Context: an optimization exercise on an open-source flow, tuned for small area, a short achievable clock period and few clock cycles per item. The choices shown serve that exercise and are no tape-out recipe.
At most, simulation tests tie the RTL to the original design; equivalence was not proved.
The series may have gaps, and a smaller design here may also do less where the tests do not look.
Function not checked in runs 9 and 11: the RTL went through the layout flow alone.

==> flow/design.v, too long to show whole: its modules and the start of the top module <==
// module precalc: 1798 lines
module precalc(
  input clk,
  input rst,
  input [121:0] vertices_data,
  input vertices_empty,
  output vertices_pull,
  output reg [216:0] triangle_data,
  input triangle_full,
  output reg triangle_push
);
  // ...
==> flow/run.sh <==
#!/bin/bash
# synth_recipe.tcl (not shown) runs the flow's synth.tcl, then flattens the netlist and writes it again
# the make line also repeats each setting of config.mk as NAME=value (left out here)
make -C /OpenROAD-flow-scripts/flow DESIGN_CONFIG=/design/flow/config.mk WORK_HOME=/design/flow/orfs CLKGATE_MAP_FILE= SYNTH_SCRIPT=/design/flow/synth_recipe.tcl finish
==> flow/config.mk <==
export PLATFORM = sky130hd
export DESIGN_NAME = precalc
export DESIGN_NICKNAME = precalc
export VERILOG_FILES = /design/flow/design.v
export SDC_FILE = /design/flow/constraint.sdc
export NUM_CORES = 4
export LEC_CHECK = 0
export ABC_AREA = 1
export CAP_MARGIN = 20
export CORE_MARGIN = 2
export CORE_UTILIZATION = 40
export SETUP_SLACK_MARGIN = 2.7
export SLEW_MARGIN = 20
==> flow/constraint.sdc <==
create_clock -name core_clock -period 5.5 [get_ports {clk}]
set_input_delay 1.1000 -clock core_clock [delete_from_list [all_inputs] [get_ports {clk}]]
set_output_delay 1.1000 -clock core_clock [all_outputs]
set_load 0.01 [all_outputs]
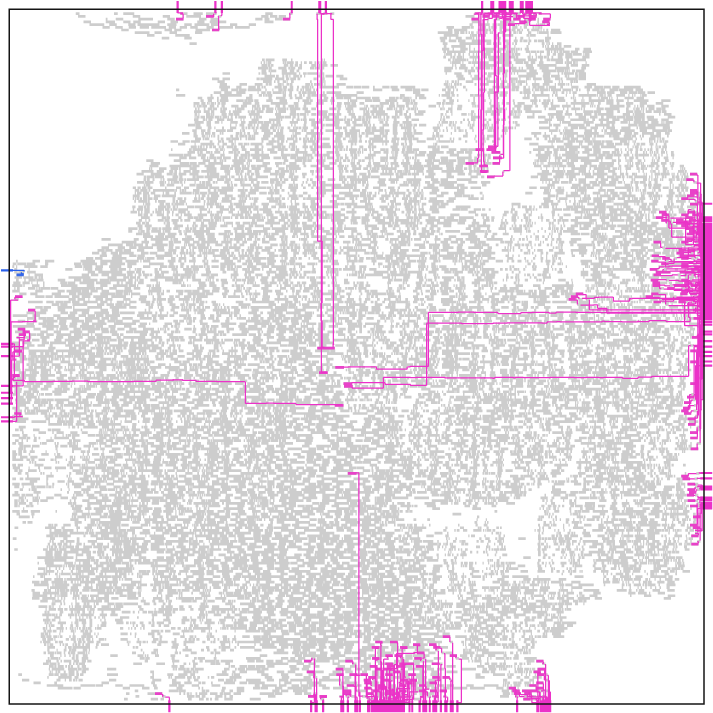
(run_1/port_nets.png)
Drawn at 1 px/um.
| port | color | bits | direction | end cells | wire |
|---|---|---|---|---|---|
| `triangle_push` | blue | 1 | output | 1 | 18.4 um |
| `triangle_data` | magenta | 217 | output | 217 | 11800 um |
# IOs: 345
count of input and output buffers: 344

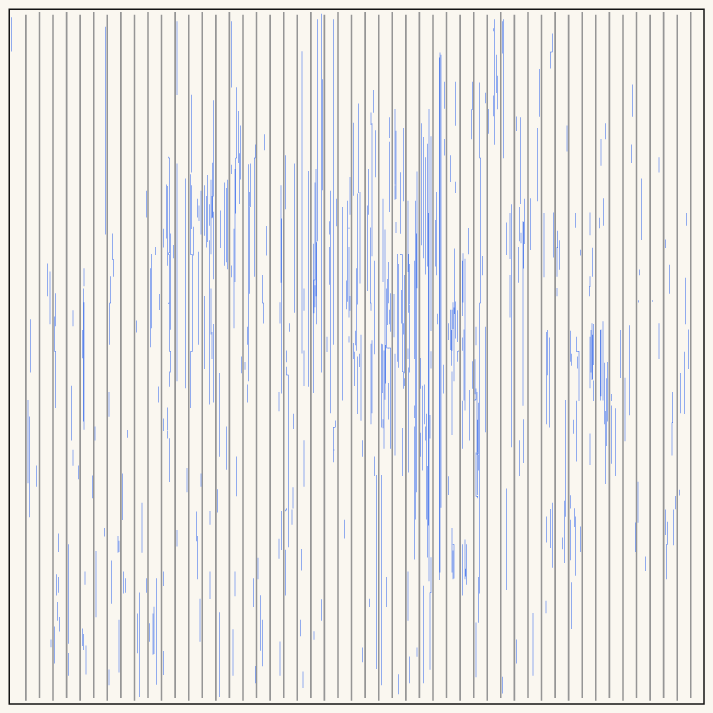
(run_1/met4.png)
Drawn at 1 px/um. Supply wires on this layer in gray.
nets with wire on the layer: 289
longest straight run: 522 um
WL final: 508 mm
vias: 138000

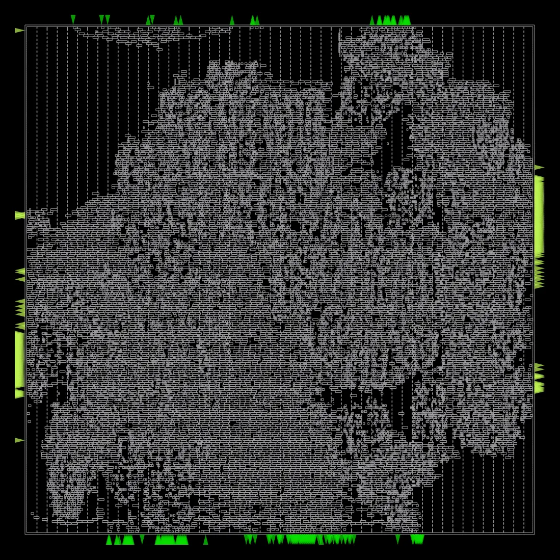
(run_1/final_placement.png)
Post-Layout Cell Count: 29000
Seq/total area: 0.373
Tap Cells: 6247
fin util: 0.468

==> results by group, run 1 <==
Yosys
  – Number of synthesized flops with an enable pin: 0
  – Share of Yosys cell area claimed by the top area cell type: 0.434
  – Area leader, netlist: dfxtp_1
  – Post-synthesis xor/xnor area fraction: 0.0484
  – Async set-reset flop share out of synthesis: 0
  – Compound-Gate Fraction of Synth Area: 0.0856
  – Adder-cell area share of the yosys netlist: 0.199
  – Sequential share of the synthesized area: 0.434
  – Mux cell area share after synthesis: 0.000777
  – Synthesized area: 0.190 mm^2

Critical path
  – CP Capture Type: flip-flop
  – Crit-path most repeated cell: buf_6
  – Crit path max fanout: 3
  – Flop2flop setup slack: 2650 ps
  – CP Data Arrival Time: 3780 ps
  – CP delay by family, top: adder cells
  – Slowest cell on crit path: fa_1
  – CP required: 6430 ps
  – CP max stage delay: 550 ps
  – Reg2reg path depth: 14
  – Worst Path Buf+Inv: 3

Route
  – Initial drt markers: 8531
  – Via density: 4.77

Timing
  – Period utilization: 0.518
  – Actual slew at the worst max-slew pin: 1220 ps
  – Setup_tns: 0 ps
  – Rel. slew slack: 0.186
  – RSZ-0062 raised after global routing: yes
  – Final Slew Violations: 0

CTS
  – Max Buffers Root-to-Sink: 4
  – Clock sinks: 4123
  – CTS Buf Count: 424

Floorplanning
  – Die width: 693 um
  – # rows: 253
  – Die Ht: 693 um
  – Initial core utilization: 0.401

Global route
  – GR Overflow Total: 0
  – Antenna violations before repair: 37
  – First-pass GRT wire length: 774 mm
  – Largest net degree at the start of global routing: 77
  – Global Route Usage Sum: 0.205

Finish
  – Clkbuf count: 579
  – Fillers: 44900
  – Buffers, non-clock: 778
  – Antenna diodes: 75
  – Clock buf/inv share: 0.0659
  – Nets@finish: 24900
  – Signal buffers share of area: 0.0317
  – Layout cells sized above 1: 0.0952
  – Register area: 0.0828 mm^2

Run status
  – Status: timing/DRC/antenna clean

Worst hold path
  – WHS Path Cells: 0

Placed design
  – Routability cong.: 0.948
Testbench counts for the RTL of run 1, summed over its fixed seeds: cycles 656, items 512.
[run 1: layer usage]
metal	up-vias	track usage	share of wire	wire, um
met5	-	0	0.000075	38
met4	6	0.100	0.054	27600
met3	1040	0.0255	0.050	25600
met2	3414	0.350	0.47	237000
met1	64500	0.257	0.43	217000
li1	69500	-	-	-
[run 1: through the flow]
step	std cells	setup WS (ps)	area [um^2]	hold slack, ps
after global placement	27800	844	200000	310
after global routing	29000	2490	222000	249
final	29000	2650	222000	262
after CTS	28700	2580	217000	244
after detailed placement	27800	832	200000	312
after floorplan	21500	2190	190000	310
[run 1: placed cells by master, fill, tap and decap left out, types with 426 or more instances in the layout]
cell type,count
dfxtp_1,3987
nand3_1,602
xor2_1,606
fa_1,949
o21ai_0,865
clkbuf_16,426
inv_1,3776
nor2_1,983
ha_1,1412
a21oi_1,1108
nand2_1,4099
==> run_1/final_congestion.png <==
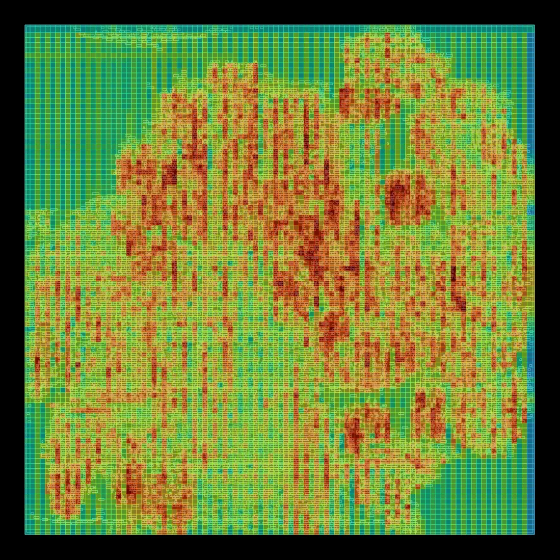

--- run 2: outline of the changes from run 1 ---
flow/design.v: 1798 -> 2822 lines; modules unchanged: 0
  precalc: edited, 1798 -> 2822 lines
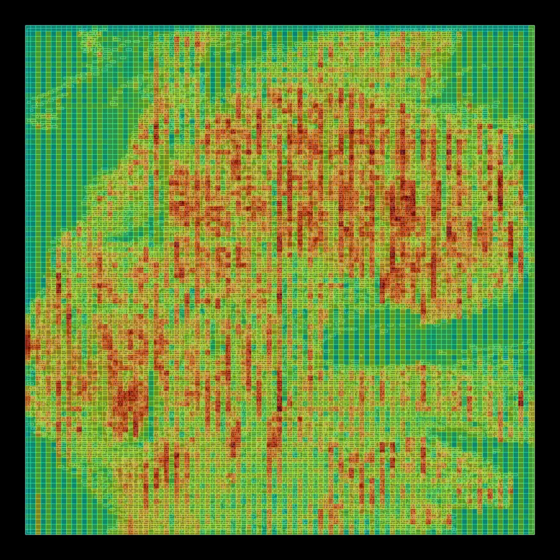
(run_2/final_congestion.png)
global routing usage on met1: 0.229
M3 GR Usage: 0.0228
DR WL/cell: 16.7 um
Most Used Layer, Global Route: met2
fin util: 0.474

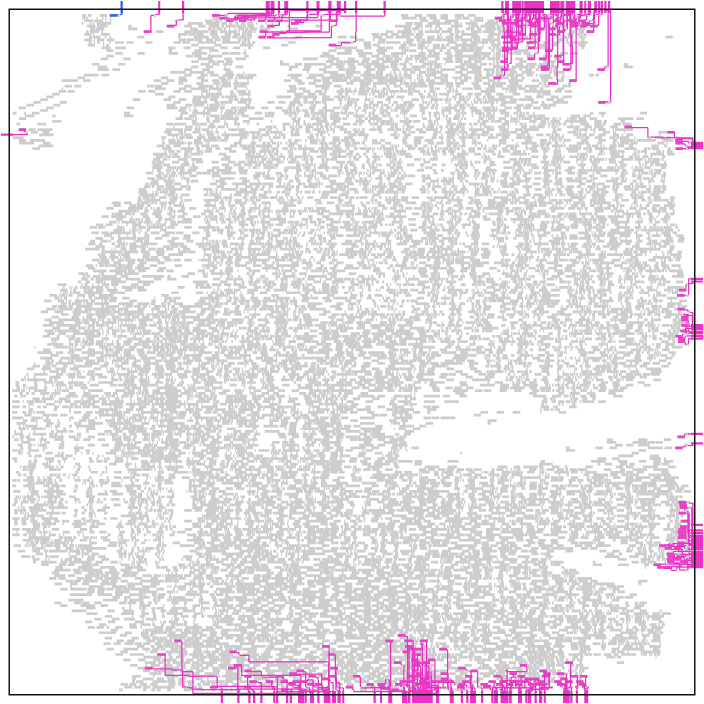
(run_2/port_nets.png)
Drawn at 1 px/um.
| port | color | bits | direction | end cells | wire |
|---|---|---|---|---|---|
| `triangle_push` | blue | 1 | output | 1 | 7.30 um |
| `triangle_data` | magenta | 217 | output | 217 | 6940 um |

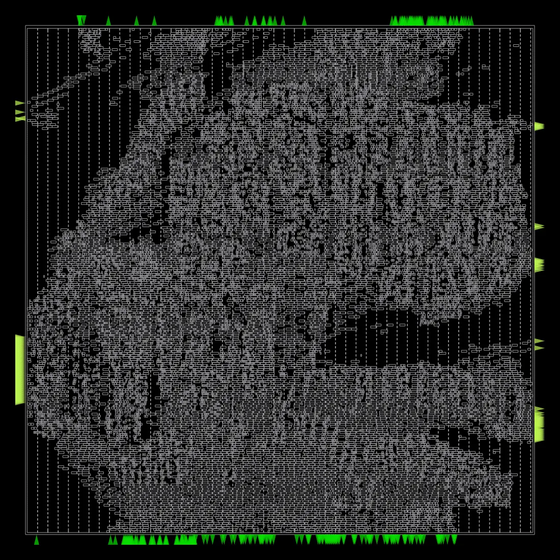
(run_2/final_placement.png)
fillers: 42900
Tap Cells: 6149
Seq/total area: 0.430
# rows: 249
sequential cells: 4670

==> results by group, run 2 <==
Run status
  – Status: timing/DRC/antenna clean

CTS
  – Max Buffers Root-to-Sink: 4
  – CTS Buf Count: 468
  – Clock sinks: 4670

Timing
  – Rel. slew slack: 0.253
  – RSZ-0062 raised after global routing: yes
  – Final setup vio count: 0
  – Fin crit period: 2950 ps
  – Setup_tns: 0 ps
  – Actual slew at the worst max-slew pin: 1120 ps

Global route
  – Largest net degree at the start of global routing: 77
  – GR Overflow Total: 0
  – Global Route Usage Sum: 0.185
  – Antenna violations before repair: 46

Yosys
  – Adder-cell area share of the yosys netlist: 0.165
  – Sequential share of the synthesized area: 0.506
  – Share of Yosys cell area claimed by the top area cell type: 0.506
  – Compound-Gate Fraction of Synth Area: 0.0994
  – Post-synthesis xor/xnor area fraction: 0.0604
  – Async set-reset flop share out of synthesis: 0
  – Mux cell area share after synthesis: 0.00196
  – Number of synthesized flops with an enable pin: 0

Critical path
  – CP delay by family, top: adder cells
  – Crit path max fanout: 3
  – Worst Path Buf+Inv: 0
  – CP Capture Type: flip-flop
  – Slowest cell on crit path: fa_1
  – CP required: 6490 ps
  – CP Data Arrival Time: 3940 ps
  – Reg2reg path depth: 16
  – CP max stage delay: 570 ps

Finish
  – Commonest non-fill, non-tap cell in the layout: dfxtp_1
  – Most frequent cells in the layout: dfxtp_1 (4580), nand2_1 (2765), inv_1 (2663)
  – Layout cells sized above 1: 0.100
  – Cell area after layout: 0.218 mm^2
  – Nets@finish: 22400

Floorplanning
  – Initial core utilization: 0.402
  – Die width: 684 um
  – # IOs: 345
  – Die Ht: 684 um

Placed design
  – Count of input and output buffers: 344
  – Area after DPL: 0.196 mm^2

Route
  – Vias: 125000
  – Initial drt markers: 6481
  – Via density: 4.66
  – WL final: 448 mm

Worst hold path
  – WHS Path Cells: 0
Testbench counts for the RTL of run 2, summed over its fixed seeds: cycles 656, items 512.
[run 2: repair_timing]
| item | CTS | global route |
|---|---|---|
| pin swaps | 77 | 170 |
| resized for setup | 900 | 528 |
| cloned | 7 | 8 |
| buffers inserted | 136 | 220 |
| endpoints found under the setup margin | 939 | 568 |
[run 2: cell type report]
type                            instances  area [um^2]
Multi-Input combinational cell      11500        82300
Antenna cell                           55          138
Tap cell                             6149         7690
Inverter                             2794        10800
Fill cell                           42900       242000
Timing Repair inverter                  6         40.0
Clock buffer                          620        13100
Timing Repair Buffer                  739         6700
Clock inverter                        248         3370
Sequential cell                      4670        93700
[run 2: stage by stage]
stage          setup slack (ps)  instances
2_1_floorplan              2160      19200
5_1_grt                    2400      26800
3_5_place_dp                772      25500
6_report                   2550      26800
3_3_place_gp                830      25500
4_1_cts                    2540      26500
[run 2: layer usage]
metal  wire [um]  vias to the layer above  global-route usage
li1            -                    64100                   -
met1      196000                    57500               0.229
met2      216000                     2313               0.323
met3       17600                      818              0.0228
met4       19200                        0              0.0805
met5           0                        -                   0
==> run_2/met4.png <==
Drawn at 1 px/um. Supply wires on this layer in gray.
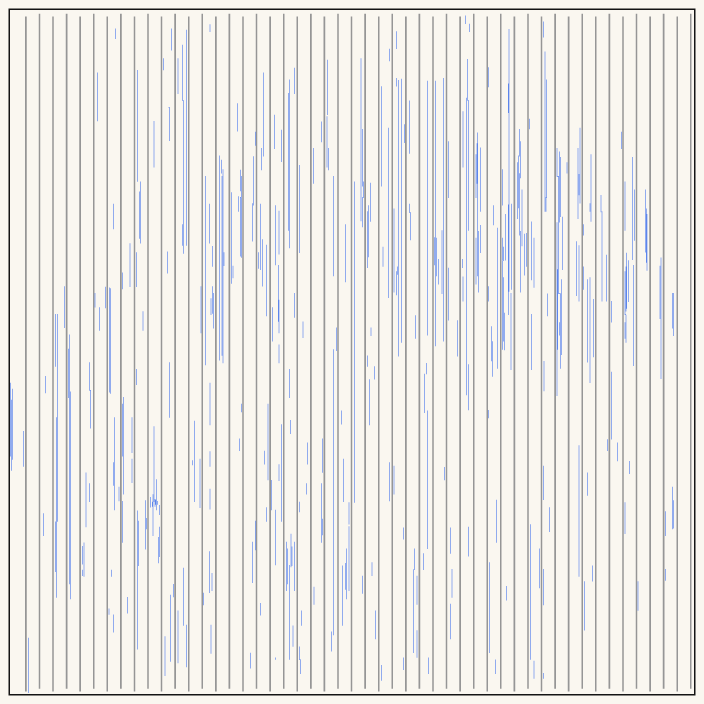

==> inputs of run 3 (changes only) <==
--- a/flow/design.v
+++ b/flow/design.v
@@ -280,31 +280,29 @@
 reg [4:0] b3_s6; always @(posedge clk) b3_s6 <= b3_s5;
 reg [4:0] b3_s7; always @(posedge clk) b3_s7 <= b3_s6;
 reg [4:0] b3_s8; always @(posedge clk) b3_s8 <= b3_s7;
-wire [17:0] rtab_s1 = (y31_s1 == 6'd63) ? 18'd4162 : (y31_s1 == 6'd62) ? 18'd4229 : (y31_s1 == 6'd61) ? 18'd4298 : (y31_s1 == 6'd60) ? 18'd4370 : (y31_s1 == 6'd59) ? 18'd4444 : (y31_s1 == 6'd58) ? 18'd4520 : (y31_s1 == 6'd57) ? 18'd4600 : (y31_s1 == 6'd56) ? 18'd4682 : (y31_s1 == 6'd55) ? 18'd4767 : (y31_s1 == 6'd54) ? 18'd4855 : (y31_s1 == 6'd53) ? 18'd4947 : (y31_s1 == 6'd52) ? 18'd5042 : (y31_s1 == 6'd51) ? 18'd5141 : (y31_s1 == 6'd50) ? 18'd5243 : (y31_s1 == 6'd49) ? 18'd5350 : (y31_s1 == 6'd48) ? 18'd5462 : (y31_s1 == 6'd47) ? 18'd5578 : (y31_s1 == 6'd46) ? 18'd5699 : (y31_s1 == 6'd45) ? 18'd5826 : (y31_s1 == 6'd44) ? 18'd5958 : (y31_s1 == 6'd43) ? 18'd6097 : (y31_s1 == 6'd42) ? 18'd6242 : (y31_s1 == 6'd41) ? 18'd6394 : (y31_s1 == 6'd40) ? 18'd6554 : (y31_s1 == 6'd39) ? 18'd6722 : (y31_s1 == 6'd38) ? 18'd6899 : (y31_s1 == 6'd37) ? 18'd7085 : (y31_s1 == 6'd36) ? 18'd7282 : (y31_s1 == 6'd35) ? 18'd7490 : (y31_s1 == 6'd34) ? 18'd7711 : (y31_s1 == 6'd33) ? 18'd7944 : (y31_s1 == 6'd32) ? 18'd8192 : (y31_s1 == 6'd31) ? 18'd8457 : (y31_s1 == 6'd30) ? 18'd8739 : (y31_s1 == 6'd29) ? 18'd9040 : (y31_s1 == 6'd28) ? 18'd9363 : (y31_s1 == 6'd27) ? 18'd9710 : (y31_s1 == 6'd26) ? 18'd10083 : (y31_s1 == 6'd25) ? 18'd10486 : (y31_s1 == 6'd24) ? 18'd10923 : (y31_s1 == 6'd23) ? 18'd11398 : (y31_s1 == 6'd22) ? 18'd11916 : (y31_s1 == 6'd21) ? 18'd12484 : (y31_s1 == 6'd20) ? 18'd13108 : (y31_s1 == 6'd19) ? 18'd13798 : (y31_s1 == 6'd18) ? 18'd14564 : (y31_s1 == 6'd17) ? 18'd15421 : (y31_s1 == 6'd16) ? 18'd16384 : (y31_s1 == 6'd15) ? 18'd17477 : (y31_s1 == 6'd14) ? 18'd18725 : (y31_s1 == 6'd13) ? 18'd20165 : (y31_s1 == 6'd12) ? 18'd21846 : (y31_s1 == 6'd11) ? 18'd23832 : (y31_s1 == 6'd10) ? 18'd26215 : (y31_s1 == 6'd9) ? 18'd29128 : (y31_s1 == 6'd8) ? 18'd32768 : (y31_s1 == 6'd7) ? 18'd37450 : (y31_s1 == 6'd6) ? 18'd43691 : (y31_s1 == 6'd5) ? 18'd52429 : (y31_s1 == 6'd4) ? 18'd65536 : (y31_s1 == 6'd3) ? 18'd87382 : (y31_s1 == 6'd2) ? 18'd131072 : 18'd0;
+wire [18:0] rtab_s1 = (y31_s1 == 6'd63) ? 19'd4162 : (y31_s1 == 6'd62) ? 19'd4229 : (y31_s1 == 6'd61) ? 19'd4298 : (y31_s1 == 6'd60) ? 19'd4370 : (y31_s1 == 6'd59) ? 19'd4444 : (y31_s1 == 6'd58) ? 19'd4520 : (y31_s1 == 6'd57) ? 19'd4600 : (y31_s1 == 6'd56) ? 19'd4682 : (y31_s1 == 6'd55) ? 19'd4767 : (y31_s1 == 6'd54) ? 19'd4855 : (y31_s1 == 6'd53) ? 19'd4947 : (y31_s1 == 6'd52) ? 19'd5042 : (y31_s1 == 6'd51) ? 19'd5141 : (y31_s1 == 6'd50) ? 19'd5243 : (y31_s1 == 6'd49) ? 19'd5350 : (y31_s1 == 6'd48) ? 19'd5462 : (y31_s1 == 6'd47) ? 19'd5578 : (y31_s1 == 6'd46) ? 19'd5699 : (y31_s1 == 6'd45) ? 19'd5826 : (y31_s1 == 6'd44) ? 19'd5958 : (y31_s1 == 6'd43) ? 19'd6097 : (y31_s1 == 6'd42) ? 19'd6242 : (y31_s1 == 6'd41) ? 19'd6394 : (y31_s1 == 6'd40) ? 19'd6554 : (y31_s1 == 6'd39) ? 19'd6722 : (y31_s1 == 6'd38) ? 19'd6899 : (y31_s1 == 6'd37) ? 19'd7085 : (y31_s1 == 6'd36) ? 19'd7282 : (y31_s1 == 6'd35) ? 19'd7490 : (y31_s1 == 6'd34) ? 19'd7711 : (y31_s1 == 6'd33) ? 19'd7944 : (y31_s1 == 6'd32) ? 19'd8192 : (y31_s1 == 6'd31) ? 19'd8457 : (y31_s1 == 6'd30) ? 19'd8739 : (y31_s1 == 6'd29) ? 19'd9040 : (y31_s1 == 6'd28) ? 19'd9363 : (y31_s1 == 6'd27) ? 19'd9710 : (y31_s1 == 6'd26) ? 19'd10083 : (y31_s1 == 6'd25) ? 19'd10486 : (y31_s1 == 6'd24) ? 19'd10923 : (y31_s1 == 6'd23) ? 19'd11398 : (y31_s1 == 6'd22) ? 19'd11916 : (y31_s1 == 6'd21) ? 19'd12484 : (y31_s1 == 6'd20) ? 19'd13108 : (y31_s1 == 6'd19) ? 19'd13798 : (y31_s1 == 6'd18) ? 19'd14564 : (y31_s1 == 6'd17) ? 19'd15421 : (y31_s1 == 6'd16) ? 19'd16384 : (y31_s1 == 6'd15) ? 19'd17477 : (y31_s1 == 6'd14) ? 19'd18725 : (y31_s1 == 6'd13) ? 19'd20165 : (y31_s1 == 6'd12) ? 19'd21846 : (y31_s1 == 6'd11) ? 19'd23832 : (y31_s1 == 6'd10) ? 19'd26215 : (y31_s1 == 6'd9) ? 19'd29128 : (y31_s1 == 6'd8) ? 19'd32768 : (y31_s1 == 6'd7) ? 19'd37450 : (y31_s1 == 6'd6) ? 19'd43691 : (y31_s1 == 6'd5) ? 19'd52429 : (y31_s1 == 6'd4) ? 19'd65536 : (y31_s1 == 6'd3) ? 19'd87382 : (y31_s1 == 6'd2) ? 19'd131072 : 19'd262144;
 wire [0:0] qz_s1 = y31_s1 == 6'd0;
 reg [0:0] qz_s2; always @(posedge clk) qz_s2 <= qz_s1;
-wire [0:0] qe_s1 = y21_s1 == y31_s1;
-reg [0:0] qe_s2; always @(posedge clk) qe_s2 <= qe_s1;
-wire [23:0] qpp0_s1 = {24{y21_s1[0]}} & ({6'b0, rtab_s1} << 0);
-wire [23:0] qpp1_s1 = {24{y21_s1[1]}} & ({6'b0, rtab_s1} << 1);
-wire [23:0] qpp2_s1 = {24{y21_s1[2]}} & ({6'b0, rtab_s1} << 2);
-wire [23:0] qpp3_s1 = {24{y21_s1[3]}} & ({6'b0, rtab_s1} << 3);
-wire [23:0] qpp4_s1 = {24{y21_s1[4]}} & ({6'b0, rtab_s1} << 4);
-wire [23:0] qpp5_s1 = {24{y21_s1[5]}} & ({6'b0, rtab_s1} << 5);
-wire [23:0] qm_cs1_s1 = qpp0_s1 ^ qpp1_s1 ^ qpp2_s1;
-reg [23:0] qm_cs1_s2; always @(posedge clk) qm_cs1_s2 <= qm_cs1_s1;
-wire [23:0] qm_cc1_s1 = {((qpp0_s1) & (qpp1_s1) | (qpp0_s1) & (qpp2_s1) | (qpp1_s1) & (qpp2_s1)), 1'b0};
-reg [23:0] qm_cc1_s2; always @(posedge clk) qm_cc1_s2 <= qm_cc1_s1;
-wire [23:0] qm_cs2_s1 = qpp3_s1 ^ qpp4_s1 ^ qpp5_s1;
-reg [23:0] qm_cs2_s2; always @(posedge clk) qm_cs2_s2 <= qm_cs2_s1;
-wire [23:0] qm_cc2_s1 = {((qpp3_s1) & (qpp4_s1) | (qpp3_s1) & (qpp5_s1) | (qpp4_s1) & (qpp5_s1)), 1'b0};
-reg [23:0] qm_cc2_s2; always @(posedge clk) qm_cc2_s2 <= qm_cc2_s1;
-wire [23:0] qm2_cs3_s2 = qm_cs1_s2 ^ qm_cc1_s2 ^ qm_cs2_s2;
-wire [23:0] qm2_cc3_s2 = {((qm_cs1_s2) & (qm_cc1_s2) | (qm_cs1_s2) & (qm_cs2_s2) | (qm_cc1_s2) & (qm_cs2_s2)), 1'b0};
-wire [23:0] qm2_cs4_s2 = qm2_cs3_s2 ^ qm2_cc3_s2 ^ qm_cc2_s2;
-wire [23:0] qm2_cc4_s2 = {((qm2_cs3_s2) & (qm2_cc3_s2) | (qm2_cs3_s2) & (qm_cc2_s2) | (qm2_cc3_s2) & (qm_cc2_s2)), 1'b0};
-wire [23:0] rq_s2 = qm2_cs4_s2 + qm2_cc4_s2;
-wire [6:0] Q_s2 = qz_s2 ? 7'd127 : qe_s2 ? 7'd64 : {1'b0, rq_s2[17:12]};
+wire [24:0] qpp0_s1 = {25{y21_s1[0]}} & ({6'b0, rtab_s1} << 0);
+wire [24:0] qpp1_s1 = {25{y21_s1[1]}} & ({6'b0, rtab_s1} << 1);
+wire [24:0] qpp2_s1 = {25{y21_s1[2]}} & ({6'b0, rtab_s1} << 2);
+wire [24:0] qpp3_s1 = {25{y21_s1[3]}} & ({6'b0, rtab_s1} << 3);
+wire [24:0] qpp4_s1 = {25{y21_s1[4]}} & ({6'b0, rtab_s1} << 4);
+wire [24:0] qpp5_s1 = {25{y21_s1[5]}} & ({6'b0, rtab_s1} << 5);
+wire [24:0] qm_cs1_s1 = qpp0_s1 ^ qpp1_s1 ^ qpp2_s1;
+reg [24:0] qm_cs1_s2; always @(posedge clk) qm_cs1_s2 <= qm_cs1_s1;
+wire [24:0] qm_cc1_s1 = {((qpp0_s1) & (qpp1_s1) | (qpp0_s1) & (qpp2_s1) | (qpp1_s1) & (qpp2_s1)), 1'b0};
+reg [24:0] qm_cc1_s2; always @(posedge clk) qm_cc1_s2 <= qm_cc1_s1;
+wire [24:0] qm_cs2_s1 = qpp3_s1 ^ qpp4_s1 ^ qpp5_s1;
+reg [24:0] qm_cs2_s2; always @(posedge clk) qm_cs2_s2 <= qm_cs2_s1;
+wire [24:0] qm_cc2_s1 = {((qpp3_s1) & (qpp4_s1) | (qpp3_s1) & (qpp5_s1) | (qpp4_s1) & (qpp5_s1)), 1'b0};
+reg [24:0] qm_cc2_s2; always @(posedge clk) qm_cc2_s2 <= qm_cc2_s1;
+wire [24:0] qm2_cs3_s2 = qm_cs1_s2 ^ qm_cc1_s2 ^ qm_cs2_s2;
+wire [24:0] qm2_cc3_s2 = {((qm_cs1_s2) & (qm_cc1_s2) | (qm_cs1_s2) & (qm_cs2_s2) | (qm_cc1_s2) & (qm_cs2_s2)), 1'b0};
+wire [24:0] qm2_cs4_s2 = qm2_cs3_s2 ^ qm2_cc3_s2 ^ qm_cc2_s2;
+wire [24:0] qm2_cc4_s2 = {((qm2_cs3_s2) & (qm2_cc3_s2) | (qm2_cs3_s2) & (qm_cc2_s2) | (qm2_cc3_s2) & (qm_cc2_s2)), 1'b0};
+wire [24:0] rq_s2 = qm2_cs4_s2 + qm2_cc4_s2;
+wire [6:0] Q_s2 = rq_s2[18:12] | {7{qz_s2}};
 reg [6:0] Q_s3; always @(posedge clk) Q_s3 <= Q_s2;
 wire [6:0] x21_s1 = {1'b0,x2_s1} - {1'b0,x1_s1};
 reg [6:0] x21_s2; always @(posedge clk) x21_s2 <= x21_s1;
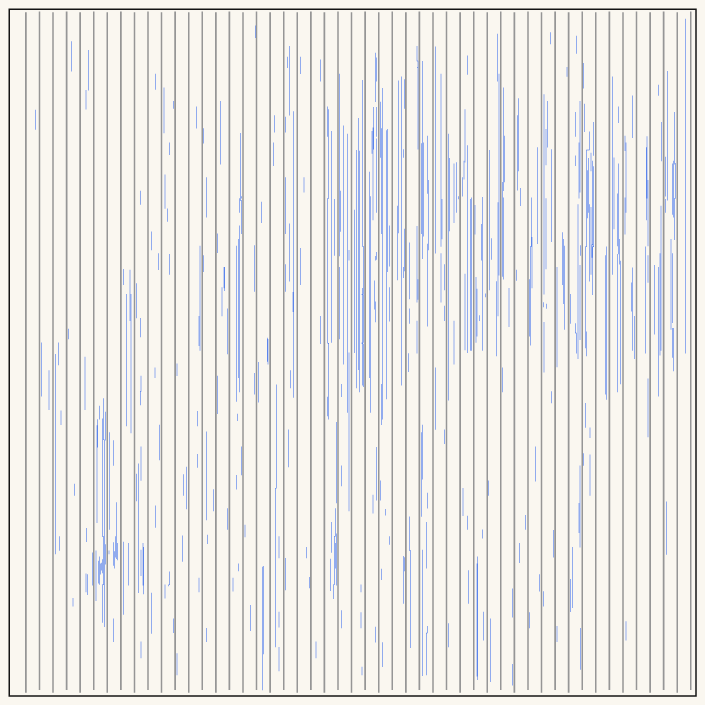
(run_3/met4.png)
Drawn at 1 px/um. Supply wires on this layer in gray.
nets with wire on the layer: 232
longest straight run: 335 um
main direction: vertical
wire length on this layer: 23.3 mm
share of all routed wire: 5.1%

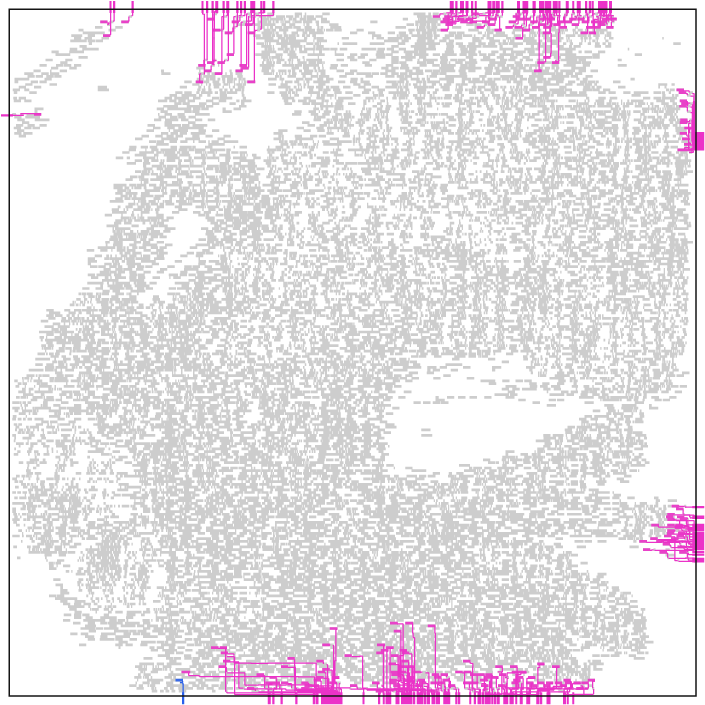
(run_3/port_nets.png)
Drawn at 1 px/um.
| port | color | bits | direction | end cells | wire |
|---|---|---|---|---|---|
| `triangle_push` | blue | 1 | output | 1 | 16.0 um |
| `triangle_data` | magenta | 217 | output | 217 | 6950 um |

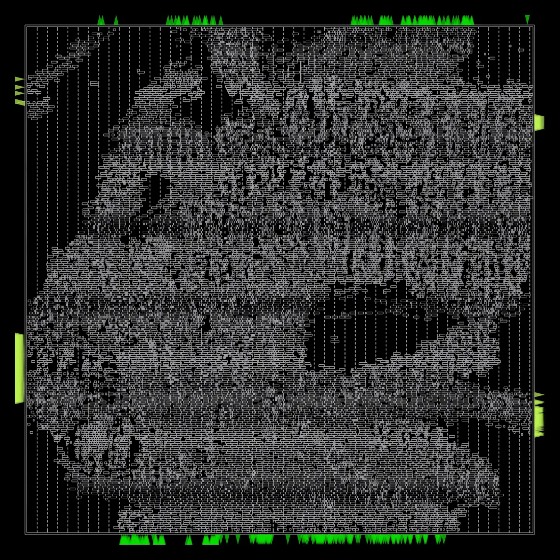
(run_3/final_placement.png)
# rows: 250
fin util: 0.475

==> results by group, run 3 <==
Critical path
  – Crit path max fanout: 7
  – CP Data Arrival Time: 3820 ps
  – Crit-path most repeated cell: nor2_2
  – Worst Path Buf+Inv: 4
  – Reg2reg path depth: 16
  – Flop2flop setup slack: 2640 ps
  – CP delay by family, top: simple AND/OR/NAND/NOR gates
  – CP required: 6470 ps
  – CP max stage delay: 420 ps
  – CP Depth: 16
  – Slowest cell on crit path: fa_1
  – CP Capture Type: flip-flop

Timing
  – Final hold slack: 276 ps
  – RSZ-0062 raised after global routing: yes
  – Final setup vio count: 0
  – Fin crit period: 2860 ps
  – Final Slew Violations: 0
  – Actual slew at the worst max-slew pin: 1100 ps
  – Setup_tns: 0 ps
  – Worst setup margin: 2640 ps
  – Period utilization: 0.519
  – Rel. slew slack: 0.269

CTS
  – CTS Buf Count: 470
  – Clock sinks: 4673
  – Max Buffers Root-to-Sink: 4
  – Post-CTS Hold Buffers: 0

Yosys
  – Most used DFF post-synth: dfxtp_1
  – Post-synthesis xor/xnor area fraction: 0.0596
  – Adder-cell area share of the yosys netlist: 0.165
  – Mux cell area share after synthesis: 0.00188
  – Post-synthesis simple-gate area fraction: 0.109
  – Async set-reset flop share out of synthesis: 0
  – Share of Yosys cell area claimed by the top area cell type: 0.504
  – Compound-Gate Fraction of Synth Area: 0.0984
  – Number of synthesized flops with an enable pin: 0
  – Synthesized area: 0.186 mm^2
  – Sequential share of the synthesized area: 0.504
  – Post-Synthesis Cells: 19400
  – FF+latch count, synth: 4673
  – Area leader, netlist: dfxtp_1

Route
  – DRC: 0
  – Via density: 4.69
  – Vias: 127000
  – Initial drt markers: 6586
  – WL final: 458 mm
  – DR WL/cell: 16.9 um

Finish
  – Register area: 0.0937 mm^2
  – Most frequent cells in the layout: dfxtp_1 (4575), nand2_1 (2818), inv_1 (2644)
  – Fillers: 43100
  – Layout cells sized above 1: 0.109
  – Commonest non-fill, non-tap cell in the layout: dfxtp_1
  – Area occupied by multi-input gates: 0.0838 mm^2
  – Nets@finish: 22700
  – Cell area after layout: 0.220 mm^2
  – Post-Layout Cell Count: 27000

Placed design
  – Area after DPL: 0.196 mm^2
  – Setup slack after placement: 704 ps
  – Count of input and output buffers: 344
  – Placed Cells: 25700
  – Routability cong.: 0.928
  – Post-DP HPWL: 354 mm

Floorplanning
  – Initial core utilization: 0.401
  – Die width: 685 um
  – Die Ht: 685 um
  – # IOs: 345

Global route
  – Antenna violations before repair: 37
  – Vias in the first global route: 126000
  – Largest net degree at the start of global routing: 77
  – GR Overflow Total: 0
  – Global Route Usage Sum: 0.190
  – First-pass GRT wire length: 703 mm

Job
  – Max Cap Viol: 0

Worst hold path
  – WHS Path Cells: 0

Run status
  – Status: timing/DRC/antenna clean
Testbench counts for the RTL of run 3, summed over its fixed seeds: cycles 656, items 512.
run 3: cell types whose count changed after synthesis, sizes merged, moves of 15 or more:
cell | before | now
nand2 | 2876 | 2971
o21ai | 1406 | 1342
a21boi | 49 | 24
nor2 | 797 | 890
nand3 | 521 | 559
nor3 | 148 | 169
a21o | 57 | 72
run 3: layout make-up:
cell class                      count  share of cell area
Clock inverter                    259              0.0164
Clock buffer                      627              0.0606
Tap cell                         6174              0.0351
Antenna cell                       50            0.000569
Sequential cell                  4673               0.426
Inverter                         2781              0.0488
Multi-Input combinational cell  11700               0.381
Timing Repair inverter              8            0.000256
Timing Repair Buffer              784              0.0313
run 3: metal layers:
| layer | GRT usage | vias up | routed length, um |
|---|---|---|---|
| li1 | - | 64800 | - |
| met5 | 0 | - | 21 |
| met1 | 0.232 | 58800 | 197000 |
| met3 | 0.0238 | 915 | 17500 |
| met2 | 0.331 | 2232 | 220000 |
| met4 | 0.0890 | 4 | 23300 |
run 3: repair_timing:
item                                    CTS  global route
resized for setup                       971           639
cloned                                    6            10
setup buffers                           179           214
endpoints found under the setup margin  976           604
pin swaps                               117           244
==> run_3/final_congestion.png <==
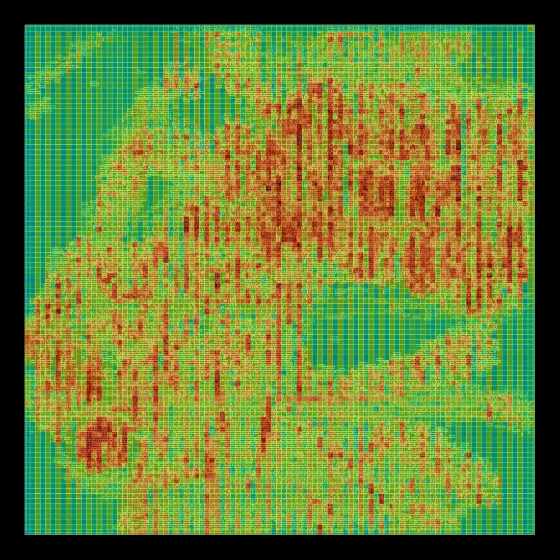

==> inputs of run 4 (changes only) <==
--- a/flow/config.mk
+++ b/flow/config.mk
@@ -8,6 +8,6 @@
 export ABC_AREA = 1
 export CAP_MARGIN = 20
 export CORE_MARGIN = 2
-export CORE_UTILIZATION = 40
+export CORE_UTILIZATION = 50
 export SETUP_SLACK_MARGIN = 2.7
 export SLEW_MARGIN = 20
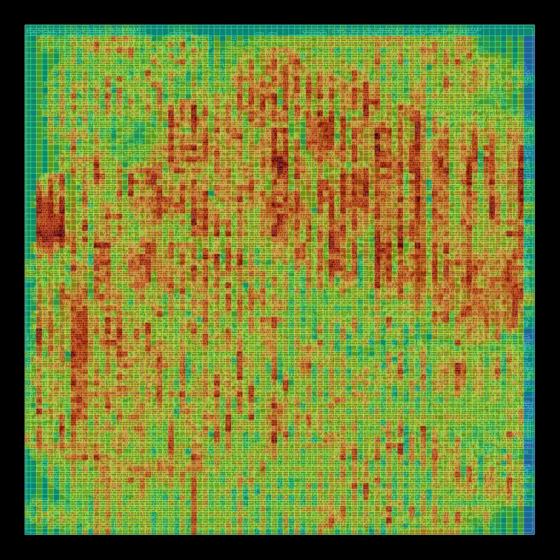
(run_4/final_congestion.png)
DR WL/cell: 17.4 um
global-route met2 utilization: 0.401
Global Route Usage Sum: 0.232
M3 GR Usage: 0.0269
fin util: 0.590

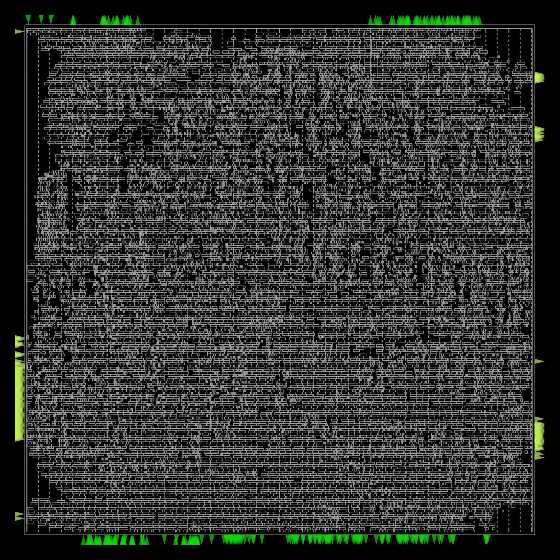
(run_4/final_placement.png)
# rows: 223
Tap Cells: 4950
Placeable Area: 0.369 mm^2
Seq/total area: 0.430
fillers: 32000

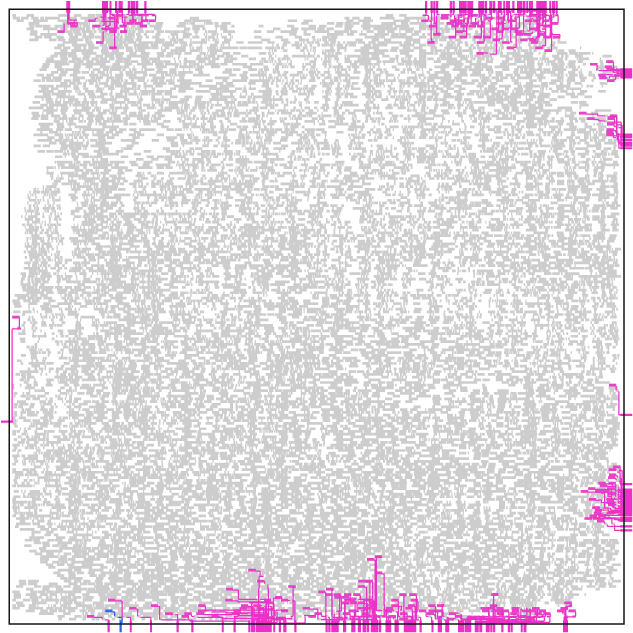
(run_4/port_nets.png)
Drawn at 1 px/um.
| port | color | bits | direction | end cells | wire |
|---|---|---|---|---|---|
| `triangle_push` | blue | 1 | output | 1 | 17.9 um |
| `triangle_data` | magenta | 217 | output | 217 | 6320 um |

==> results by group, run 4 <==
CTS
  – Clk root buf: clkbuf_16
  – Post-CTS Hold Buffers: 0
  – Later-pin clock latency in the skew report: 1050 ps
  – Clock sinks: 4673
  – CTS Buf Count: 456
  – CTS H-Tree Depth: 5
  – Max Buffers Root-to-Sink: 4
  – TritonCTS clock tree: built
  – Clock Pin Slew Worst Setup and Hold Paths: 70 ps

Finish
  – Logic inverters: 2786
  – Antenna diodes: 39
  – Most frequent cells in the layout: dfxtp_1 (4606), nand2_1 (2843), inv_1 (2649)
  – Post-Layout Cell Count: 25800
  – Top cell category: sequential cells
  – Signal buffers share of area: 0.0330
  – Fraction of area in multi-input gates: 0.384
  – Commonest non-fill, non-tap cell in the layout: dfxtp_1
  – Area Overhead vs Synth: 17.3%
  – Clkbuf count: 617
  – Nets@finish: 22700
  – Register area: 0.0937 mm^2
  – #MultiIn Comb: 11700
  – Cell area after layout: 0.218 mm^2
  – Sequential cells: 4673
  – Layout cells sized above 1: 0.0988
  – Area occupied by multi-input gates: 0.0835 mm^2
  – Clock buf/inv share: 0.0747
  – Buffers, non-clock: 798

Global route
  – GR Overflow Total: 0
  – Vias in the first global route: 123000
  – Antenna violations before repair: 29
  – Largest net degree at the start of global routing: 77
  – First-pass GRT wire length: 683 mm

Route
  – First-pass DRT Iterations: 8
  – WL final: 448 mm
  – DRT antenna net count: 0
  – Via density: 4.90
  – DRC: 0
  – Initial drt markers: 6347
  – Vias: 126000

Run status
  – Status: timing/DRC/antenna clean

Critical path
  – Crit-path most repeated cell: nand2_1
  – Crit path max fanout: 7
  – Worst Path Buf+Inv: 1
  – Critical path class: flip-flop to flip-flop
  – Slowest cell on crit path: xor2_1
  – CP Depth: 9
  – CP delay by family, top: compound AO/OA/AOI/OAI gates
  – Flop2flop setup slack: 2710 ps
  – Reg2reg path depth: 9
  – CP Data Arrival Time: 3590 ps
  – CP Capture Type: flip-flop
  – CP max stage delay: 600 ps
  – CP required: 6300 ps

Timing
  – RSZ-0062 raised after global routing: yes
  – Setup_tns: 0 ps
  – Rel. slew slack: 0.251
  – Final setup vio count: 0
  – Period utilization: 0.507
  – Final hold slack: 280 ps
  – Final Hold Fails: 0
  – Actual slew at the worst max-slew pin: 1110 ps
  – Fin crit period: 2790 ps
  – FMAX: 359 MHz
  – Final Slew Violations: 0
  – Worst setup margin: 2710 ps

Yosys
  – FF+latch count, synth: 4673
  – Share of Yosys cell area claimed by the top area cell type: 0.504
  – Synthesized area: 0.186 mm^2
  – Post-synth cell types: 68
  – Post-Synthesis Cells: 19400
  – Async set-reset flop share out of synthesis: 0
  – Ys Warns: 1
  – Number of synthesized flops with an enable pin: 0
  – Top post-synthesis cells by area: dfxtp_1 (50%), ha_1 (11%), nand2_1 (6.0%)
  – Syn avg cell area: 9.58 um^2
  – Synth Net Count: 21700
  – Most frequent cell after synthesis: dfxtp_1
  – Sequential share of the synthesized area: 0.504
  – Area leader, netlist: dfxtp_1
  – Most used DFF post-synth: dfxtp_1

Floorplanning
  – Die width: 613 um
  – # IOs: 345
  – Initial core utilization: 0.503
  – Full die area: 0.376 mm^2
  – Die Ht: 613 um

Placed design
  – Routability cong.: 0.948
  – Area after DPL: 0.195 mm^2
  – Count of input and output buffers: 344
  – Setup slack after placement: 849 ps
  – Post-DP HPWL: 346 mm
  – Placed Cells: 24500

Job
  – Max Cap Viol: 0

Worst hold path
  – Hold crit path type: flip-flop to flip-flop
  – WHS Path Cells: 0
==> run 4: cell counts after synthesis <==
Identical to the previous run, type by type.
==> run 4: timing repair <==
item                                    CTS  global route
endpoints found under the setup margin  984           579
cloned                                    4             8
buffers inserted                        154           242
pin swaps                                82           172
gates resized for setup                 662           562
==> run 4: metal layers <==
metal | vias to the layer above | global-route usage | wire length, um
met5 | - | 0 | 26
met4 | 4 | 0.104 | 22300
met3 | 836 | 0.0269 | 16900
met2 | 2413 | 0.401 | 213000
met1 | 58100 | 0.292 | 196000
li1 | 64800 | - | -
==> run 4: cell families after synthesis <==
logic type               share of synthesized area
AO/OA/AOI/OAI                               0.0984
XOR/XNOR                                    0.0596
adder cells (fa/ha/maj)                      0.165
buffers and inverters                       0.0624
flip-flops                                   0.504
multiplexers                               0.00188
AND/OR/NAND/NOR                              0.109
==> run_4/met4.png <==
Drawn at 1 px/um. Supply wires on this layer in gray.
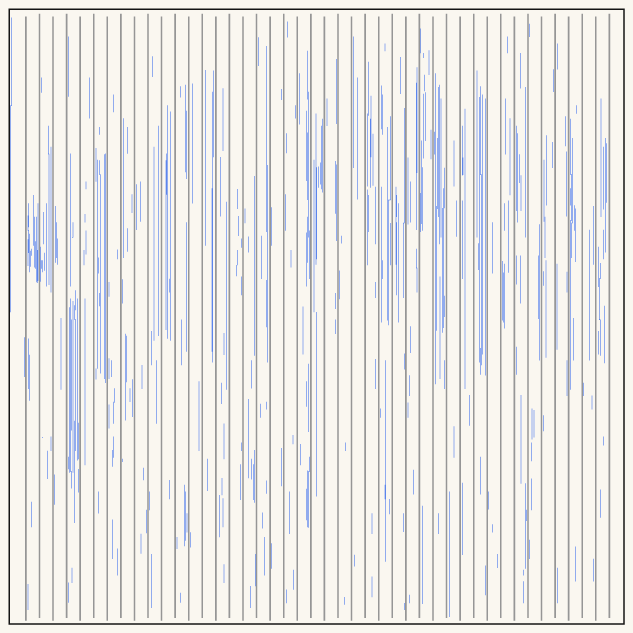

## Run 5: large edit since run 4, in outline
flow/design.v: 2820 -> 2895 lines; modules unchanged: 0
  precalc: edited, 2820 -> 2895 lines
--- a/flow/config.mk
+++ b/flow/config.mk
@@ -9,5 +9,5 @@
 export CAP_MARGIN = 20
 export CORE_MARGIN = 2
-export CORE_UTILIZATION = 50
+export CORE_UTILIZATION = 40
 export SETUP_SLACK_MARGIN = 2.7
 export SLEW_MARGIN = 20
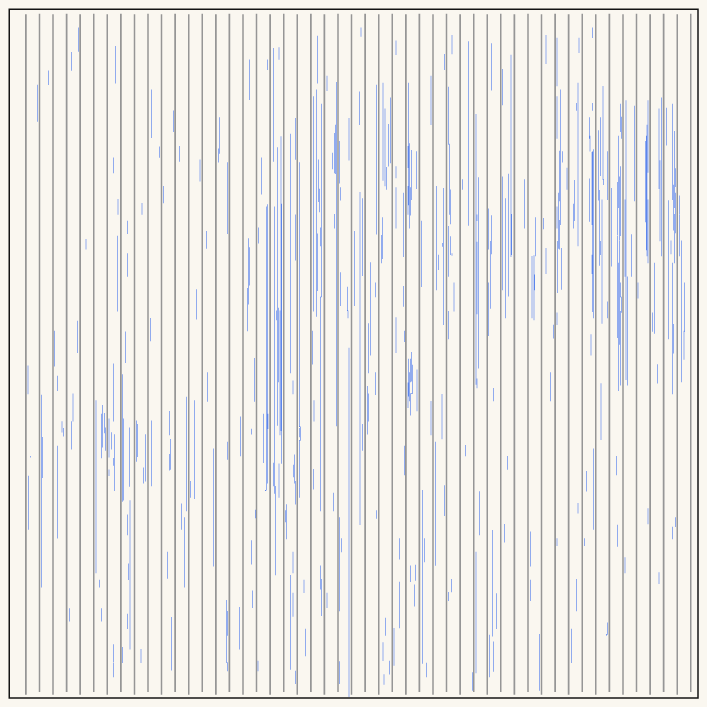
(run_5/met4.png)
Drawn at 1 px/um. Supply wires on this layer in gray.
main direction: vertical
nets with wire on the layer: 219
longest straight run: 349 um
share of all routed wire: 4.5%
wire length on this layer: 20.7 mm
WL final: 459 mm
vias: 126000

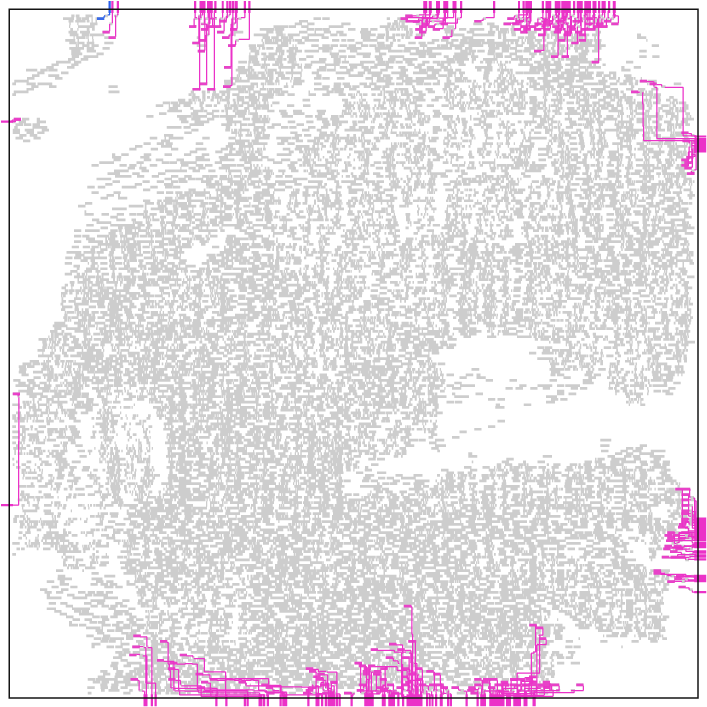
(run_5/port_nets.png)
Drawn at 1 px/um.
| port | color | bits | direction | end cells | wire |
|---|---|---|---|---|---|
| `triangle_push` | blue | 1 | output | 1 | 9.20 um |
| `triangle_data` | magenta | 217 | output | 217 | 7080 um |

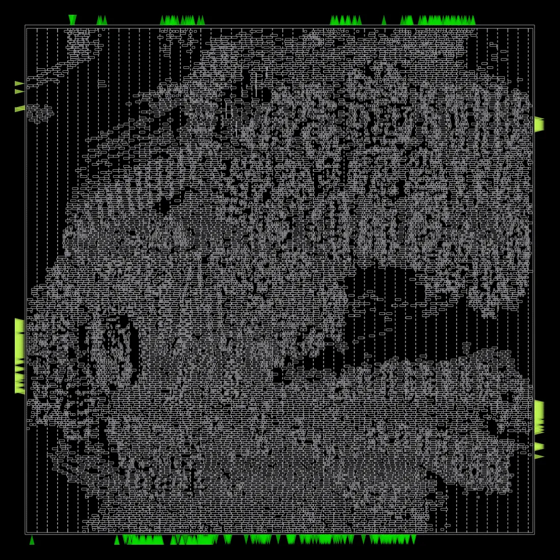
(run_5/final_placement.png)
# rows: 250
fin util: 0.474

==> results by group, run 5 <==
Yosys
  – Sequential share of the synthesized area: 0.509
  – Most used DFF post-synth: dfxtp_1
  – Area leader, netlist: dfxtp_1
  – FF+latch count, synth: 4745
  – Share of Yosys cell area claimed by the top area cell type: 0.509
  – Ys Warns: 1
  – Main combinational cell family by area after synthesis: adder cells
  – Syn avg cell area: 9.67 um^2
  – Async set-reset flop share out of synthesis: 0
  – Compound-Gate Fraction of Synth Area: 0.0969
  – Post-synthesis xor/xnor area fraction: 0.0608
  – Mux cell area share after synthesis: 0.00184
  – Post-synthesis simple-gate area fraction: 0.108
  – Top post-synthesis cells by area: dfxtp_1 (51%), ha_1 (11%), nand2_1 (5.7%)
  – Post-Synthesis Cells: 19300
  – Number of synthesized flops with an enable pin: 0
  – Synthesized area: 0.187 mm^2
  – Most frequent cell after synthesis: dfxtp_1
  – Synth Net Count: 21600
  – Adder-cell area share of the yosys netlist: 0.164
  – Post-synth cell types: 70

Job
  – Max Cap Viol: 0

Worst hold path
  – WHS Path Cells: 0
  – Hold crit path type: flip-flop to flip-flop

Finish
  – Commonest non-fill, non-tap cell in the layout: dfxtp_1
  – Area Overhead vs Synth: 17.9%
  – Cell area after layout: 0.220 mm^2
  – Nets@finish: 22600
  – Layout cells sized above 1: 0.0971
  – Fillers: 43200
  – Post-Layout Cell Count: 26900
  – Most frequent cells in the layout: dfxtp_1 (4668), nand2_1 (2758), inv_1 (2572)

Floorplanning
  – Die width: 687 um
  – Placeable Area: 0.464 mm^2
  – Initial core utilization: 0.402
  – # IOs: 345
  – Full die area: 0.472 mm^2
  – Die Ht: 687 um

CTS
  – Max Buffers Root-to-Sink: 4
  – CTS H-Tree Depth: 5
  – Later-pin clock latency in the skew report: 1070 ps
  – Post-CTS Hold Buffers: 0
  – Clock Pin Slew Worst Setup and Hold Paths: 60 ps
  – Clock sinks: 4745
  – CTS Buf Count: 473
  – Setup Fix Bufs, Post-CTS: 134
  – Clk root buf: clkbuf_16
  – TritonCTS clock tree: built
  – Post-CTS sizing: 833

Global route
  – Vias in the first global route: 124000
  – M3 GR Usage: 0.0240
  – GR Overflow Total: 0
  – Largest net degree at the start of global routing: 77
  – Most Used Layer, Global Route: met2
  – Global routing usage on met1: 0.234
  – First-pass GRT wire length: 699 mm
  – Global Route Usage Sum: 0.188
  – Antenna violations before repair: 35

Timing
  – Fin crit period: 2810 ps
  – Actual slew at the worst max-slew pin: 1150 ps
  – Final Hold Fails: 0
  – Final hold slack: 285 ps
  – Period utilization: 0.511
  – Rel. slew slack: 0.226
  – Final setup vio count: 0
  – Worst setup margin: 2690 ps
  – Final Slew Violations: 0
  – FMAX: 356 MHz
  – Setup_tns: 0 ps
  – RSZ-0062 raised after global routing: yes

Critical path
  – CP required: 6320 ps
  – CP max stage delay: 840 ps
  – Slowest cell on crit path: xor2_1
  – Reg2reg path depth: 8
  – Worst Path Buf+Inv: 1
  – Crit path max fanout: 4
  – CP Data Arrival Time: 3630 ps
  – CP Depth: 8
  – Flop2flop setup slack: 2690 ps
  – CP delay by family, top: XOR/XNOR gates
  – Critical path class: flip-flop to flip-flop

Route
  – Initial drt markers: 6756
  – DRT antenna net count: 0
  – DRC: 0
  – DR WL/cell: 17.1 um
  – Via density: 4.70

Run status
  – Status: timing/DRC/antenna clean

Placed design
  – Placed Cells: 25600
  – Count of input and output buffers: 344
  – Setup slack after placement: 927 ps
  – Routability cong.: 0.914
  – Area after DPL: 0.197 mm^2
Testbench counts for the RTL of run 5, summed over its fixed seeds: cycles 656, items 512.
run 5: changes by cell type after synthesis, moves of 11 or more:
| cell | delta |
|---|---|
| nor3_1 | -21 |
| inv_1 | -92 |
| a21oi_1 | +89 |
| dfxtp_1 | +72 |
| nand2_1 | -104 |
| nor2_1 | +69 |
| xor2_1 | +86 |
| xnor2_1 | -56 |
| clkbuf_1 | -26 |
| o21ai_1 | +32 |
| a211oi_1 | -19 |
| nand3_1 | +11 |
| o31ai_1 | -12 |
| o21ai_0 | -119 |
run 5: per-layer routing:
metal	part of all wire	wire length [um]
met5	0.00012	55
met4	0.045	20700
met3	0.040	18500
met2	0.48	221000
met1	0.43	199000
run 5: layout make-up:
cell class	instances	area, um^2	share of cell area
Antenna cell	60	150	0.000682
Clock buffer	639	13400	0.0607
Clock inverter	236	3620	0.0165
Inverter	2699	10400	0.0473
Multi-Input combinational cell	11600	83100	0.378
Sequential cell	4745	95100	0.432
Tap cell	6174	7720	0.0351
Timing Repair Buffer	701	6510	0.0296
Timing Repair inverter	9	62.6	0.000284
==> run_5/final_congestion.png <==
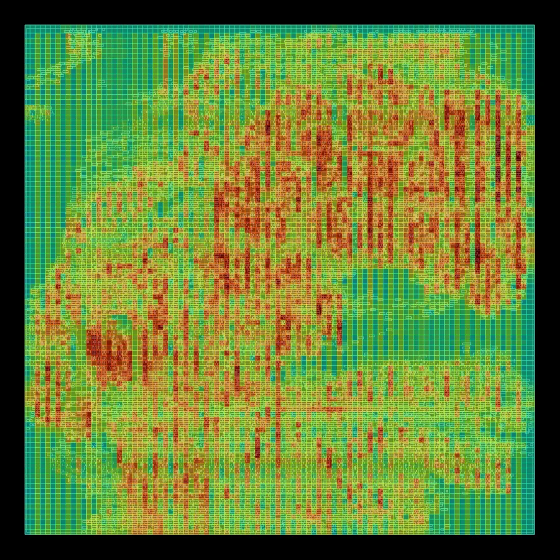

==> inputs of run 6 (changes only) <==
--- a/flow/config.mk
+++ b/flow/config.mk
@@ -9,5 +9,5 @@
 export CAP_MARGIN = 20
 export CORE_MARGIN = 2
 export CORE_UTILIZATION = 40
-export SETUP_SLACK_MARGIN = 2.7
+export SETUP_SLACK_MARGIN = 2.85
 export SLEW_MARGIN = 20
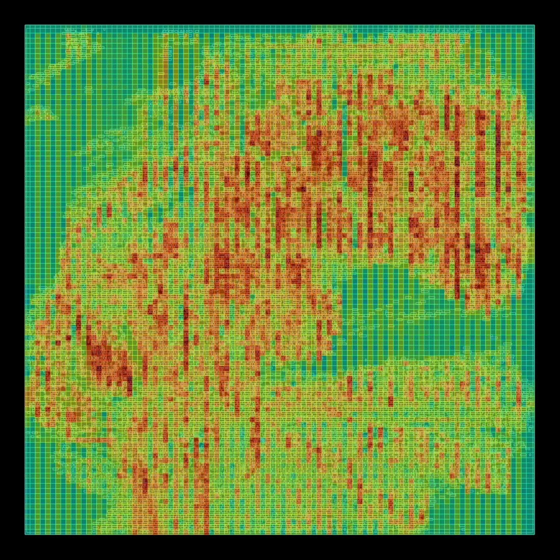
(run_6/final_congestion.png)
global routing usage on met1: 0.234
global-route met2 utilization: 0.333
Global Route Usage Sum: 0.190

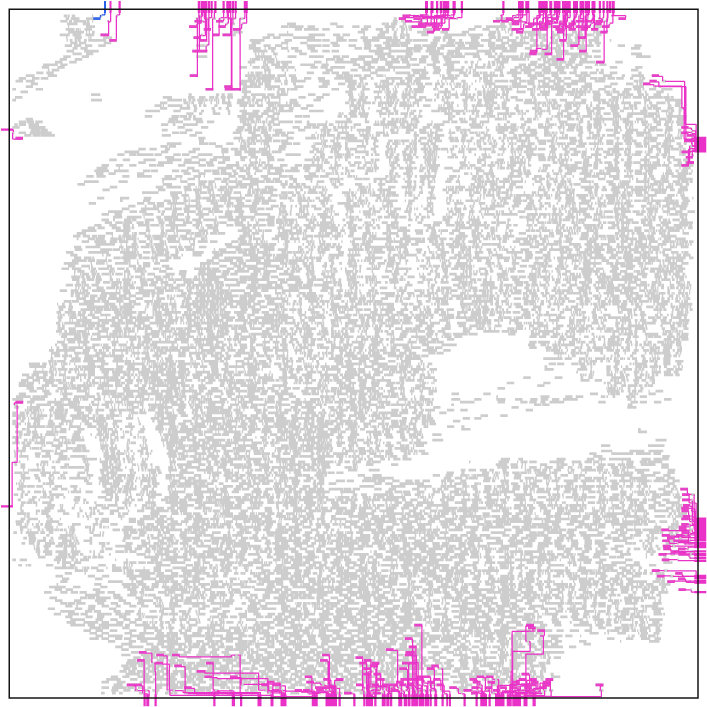
(run_6/port_nets.png)
Drawn at 1 px/um.
| port | color | bits | direction | end cells | wire |
|---|---|---|---|---|---|
| `triangle_push` | blue | 1 | output | 1 | 10.4 um |
| `triangle_data` | magenta | 217 | output | 217 | 6890 um |

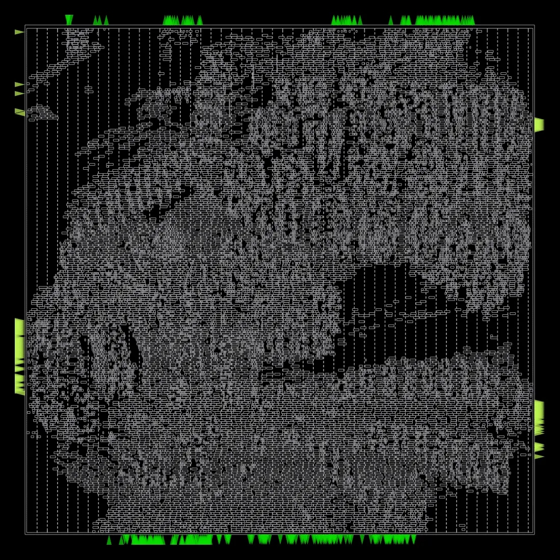
(run_6/final_placement.png)
sequential cells: 4745
Placeable Area: 0.464 mm^2

==> results by group, run 6 <==
Placed design
  – Setup slack after placement: 944 ps
  – Placed Cells: 25600
  – Count of input and output buffers: 344

Yosys
  – Synth Net Count: 21600
  – Share of Yosys cell area claimed by the top area cell type: 0.509
  – Syn avg cell area: 9.67 um^2
  – Post-synth cell types: 70
  – Most used DFF post-synth: dfxtp_1

Global route
  – First-pass GRT wire length: 705 mm
  – GR Overflow Total: 0
  – Largest net degree at the start of global routing: 77
  – Most Used Layer, Global Route: met2
  – M3 GR Usage: 0.0226

Finish
  – Seq/total area: 0.426
  – Area Overhead vs Synth: 19.9%
  – Buffers, non-clock: 914
  – Fraction of area in multi-input gates: 0.379
  – Area occupied by multi-input gates: 0.0849 mm^2
  – Fin util: 0.482
  – Register area: 0.0953 mm^2
  – Commonest non-fill, non-tap cell in the layout: dfxtp_1

Timing
  – Worst setup margin: 2720 ps
  – Final hold slack: 268 ps
  – Setup_tns: 0 ps
  – FMAX: 360 MHz
  – Actual slew at the worst max-slew pin: 1200 ps
  – Final setup vio count: 0

Route
  – DRC: 0
  – DR WL/cell: 17.2 um
  – DRT antenna net count: 0
  – Via density: 4.72

Run status
  – Status: timing/DRC/antenna clean

Critical path
  – CP required: 6450 ps
  – CP max stage delay: 570 ps
  – CP delay by family, top: adder cells
  – CP Data Arrival Time: 3730 ps
  – Slowest cell on crit path: fa_1

Worst hold path
  – WHS Path Cells: 0

CTS
  – Max Buffers Root-to-Sink: 4

Floorplanning
  – # IOs: 345

Job
  – Max Cap Viol: 0
-- run 6: changes by cell type in the layout (fill, tap and decap cells not counted), sizes merged, moves of 29 or more --
cell	delta
inv	-46
clkdlybuf4s15	-109
clkinvlp	+51
clkinv	+29
buf	+396
dlygate4sd2	-72
-- run 6: repair_timing --
action / in CTS / in global routing
buffers inserted: 249 / 277
pin swaps: 106 / 273
gates cloned: 6 / 26
hold buffers: 0 / 0
endpoints found under the setup margin: 960 / 710
gates resized for setup: 1634 / 901
-- run 6: kinds of logic (layout without fill, tap and decap cells) --
kind of cell / after synthesis / in the layout / synth area share
buffers and inverters: 2930 / 4514 / 0.0599
other: 0 / 54 / 0
multiplexers: 33 / 33 / 0.00184
flip-flops: 4745 / 4745 / 0.509
XOR/XNOR: 1294 / 1294 / 0.0608
AO/OA/AOI/OAI: 3303 / 3303 / 0.0969
adder cells (fa/ha/maj): 2157 / 2157 / 0.164
AND/OR/NAND/NOR: 4848 / 4862 / 0.108
==> run_6/met4.png <==
Drawn at 1 px/um. Supply wires on this layer in gray.
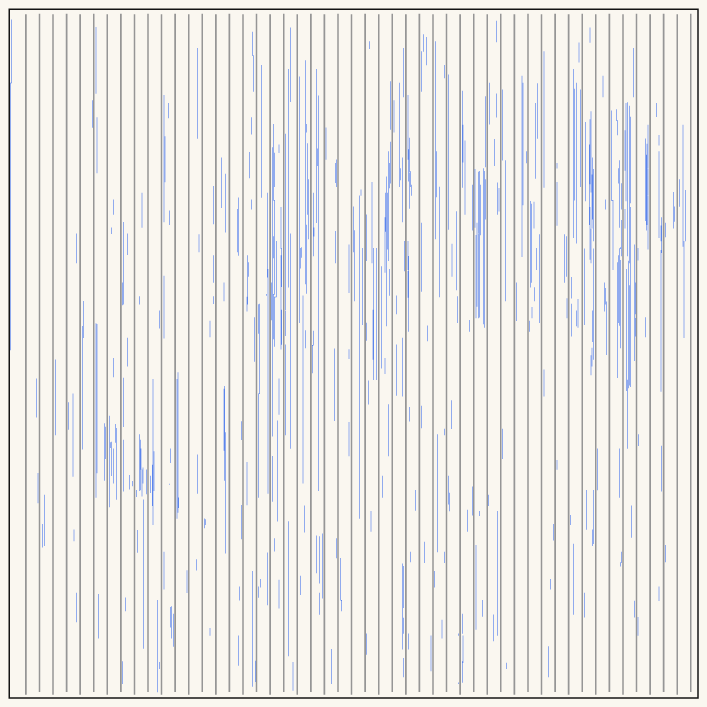

==> inputs of run 7 (changes only) <==
--- a/flow/config.mk
+++ b/flow/config.mk
@@ -8,6 +8,6 @@
 export ABC_AREA = 1
 export CAP_MARGIN = 20
 export CORE_MARGIN = 2
-export CORE_UTILIZATION = 40
+export CORE_UTILIZATION = 50
 export SETUP_SLACK_MARGIN = 2.85
 export SLEW_MARGIN = 20
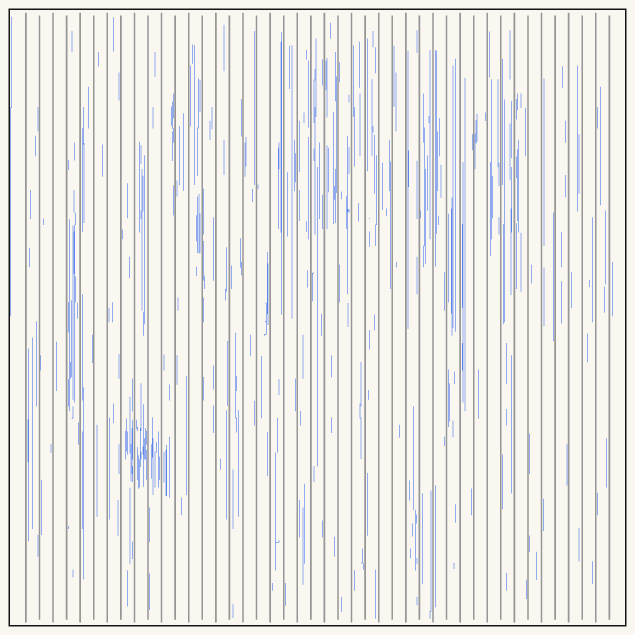
(run_7/met4.png)
Drawn at 1 px/um. Supply wires on this layer in gray.
nets with wire on the layer: 236
main direction: vertical
share of all routed wire: 4.4%

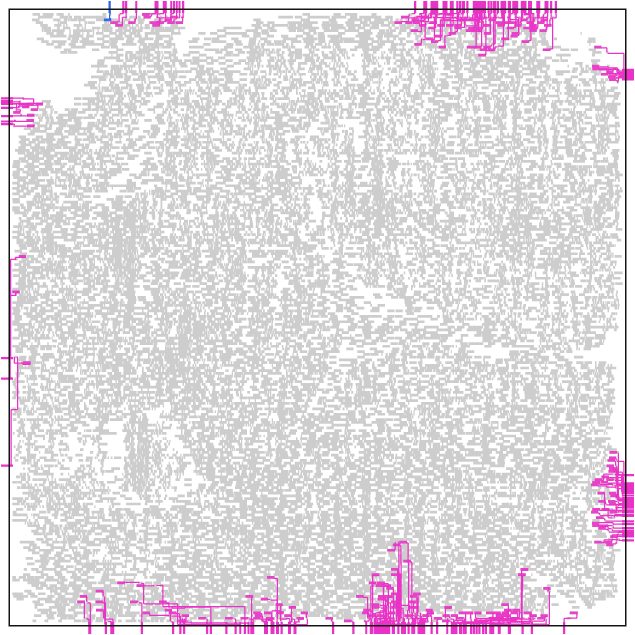
(run_7/port_nets.png)
Drawn at 1 px/um.
| port | color | bits | direction | end cells | wire |
|---|---|---|---|---|---|
| `triangle_data` | magenta | 217 | output | 217 | 6680 um |
| `triangle_push` | blue | 1 | output | 1 | 10.4 um |

==> results by group, run 7 <==
Run status
  – Status: timing/DRC/antenna clean

Floorplanning
  – Placeable Area: 0.372 mm^2
  – Initial core utilization: 0.502
  – Die Ht: 615 um
  – # rows: 224
  – Die width: 615 um
  – Full die area: 0.378 mm^2

CTS
  – Later-pin clock latency in the skew report: 980 ps
  – Max Buffers Root-to-Sink: 4
  – Clock Pin Slew Worst Setup and Hold Paths: 60 ps
  – TritonCTS clock tree: built
  – CTS H-Tree Depth: 5

Finish
  – Register area: 0.0953 mm^2
  – Nets@finish: 22800
  – Buffers, non-clock: 948
  – Signal buffers share of area: 0.0364
  – Most frequent cells in the layout: dfxtp_1 (4584), nand2_1 (2696), inv_1 (2514)
  – #MultiIn Comb: 11700
  – Clkbuf count: 612
  – Fillers: 32000
  – Top cell category: sequential cells
  – Area Overhead vs Synth: 19.0%
  – Logic inverters: 2709
  – Sequential cells: 4745
  – Commonest non-fill, non-tap cell in the layout: dfxtp_1
  – Area occupied by multi-input gates: 0.0851 mm^2
  – Layout cells sized above 1: 0.135
  – Fraction of area in multi-input gates: 0.383

Global route
  – First-pass GRT wire length: 688 mm
  – Antenna violations before repair: 33
  – Global Route Usage Sum: 0.230
  – Vias in the first global route: 124000
  – GR Overflow Total: 0
  – Global-route met2 utilization: 0.393

Placed design
  – Count of input and output buffers: 344
  – Routability cong.: 0.931
  – Placed Cells: 24400
  – Post-DP HPWL: 344 mm
  – Area after DPL: 0.196 mm^2

Yosys
  – Post-synthesis simple-gate area fraction: 0.108
  – Post-synthesis xor/xnor area fraction: 0.0608
  – Share of Yosys cell area claimed by the top area cell type: 0.509
  – Async set-reset flop share out of synthesis: 0
  – Post-synth cell types: 70
  – Synth Net Count: 21600
  – Mux cell area share after synthesis: 0.00184
  – Most frequent cell after synthesis: dfxtp_1
  – Main combinational cell family by area after synthesis: adder cells
  – Most used DFF post-synth: dfxtp_1
  – Ys Warns: 1
  – Compound-Gate Fraction of Synth Area: 0.0969

Route
  – DRC: 0
  – Vias: 128000
  – Met3 wire length: 19.0 mm
  – Routed wl met2: 213 mm
  – M1 WL: 200 mm
  – WL final: 453 mm
  – Initial drt markers: 7117
  – First-pass DRT Iterations: 6
  – DR WL/cell: 17.5 um

Timing
  – Setup_tns: 0 ps
  – Period utilization: 0.511
  – Actual slew at the worst max-slew pin: 1170 ps
  – Worst setup margin: 2690 ps
  – Final hold slack: 254 ps
  – RSZ-0062 raised after global routing: yes
  – FMAX: 356 MHz
  – Fin crit period: 2810 ps

Critical path
  – Crit path max fanout: 2
  – CP Capture Type: flip-flop
  – CP Data Arrival Time: 3700 ps
  – CP required: 6390 ps

Worst hold path
  – Hold crit path type: flip-flop to flip-flop
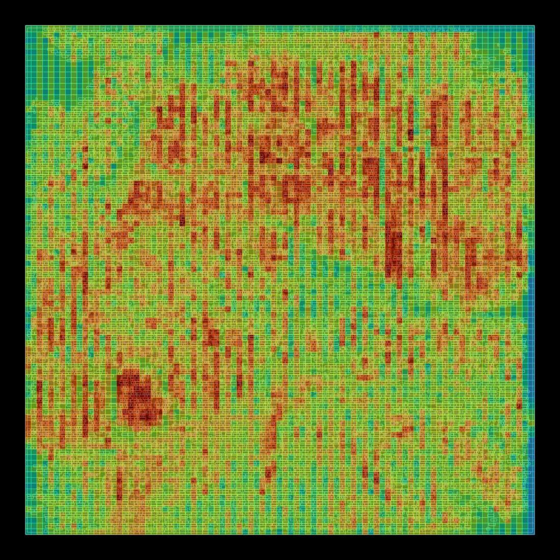
(run_7/final_congestion.png)
global routing usage on met1: 0.297
M3 GR Usage: 0.0262

==> run 7: cell types whose count changed in the layout (fill, tap and decap cells not counted), sizes merged, moves of 4 or more <==
cell	delta
buf	+30
clkdlybuf4s15	+5
inv	-4
clkinvlp	-18
nand2	+5
diode	-18
clkbuf	-9
==> run 7: worst max-delay path, cell delays in order (launching register included) <==
cell and delay, ps:
dfxtp_1 310, fa_1 560, fa_1 460, ha_4 240, nand2_2 90, a21oi_2 40, a211oi_2 180, nand3_2 170
buf_4 170, buf_6 110, nand2_4 50, o311ai_4 90, a21oi_1 140, o21ai_1 70
==> run 7: cell families after synthesis <==
| group | count (synthesis) |
|---|---|
| multiplexers | 33 |
| AND/OR/NAND/NOR | 4848 |
| flip-flops | 4745 |
| AO/OA/AOI/OAI | 3303 |
| buffers and inverters | 2930 |
| adder cells (fa/ha/maj) | 2157 |
| XOR/XNOR | 1294 |
==> run_7/final_placement.png <==
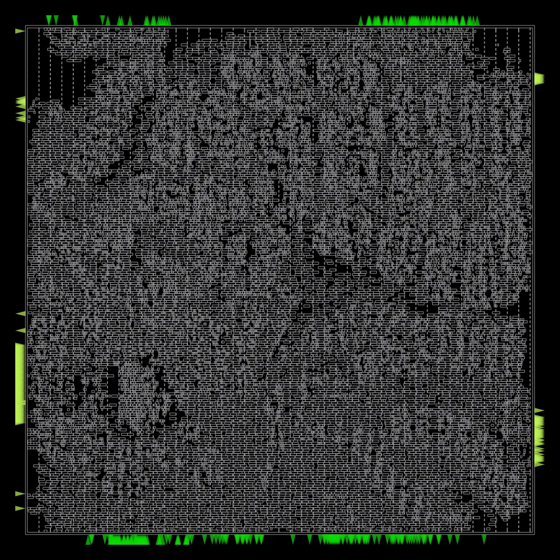

==> inputs of run 8 (changes only) <==
--- a/flow/config.mk
+++ b/flow/config.mk
@@ -9,5 +9,5 @@
 export CAP_MARGIN = 20
 export CORE_MARGIN = 2
 export CORE_UTILIZATION = 50
-export SETUP_SLACK_MARGIN = 2.85
+export SETUP_SLACK_MARGIN = 2.7
 export SLEW_MARGIN = 20
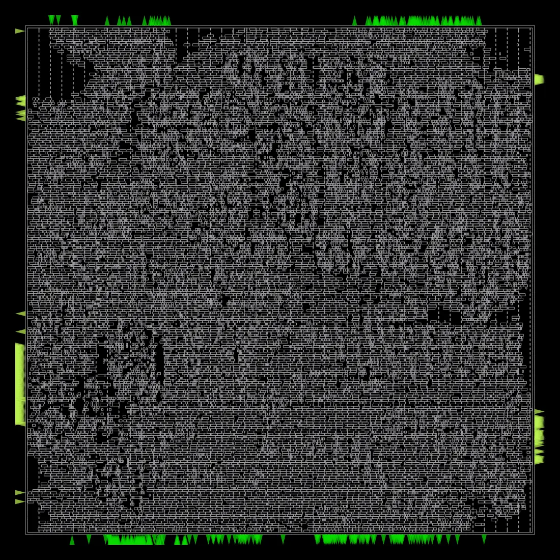
(run_8/final_placement.png)
Tap Cells: 4972
Seq/total area: 0.437
fillers: 32400

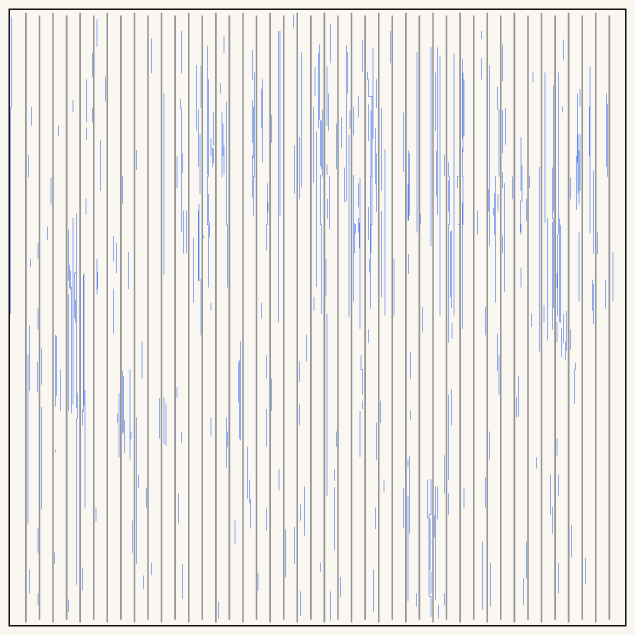
(run_8/met4.png)
Drawn at 1 px/um. Supply wires on this layer in gray.
nets with wire on the layer: 210
main direction: vertical
share of all routed wire: 4.2%
WL final: 449 mm
vias: 126000

==> results by group, run 8 <==
Critical path
  – Cells along the critical path: fa_1 > fa_1 > ha_4 > nand2_4 > a21oi_4 > a211oi_4 > nand3_4 > nand2_2 > nand2_2 > nand2_2 > nand2_2 > a21oi_2 > xor2_1 > nand2_1
  – CP delay by family, top: adder cells
  – Slowest cell on crit path: fa_1
  – Flop2flop setup slack: 2600 ps
  – CP Data Arrival Time: 3800 ps
  – CP required: 6400 ps
  – Crit path max fanout: 3
  – CP max stage delay: 570 ps
  – Crit-path most repeated cell: nand2_2
  – Worst Path Buf+Inv: 0
  – CP Depth: 14

Yosys
  – Syn avg cell area: 9.67 um^2
  – Area leader, netlist: dfxtp_1
  – Post-synthesis simple-gate area fraction: 0.108
  – Mux cell area share after synthesis: 0.00184
  – Most used DFF post-synth: dfxtp_1
  – Main combinational cell family by area after synthesis: adder cells
  – Post-synth cell types: 70
  – Compound-Gate Fraction of Synth Area: 0.0969
  – Number of synthesized flops with an enable pin: 0
  – Post-synthesis xor/xnor area fraction: 0.0608
  – Async set-reset flop share out of synthesis: 0
  – FF+latch count, synth: 4745
  – Synth Net Count: 21600
  – Most frequent cell after synthesis: dfxtp_1
  – Share of Yosys cell area claimed by the top area cell type: 0.509
  – Sequential share of the synthesized area: 0.509

Global route
  – Vias in the first global route: 124000
  – M3 GR Usage: 0.0268
  – First-pass GRT wire length: 690 mm
  – Antenna violations before repair: 33

Timing
  – Final Hold Fails: 0
  – RSZ-0062 raised after global routing: yes
  – Final setup vio count: 0
  – FMAX: 345 MHz
  – Actual slew at the worst max-slew pin: 1290 ps

Finish
  – Area Overhead vs Synth: 16.5%
  – Commonest non-fill, non-tap cell in the layout: dfxtp_1
  – Cell area after layout: 0.218 mm^2
  – Nets@finish: 22500

CTS
  – CTS Buf Count: 459
  – Max Buffers Root-to-Sink: 4
  – TritonCTS clock tree: built
  – Later-pin clock latency in the skew report: 1000 ps

Route
  – Met3 wire length: 18.2 mm
  – First-pass DRT Iterations: 6
  – Routed wl met2: 210 mm
  – DRC: 0

Placed design
  – Count of input and output buffers: 344
  – Area after DPL: 0.196 mm^2
  – Post-DP HPWL: 347 mm

Floorplanning
  – Die width: 615 um
  – Full die area: 0.378 mm^2
  – Die Ht: 615 um
  – # IOs: 345
  – Placeable Area: 0.372 mm^2

Worst hold path
  – WHS Path Cells: 0
  – Hold crit path type: flip-flop to flip-flop

Run status
  – Status: timing/DRC/antenna clean
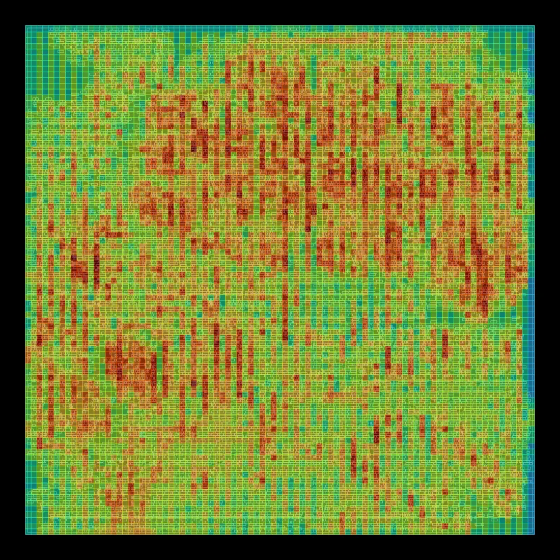
(run_8/final_congestion.png)
fin util: 0.585
DR WL/cell: 17.5 um
global routing usage on met1: 0.300
Global Route Usage Sum: 0.231
global-route met2 utilization: 0.394

## run 8: cell counts after synthesis
Identical to the previous run, type by type.
## run 8: area by class of cell
type	instances	area (um^2)	share of cell area
sequential	4745	95100	0.437
clock inverter	250	3620	0.0167
clock buffer	605	12800	0.0590
tap	4972	6220	0.0286
antenna	15	37.5	0.000173
multi-input combinational	11600	83000	0.382
inverter	2699	10400	0.0478
timing repair buffer	682	6200	0.0285
timing repair inverter	8	55.1	0.000253
## run 8: cell families after synthesis
family | Yosys count
buffers and inverters | 2930
muxes | 33
DFF | 4745
xor gates and xnor gates | 1294
adders and majority gates | 2157
AOI/OAI and AO/OA | 3303
and+or+nand+nor | 4848
## run 8: repair_timing
action	in CTS	in global routing
setup buffers	123	178
pin swaps	43	117
resized for setup	657	496
hold buffers	0	0
endpoints found under the setup margin	866	600
cloned	4	10
## run 8: metrics by stage
stage	setup WS [ps]	cells
after floorplan	2250	19300
after global placement	969	24400
after detailed placement	924	24400
after CTS	2600	25400
after global routing	2410	25600
final	2600	25600
==> run_8/port_nets.png <==
Drawn at 1 px/um.
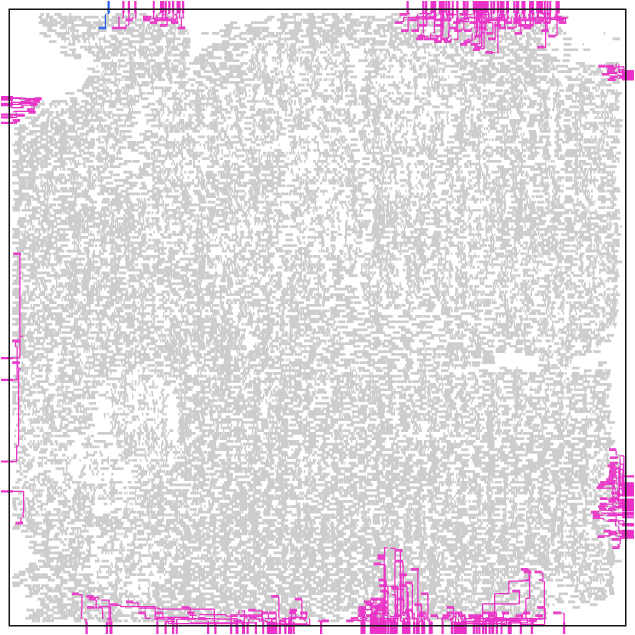

--- run 9: outline of the changes from run 8 ---
flow/design.v: 2895 -> 2351 lines; modules unchanged: 0
  precalc: edited, 2895 -> 2351 lines
--- a/flow/config.mk
+++ b/flow/config.mk
@@ -9,5 +9,5 @@
 export CAP_MARGIN = 20
 export CORE_MARGIN = 2
-export CORE_UTILIZATION = 50
-export SETUP_SLACK_MARGIN = 2.7
+export CORE_UTILIZATION = 40
+export SETUP_SLACK_MARGIN = 2.6
 export SLEW_MARGIN = 20
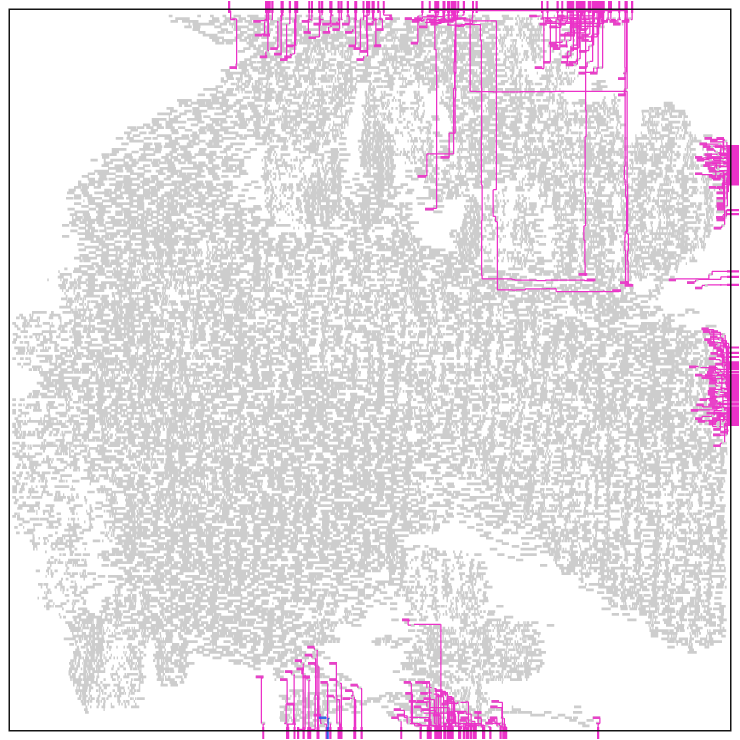
(run_9/port_nets.png)
Drawn at 1 px/um.
| port | color | bits | direction | end cells | wire |
|---|---|---|---|---|---|
| `triangle_push` | blue | 1 | output | 1 | 14.2 um |
| `triangle_data` | magenta | 217 | output | 217 | 9620 um |

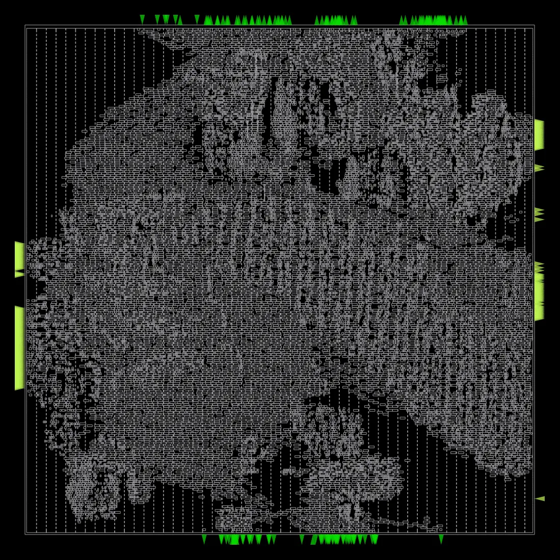
(run_9/final_placement.png)
sequential cells: 5701
Tap Cells: 6732
fillers: 45700

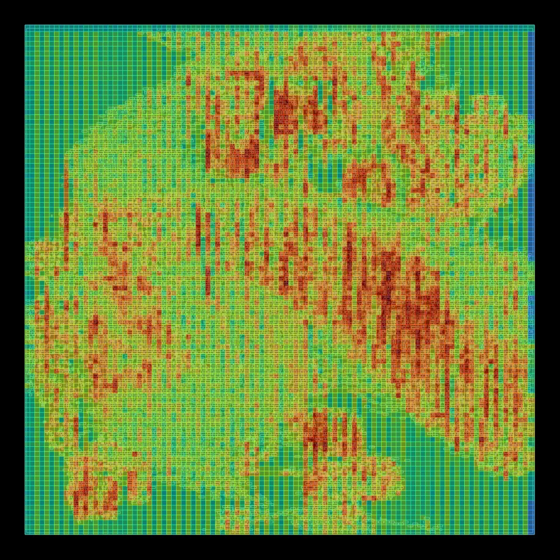
(run_9/final_congestion.png)
M3 GR Usage: 0.0263
Global Route Usage Sum: 0.174
global routing usage on met1: 0.208
fin util: 0.490
global-route met2 utilization: 0.306

==> results by group, run 9 <==
CTS
  – Clock Pin Slew Worst Setup and Hold Paths: 60 ps
  – Clock sinks: 5701
  – CTS H-Tree Depth: 6
  – Later-pin clock latency in the skew report: 1080 ps
  – Post-CTS Hold Buffers: 0
  – Clk root buf: clkbuf_16
  – TritonCTS clock tree: built
  – Max Buffers Root-to-Sink: 4

Yosys
  – Ys Warns: 1
  – Synth Net Count: 22500
  – Most frequent cell after synthesis: dfxtp_1
  – Syn avg cell area: 10.1 um^2
  – Top post-synthesis cells by area: dfxtp_1 (56%), fa_1 (9.1%), ha_1 (7.4%)
  – Sequential share of the synthesized area: 0.557
  – Async set-reset flop share out of synthesis: 0
  – Synthesized area: 0.205 mm^2
  – Post-synth cell types: 73
  – Number of synthesized flops with an enable pin: 0
  – Share of Yosys cell area claimed by the top area cell type: 0.557
  – Most used DFF post-synth: dfxtp_1
  – FF+latch count, synth: 5701

Route
  – Met3 wire length: 20.0 mm
  – Initial drt markers: 5603
  – Top Metal Used: met5
  – M1 WL: 195 mm
  – DR WL/cell: 16.2 um
  – Routed wl met2: 226 mm
  – DRC: 0
  – WL final: 465 mm
  – First-pass DRT Iterations: 6
  – Vias: 129000

Floorplanning
  – Full die area: 0.518 mm^2
  – # rows: 262
  – Die Ht: 720 um
  – Die width: 720 um
  – Initial core utilization: 0.402

Critical path
  – Critical path class: flip-flop to flip-flop
  – CP max stage delay: 570 ps
  – CP required: 6480 ps
  – CP Depth: 18
  – Cells along the critical path: inv_6 > nand2_8 > nor2_4 > inv_2 > nor2_2 > inv_2 > nand2_2 > nor4_2 > nand4_1 > nor3_2 > nand4_1 > nor3_2 > nand4_1 > buf_6 > nand2_2 > inv_2 > fa_1 > fa_2
  – Crit path max fanout: 6
  – CP Data Arrival Time: 4400 ps
  – Worst Path Buf+Inv: 5
  – Flop2flop setup slack: 2080 ps
  – Slowest cell on crit path: fa_2

Finish
  – Commonest non-fill, non-tap cell in the layout: dfxtp_1
  – Post-Layout Cell Count: 28800
  – Area Overhead vs Synth: 21.9%
  – Layout cells sized above 1: 0.148
  – Nets@finish: 23700
  – Cell area after layout: 0.250 mm^2

Timing
  – Actual slew at the worst max-slew pin: 1160 ps
  – Rel. slew slack: 0.224
  – RSZ-0062 raised after global routing: yes
  – Worst setup margin: 2080 ps
  – FMAX: 293 MHz
  – Final Hold Fails: 0
  – Fin crit period: 3420 ps
  – Period utilization: 0.621
  – Final setup vio count: 0
  – Setup_tns: 0 ps
  – Final Slew Violations: 0
  – Final hold slack: 288 ps

Job
  – Max Cap Viol: 0

Global route
  – Largest net degree at the start of global routing: 75
  – GR Overflow Total: 0
  – First-pass GRT wire length: 719 mm
  – Antenna violations before repair: 20
  – Most Used Layer, Global Route: met2
  – Vias in the first global route: 132000

Placed design
  – Routability cong.: 0.875
  – Count of input and output buffers: 344
  – Placed Cells: 27000
  – Post-DP HPWL: 335 mm
  – Setup slack after placement: 870 ps

Worst hold path
  – Hold crit path type: flip-flop to flip-flop
  – WHS Path Cells: 0

Run status
  – Status: timing/DRC/antenna clean
==> run 9: cell type report <==
cell class / count / area, um^2 / share of cell area
multi-input combinational: 10800 / 84100 / 0.337
inverter: 3368 / 12900 / 0.0515
sequential: 5701 / 114000 / 0.457
tap: 6732 / 8420 / 0.0337
timing repair inverter: 3 / 23.8 / 0.0000951
clock buffer: 776 / 16300 / 0.0651
clock inverter: 251 / 3820 / 0.0153
timing repair buffer: 1016 / 9810 / 0.0392
antenna: 100 / 250 / 0.00100
==> run 9: timing repair <==
item | CTS | global route
setup endpoints to repair | 1130 | 939
pin swaps | 400 | 497
cloned | 48 | 19
gates resized for setup | 1496 | 968
setup buffers | 362 | 228
==> run 9: kinds of logic (layout without fill, tap and decap cells) <==
kind of cell,Yosys count,in the layout,share of synthesized area
buf+inv,3754,5414,0.0694
xor+xnor,979,979,0.0419
mux,12,12,0.000592
simple gates,5393,5410,0.108
other cells,0,100,0
compound gates,2253,2279,0.0590
fa+ha+maj,2138,2138,0.165
flops,5701,5701,0.557
==> run_9/met4.png <==
Drawn at 1 px/um. Supply wires on this layer in gray.
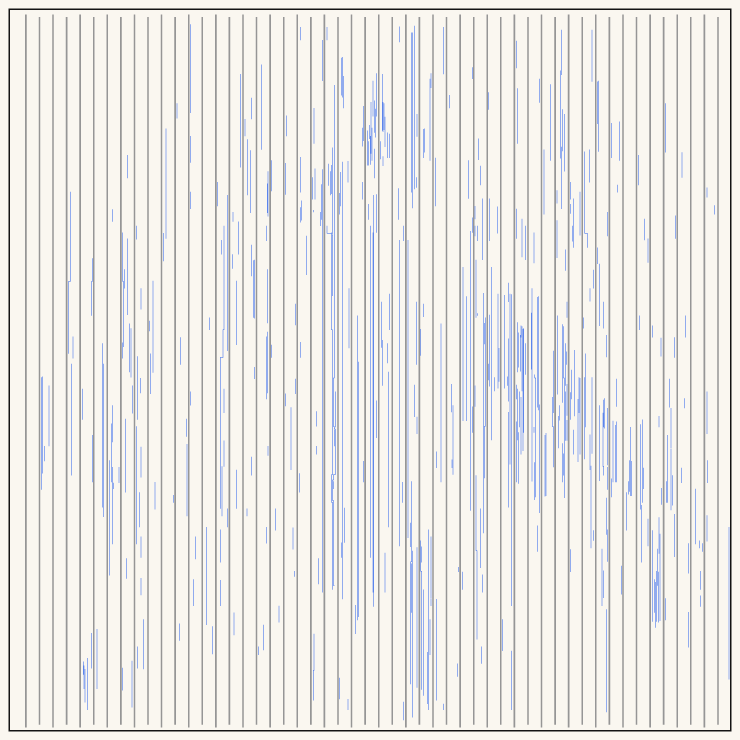

--- run 10: outline of the changes from run 9 ---
flow/design.v: 2351 -> 3336 lines; modules unchanged: 0
  precalc: edited, 2351 -> 3336 lines
--- a/flow/config.mk
+++ b/flow/config.mk
@@ -6,8 +6,7 @@
 export NUM_CORES = 4
 export LEC_CHECK = 0
-export ABC_AREA = 1
 export CAP_MARGIN = 20
 export CORE_MARGIN = 2
 export CORE_UTILIZATION = 40
-export SETUP_SLACK_MARGIN = 2.6
+export SETUP_SLACK_MARGIN = 2.3
 export SLEW_MARGIN = 20
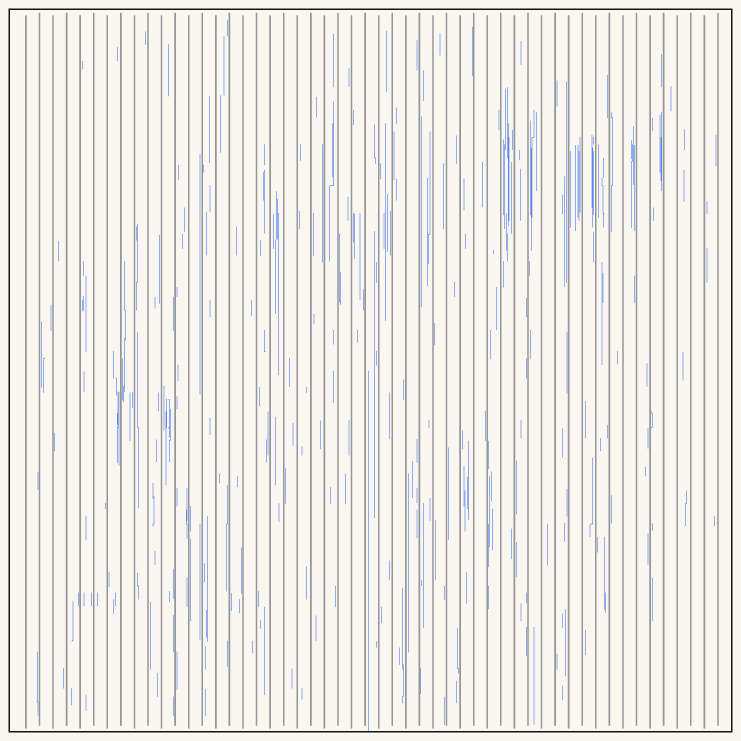
(run_10/met4.png)
Drawn at 1 px/um. Supply wires on this layer in gray.
longest straight run: 360 um
nets with wire on the layer: 170
wire length on this layer: 13600 um
WL final: 410 mm
vias: 114000

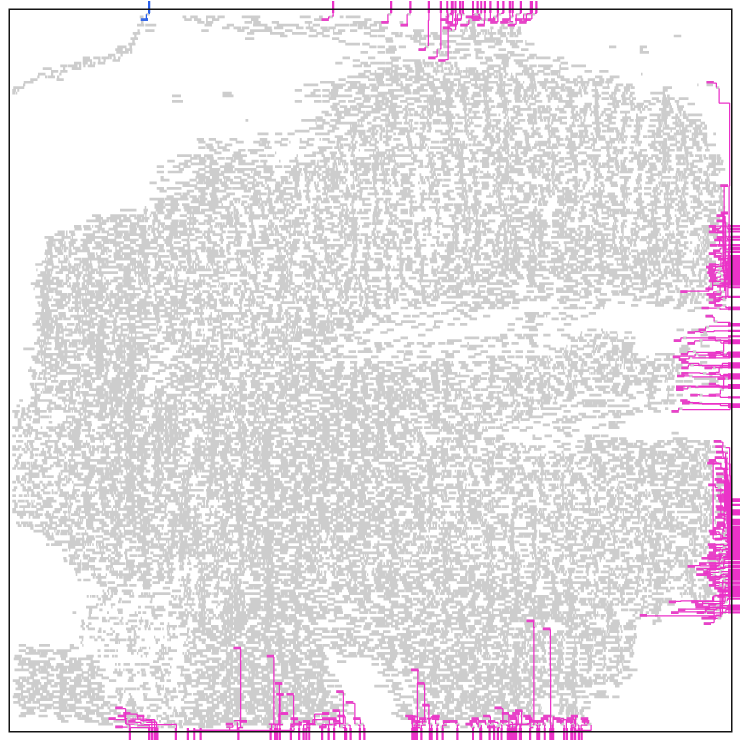
(run_10/port_nets.png)
Drawn at 1 px/um.
| port | color | bits | direction | end cells | wire |
|---|---|---|---|---|---|
| `triangle_data` | magenta | 217 | output | 217 | 6390 um |
| `triangle_push` | blue | 1 | output | 1 | 9.40 um |

==> results by group, run 10 <==
Global route
  – Global Route Usage Sum: 0.153
  – GR Overflow Total: 0
  – First-pass GRT wire length: 635 mm
  – Vias in the first global route: 115000
  – Largest net degree at the start of global routing: 59
  – Antenna violations before repair: 50

Critical path
  – CP delay by family, top: compound AO/OA/AOI/OAI gates
  – CP required: 6480 ps
  – Flop2flop setup slack: 1820 ps
  – Crit path max fanout: 6
  – CP Data Arrival Time: 4660 ps
  – CP max stage delay: 510 ps
  – CP Depth: 14

CTS
  – CTS H-Tree Depth: 6
  – Clk root buf: clkbuf_16
  – TritonCTS clock tree: built
  – Clock sinks: 6354
  – Clock Pin Slew Worst Setup and Hold Paths: 60 ps
  – Later-pin clock latency in the skew report: 1080 ps

Yosys
  – FF+latch count, synth: 6354
  – Syn avg cell area: 12.3 um^2
  – Area leader, netlist: dfxtp_1
  – Number of synthesized flops with an enable pin: 0
  – Post-Synthesis Cells: 16800
  – Most used DFF post-synth: dfxtp_1
  – Async set-reset flop share out of synthesis: 0
  – Sequential share of the synthesized area: 0.619
  – Ys Warns: 1
  – Share of Yosys cell area claimed by the top area cell type: 0.619
  – Most frequent cell after synthesis: dfxtp_1
  – Top post-synthesis cells by area: dfxtp_1 (62%), ha_1 (8.4%), fa_1 (4.4%)

Timing
  – Final Hold Fails: 0
  – Worst setup margin: 1820 ps
  – Rel. slew slack: 0.229
  – Final Slew Violations: 0
  – Final setup vio count: 0
  – Fin crit period: 3680 ps
  – Final hold slack: 261 ps
  – RSZ-0062 raised after global routing: yes
  – Setup_tns: 0 ps
  – Actual slew at the worst max-slew pin: 1160 ps

Job
  – Max Cap Viol: 0

Route
  – DRC: 0
  – Initial drt markers: 5118
  – Via density: 4.50

Floorplanning
  – Die Ht: 721 um
  – Full die area: 0.520 mm^2
  – Die width: 721 um
  – # IOs: 345

Run status
  – Status: timing/DRC/antenna clean

Placed design
  – Setup slack after placement: 637 ps
  – Area after DPL: 0.218 mm^2
  – Routability cong.: 0.849
  – Count of input and output buffers: 344
  – Placed Cells: 23700

Finish
  – Layout cells sized above 1: 0.155
  – Cell area after layout: 0.248 mm^2
  – Commonest non-fill, non-tap cell in the layout: dfxtp_1
  – Area Overhead vs Synth: 20.5%
  – Most frequent cells in the layout: dfxtp_1 (6308), inv_1 (1316), ha_1 (1297)
  – Post-Layout Cell Count: 25300
  – Nets@finish: 19900

Worst hold path
  – Hold crit path type: flip-flop to flip-flop
  – WHS Path Cells: 0
Testbench counts for the RTL of run 10, summed over its fixed seeds: cycles 728, items 512.
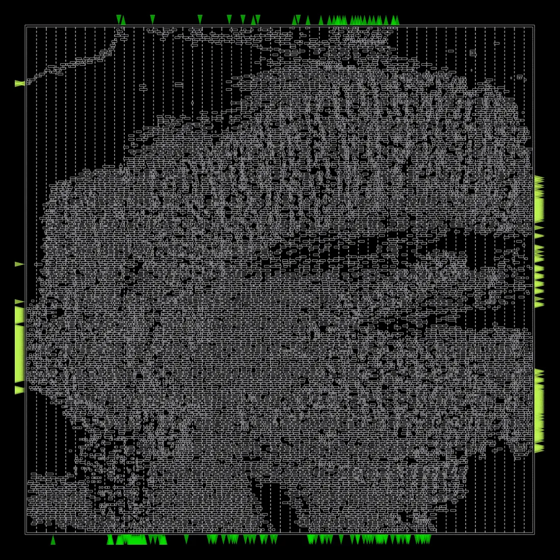
(run_10/final_placement.png)
fin util: 0.484
Seq/total area: 0.514
Placeable Area: 0.512 mm^2
Tap Cells: 6757
sequential cells: 6354

## run 10: logic make-up after synthesis
group | Yosys count | share of synthesized area
AOI/OAI and AO/OA | 2505 | 0.0771
muxes | 814 | 0.0431
buffers and inverters | 1648 | 0.0304
adders and majority gates | 1822 | 0.127
DFF | 6354 | 0.619
and+or+nand+nor | 2611 | 0.0597
xor gates and xnor gates | 1028 | 0.0438
## run 10: repair_timing
item	in CTS	in global routing
endpoints found under the hold margin	0	0
gates cloned	17	10
endpoints found under the setup margin	849	801
gates resized for setup	640	486
pin swaps	213	247
setup buffers	212	141
## run 10: per-layer routing
metal  part of all wire  GRT usage
met1               0.48      0.208
met2               0.45      0.248
met3              0.042     0.0247
met4              0.033     0.0525
met5           0.000066          0
## run 10: final cells by class
cell class              instances  area (um^2)
fillers                     44700       265000
flip-flops and latches       6354       127000
multi-input cells            8786        76400
clock buffers                 850        17900
well taps                    6757         8450
repair buffers                792         7910
inverters                    1399         5330
clock inverters               309         4340
diodes                         21         52.6
==> run_10/final_congestion.png <==
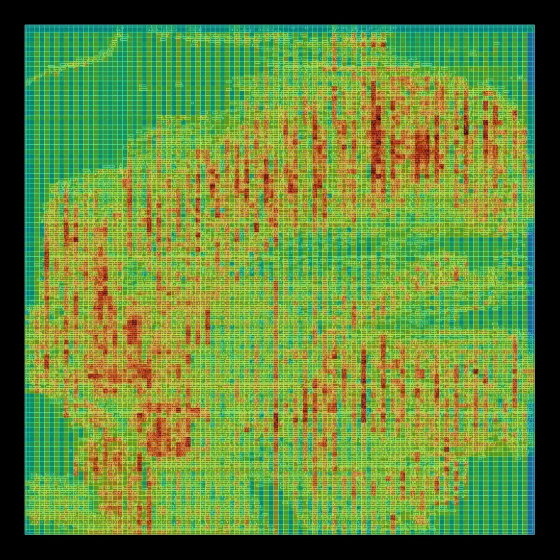

--- run 11: outline of the changes from run 10 ---
flow/design.v: 3336 -> 3014 lines; modules unchanged: 0
  precalc: edited, 3336 -> 3014 lines
--- a/flow/config.mk
+++ b/flow/config.mk
@@ -6,7 +6,8 @@
 export NUM_CORES = 4
 export LEC_CHECK = 0
+export ABC_CLOCK_PERIOD_IN_PS = 3000
 export CAP_MARGIN = 20
 export CORE_MARGIN = 2
 export CORE_UTILIZATION = 40
-export SETUP_SLACK_MARGIN = 2.3
+export SETUP_SLACK_MARGIN = 2.5
 export SLEW_MARGIN = 20
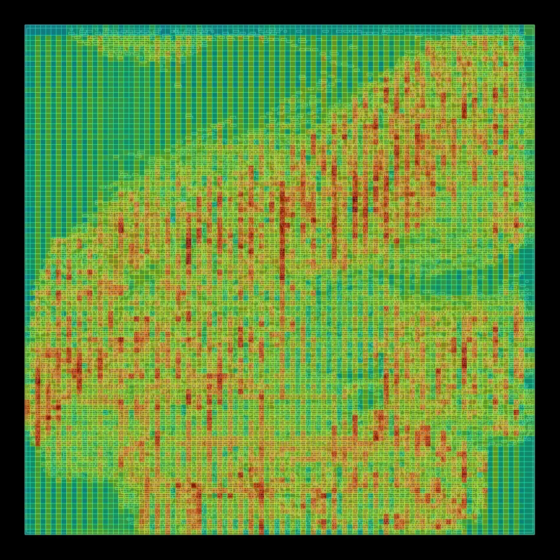
(run_11/final_congestion.png)
global routing usage on met1: 0.200
DR WL/cell: 15.4 um
Global Route Usage Sum: 0.152
global-route met2 utilization: 0.260
M3 GR Usage: 0.0215

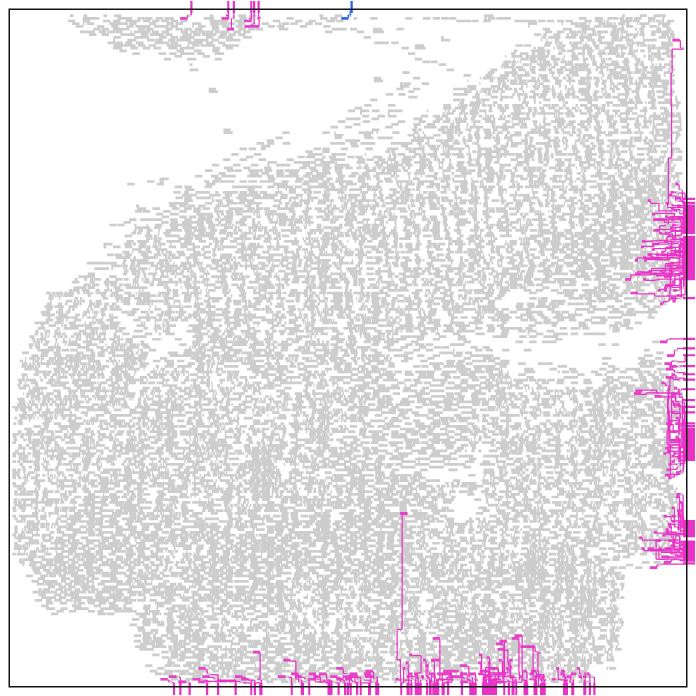
(run_11/port_nets.png)
Drawn at 1 px/um.
| port | color | bits | direction | end cells | wire |
|---|---|---|---|---|---|
| `triangle_data` | magenta | 217 | output | 217 | 6020 um |
| `triangle_push` | blue | 1 | output | 1 | 9.10 um |

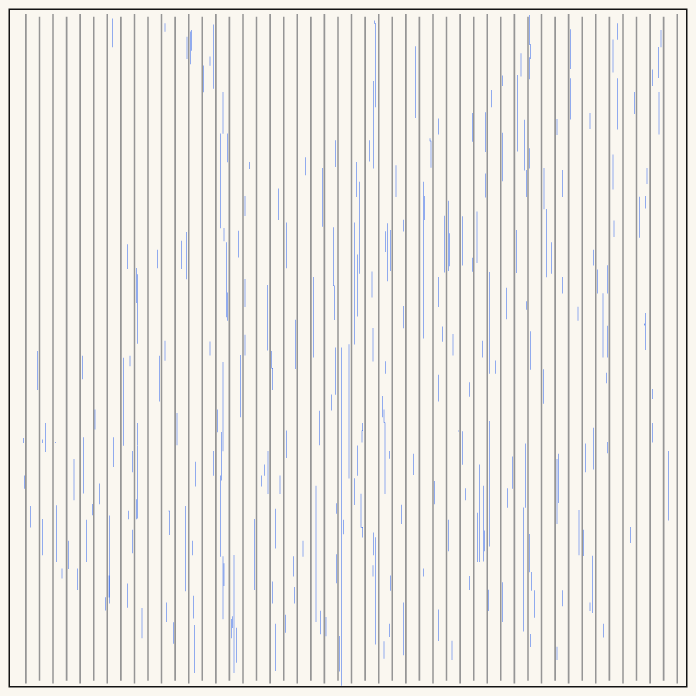
(run_11/met4.png)
Drawn at 1 px/um. Supply wires on this layer in gray.
nets with wire on the layer: 114
share of all routed wire: 2.6%
main direction: vertical
WL final: 355 mm
vias: 105000

==> results by group, run 11 <==
Route
  – DRT antenna net count: 0
  – Via density: 4.55
  – Initial drt markers: 4381
  – DRC: 0
  – First-pass DRT Iterations: 5

Finish
  – Fin util: 0.481
  – Fillers: 40000
  – Nets@finish: 18600
  – Sequential cells: 5173
  – Top cell category: sequential cells
  – Clock buf/inv share: 0.0854
  – Layout cells sized above 1: 0.153
  – Register area: 0.104 mm^2
  – Buffers, non-clock: 719
  – Antenna diodes: 9
  – Area occupied by multi-input gates: 0.0751 mm^2
  – Clkbuf count: 721
  – Post-Layout Cell Count: 23100
  – Area Overhead vs Synth: 19.7%
  – Commonest non-fill, non-tap cell in the layout: dfxtp_1
  – Seq/total area: 0.480
  – Cell area after layout: 0.216 mm^2
  – Signal buffers share of area: 0.0308
  – Logic inverters: 1262
  – #MultiIn Comb: 9040
  – Most frequent cells in the layout: dfxtp_1 (5114), ha_1 (1449), inv_1 (1223)

Timing
  – Final hold slack: 265 ps
  – Worst setup margin: 214 ps
  – Fin crit period: 5290 ps
  – Actual slew at the worst max-slew pin: 1130 ps
  – FMAX: 189 MHz
  – Period utilization: 0.961
  – Final Hold Fails: 0
  – RSZ-0062 raised after global routing: yes
  – Setup_tns: 0 ps
  – Final Slew Violations: 0
  – Final setup vio count: 0
  – Rel. slew slack: 0.236

Placed design
  – Count of input and output buffers: 344
  – Routability cong.: 0.832
  – Placed Cells: 21900
  – Area after DPL: 0.193 mm^2
  – Post-DP HPWL: 266 mm
  – Setup slack after placement: 35.2 ps

Yosys
  – Most frequent cell after synthesis: dfxtp_1
  – Post-Synthesis Cells: 15600
  – Adder-cell area share of the yosys netlist: 0.133
  – Post-synthesis simple-gate area fraction: 0.0727
  – Syn avg cell area: 11.6 um^2
  – Area leader, netlist: dfxtp_1
  – Ys Warns: 1
  – Post-synth cell types: 94
  – Synth Net Count: 17500
  – Post-synthesis xor/xnor area fraction: 0.0545
  – Synthesized area: 0.181 mm^2
  – Async set-reset flop share out of synthesis: 0
  – Number of synthesized flops with an enable pin: 0
  – Most used DFF post-synth: dfxtp_1
  – Share of Yosys cell area claimed by the top area cell type: 0.573
  – Compound-Gate Fraction of Synth Area: 0.0851
  – Main combinational cell family by area after synthesis: adder cells
  – FF+latch count, synth: 5173
  – Top post-synthesis cells by area: dfxtp_1 (57%), ha_1 (11%), mux2_2 (3.8%)
  – Sequential share of the synthesized area: 0.573
  – Mux cell area share after synthesis: 0.0514

Global route
  – Vias in the first global route: 106000
  – Antenna violations before repair: 43
  – Largest net degree at the start of global routing: 53
  – First-pass GRT wire length: 561 mm
  – GR Overflow Total: 0

Critical path
  – CP Depth: 30
  – Slowest cell on crit path: fa_1
  – Critical path class: flip-flop to flip-flop
  – Crit path max fanout: 5
  – Reg2reg path depth: 30
  – CP Data Arrival Time: 6260 ps
  – CP required: 6470 ps
  – Worst Path Buf+Inv: 5
  – CP Capture Type: flip-flop
  – CP delay by family, top: compound AO/OA/AOI/OAI gates
  – Flop2flop setup slack: 210 ps
  – CP max stage delay: 490 ps

Worst hold path
  – WHS Path Cells: 0
  – Hold crit path type: flip-flop to flip-flop

CTS
  – Post-CTS Hold Buffers: 0
  – Clk root buf: clkbuf_16
  – Clock sinks: 5173
  – Later-pin clock latency in the skew report: 1050 ps
  – CTS H-Tree Depth: 6
  – Max Buffers Root-to-Sink: 4
  – CTS Buf Count: 535
  – Clock Pin Slew Worst Setup and Hold Paths: 60 ps
  – TritonCTS clock tree: built

Floorplanning
  – Die Ht: 676 um
  – Placeable Area: 0.449 mm^2
  – Die width: 676 um
  – Full die area: 0.457 mm^2
  – Tap Cells: 5952
  – Initial core utilization: 0.402
  – # rows: 246
  – # IOs: 345

Job
  – Max Cap Viol: 0

Run status
  – Status: timing/DRC/antenna clean
-- run 11: changes by cell type in the layout (fill, tap and decap cells not counted), sizes merged, moves of 126 or more --
cell	previous run	this run
dfxtp	6354	5173
fa	447	240
ha	1375	1540
nand2	718	883
inv	1430	1284
clkbuf	851	721
o21ai	707	833
-- run 11: per-layer routing --
layer | track usage | share of wire
met1 | 0.200 | 0.47
met3 | 0.0215 | 0.038
met2 | 0.260 | 0.47
met4 | 0.0433 | 0.026
met5 | 0 | 0.000056
-- run 11: logic make-up (layout without fill, tap and decap cells) --
logic type / after synthesis / count (layout)
AOI/OAI and AO/OA: 2495 / 2496
xor gates and xnor gates: 1122 / 1122
adders and majority gates: 1780 / 1780
buffers and inverters: 1422 / 2936
DFF: 5173 / 5173
muxes: 851 / 851
other: 0 / 9
and+or+nand+nor: 2791 / 2791
-- run 11: repair_timing --
action / in CTS / in global routing
pin swaps: 140 / 238
buffers inserted: 122 / 130
gates cloned: 7 / 1
resized for setup: 343 / 478
endpoints found under the setup margin: 1383 / 1419

-- re-timing with driven ports --
No port has a modelled driver above. Below, the same layouts with a new extraction and two added sets of constraints.
Step 1 (the two cells are an assumption about what drives the block):
set clk [get_ports {clk}]
set_driving_cell -lib_cell sky130_fd_sc_hd__clkbuf_16 $clk
set_driving_cell -lib_cell sky130_fd_sc_hd__buf_2 [delete_from_list [all_inputs] $clk]
Step 2 adds t to the input delays and takes it off the output delays; t is the mean of the earliest and latest rising clock arrival at the registers after step 1. Input paths then give back, and output paths get back, about the clock's delay inside the block.
Slacks: ideal ports / drivers / drivers and shift; pairs: ideal ports / drivers.
run | t, ns | slack for setup (ns) | worst setup path at the end | clock arrival spread, ns | worst data-port slew with drivers (ns)
run 1 | 1.121 | 2.650 / 2.627 / 1.764 | input to register | 0.101 / 0.101 | 0.12
run 2 | 1.142 | 2.549 / 2.549 / 1.740 | input to register | 0.124 / 0.124 | 0.16
run 3 | 1.137 | 2.643 / 2.643 / 1.721 | input to register | 0.117 / 0.117 | 0.16
run 4 | 1.083 | 2.711 / 2.673 / 1.720 | input to register | 0.161 / 0.162 | 0.11
run 5 | 1.131 | 2.690 / 2.690 / 1.679 | input to register | 0.118 / 0.118 | 0.10
run 6 | 1.131 | 2.720 / 2.720 / 1.820 | input to register | 0.096 / 0.095 | 0.16
run 7 | 1.062 | 2.690 / 2.690 / 1.885 | input to register | 0.140 / 0.141 | 0.10
run 8 | 1.067 | 2.600 / 2.600 / 1.832 | input to register | 0.122 / 0.123 | 0.16
run 9 | 1.166 | 2.084 / 2.084 / 1.617 | input to register | 0.072 / 0.072 | 0.04
run 10 | 1.155 | 1.818 / 1.818 / 1.304 | input to register | 0.106 / 0.106 | 0.16
run 11 | 1.104 | 0.214 / 0.214 / 0.214 | register to register | 0.104 / 0.104 | 0.07
After both steps every run listed still meets setup and hold. The setup slack of run 5, which loses most, moves by 0.000 ns with the drivers and by -1.011 ns with both steps.
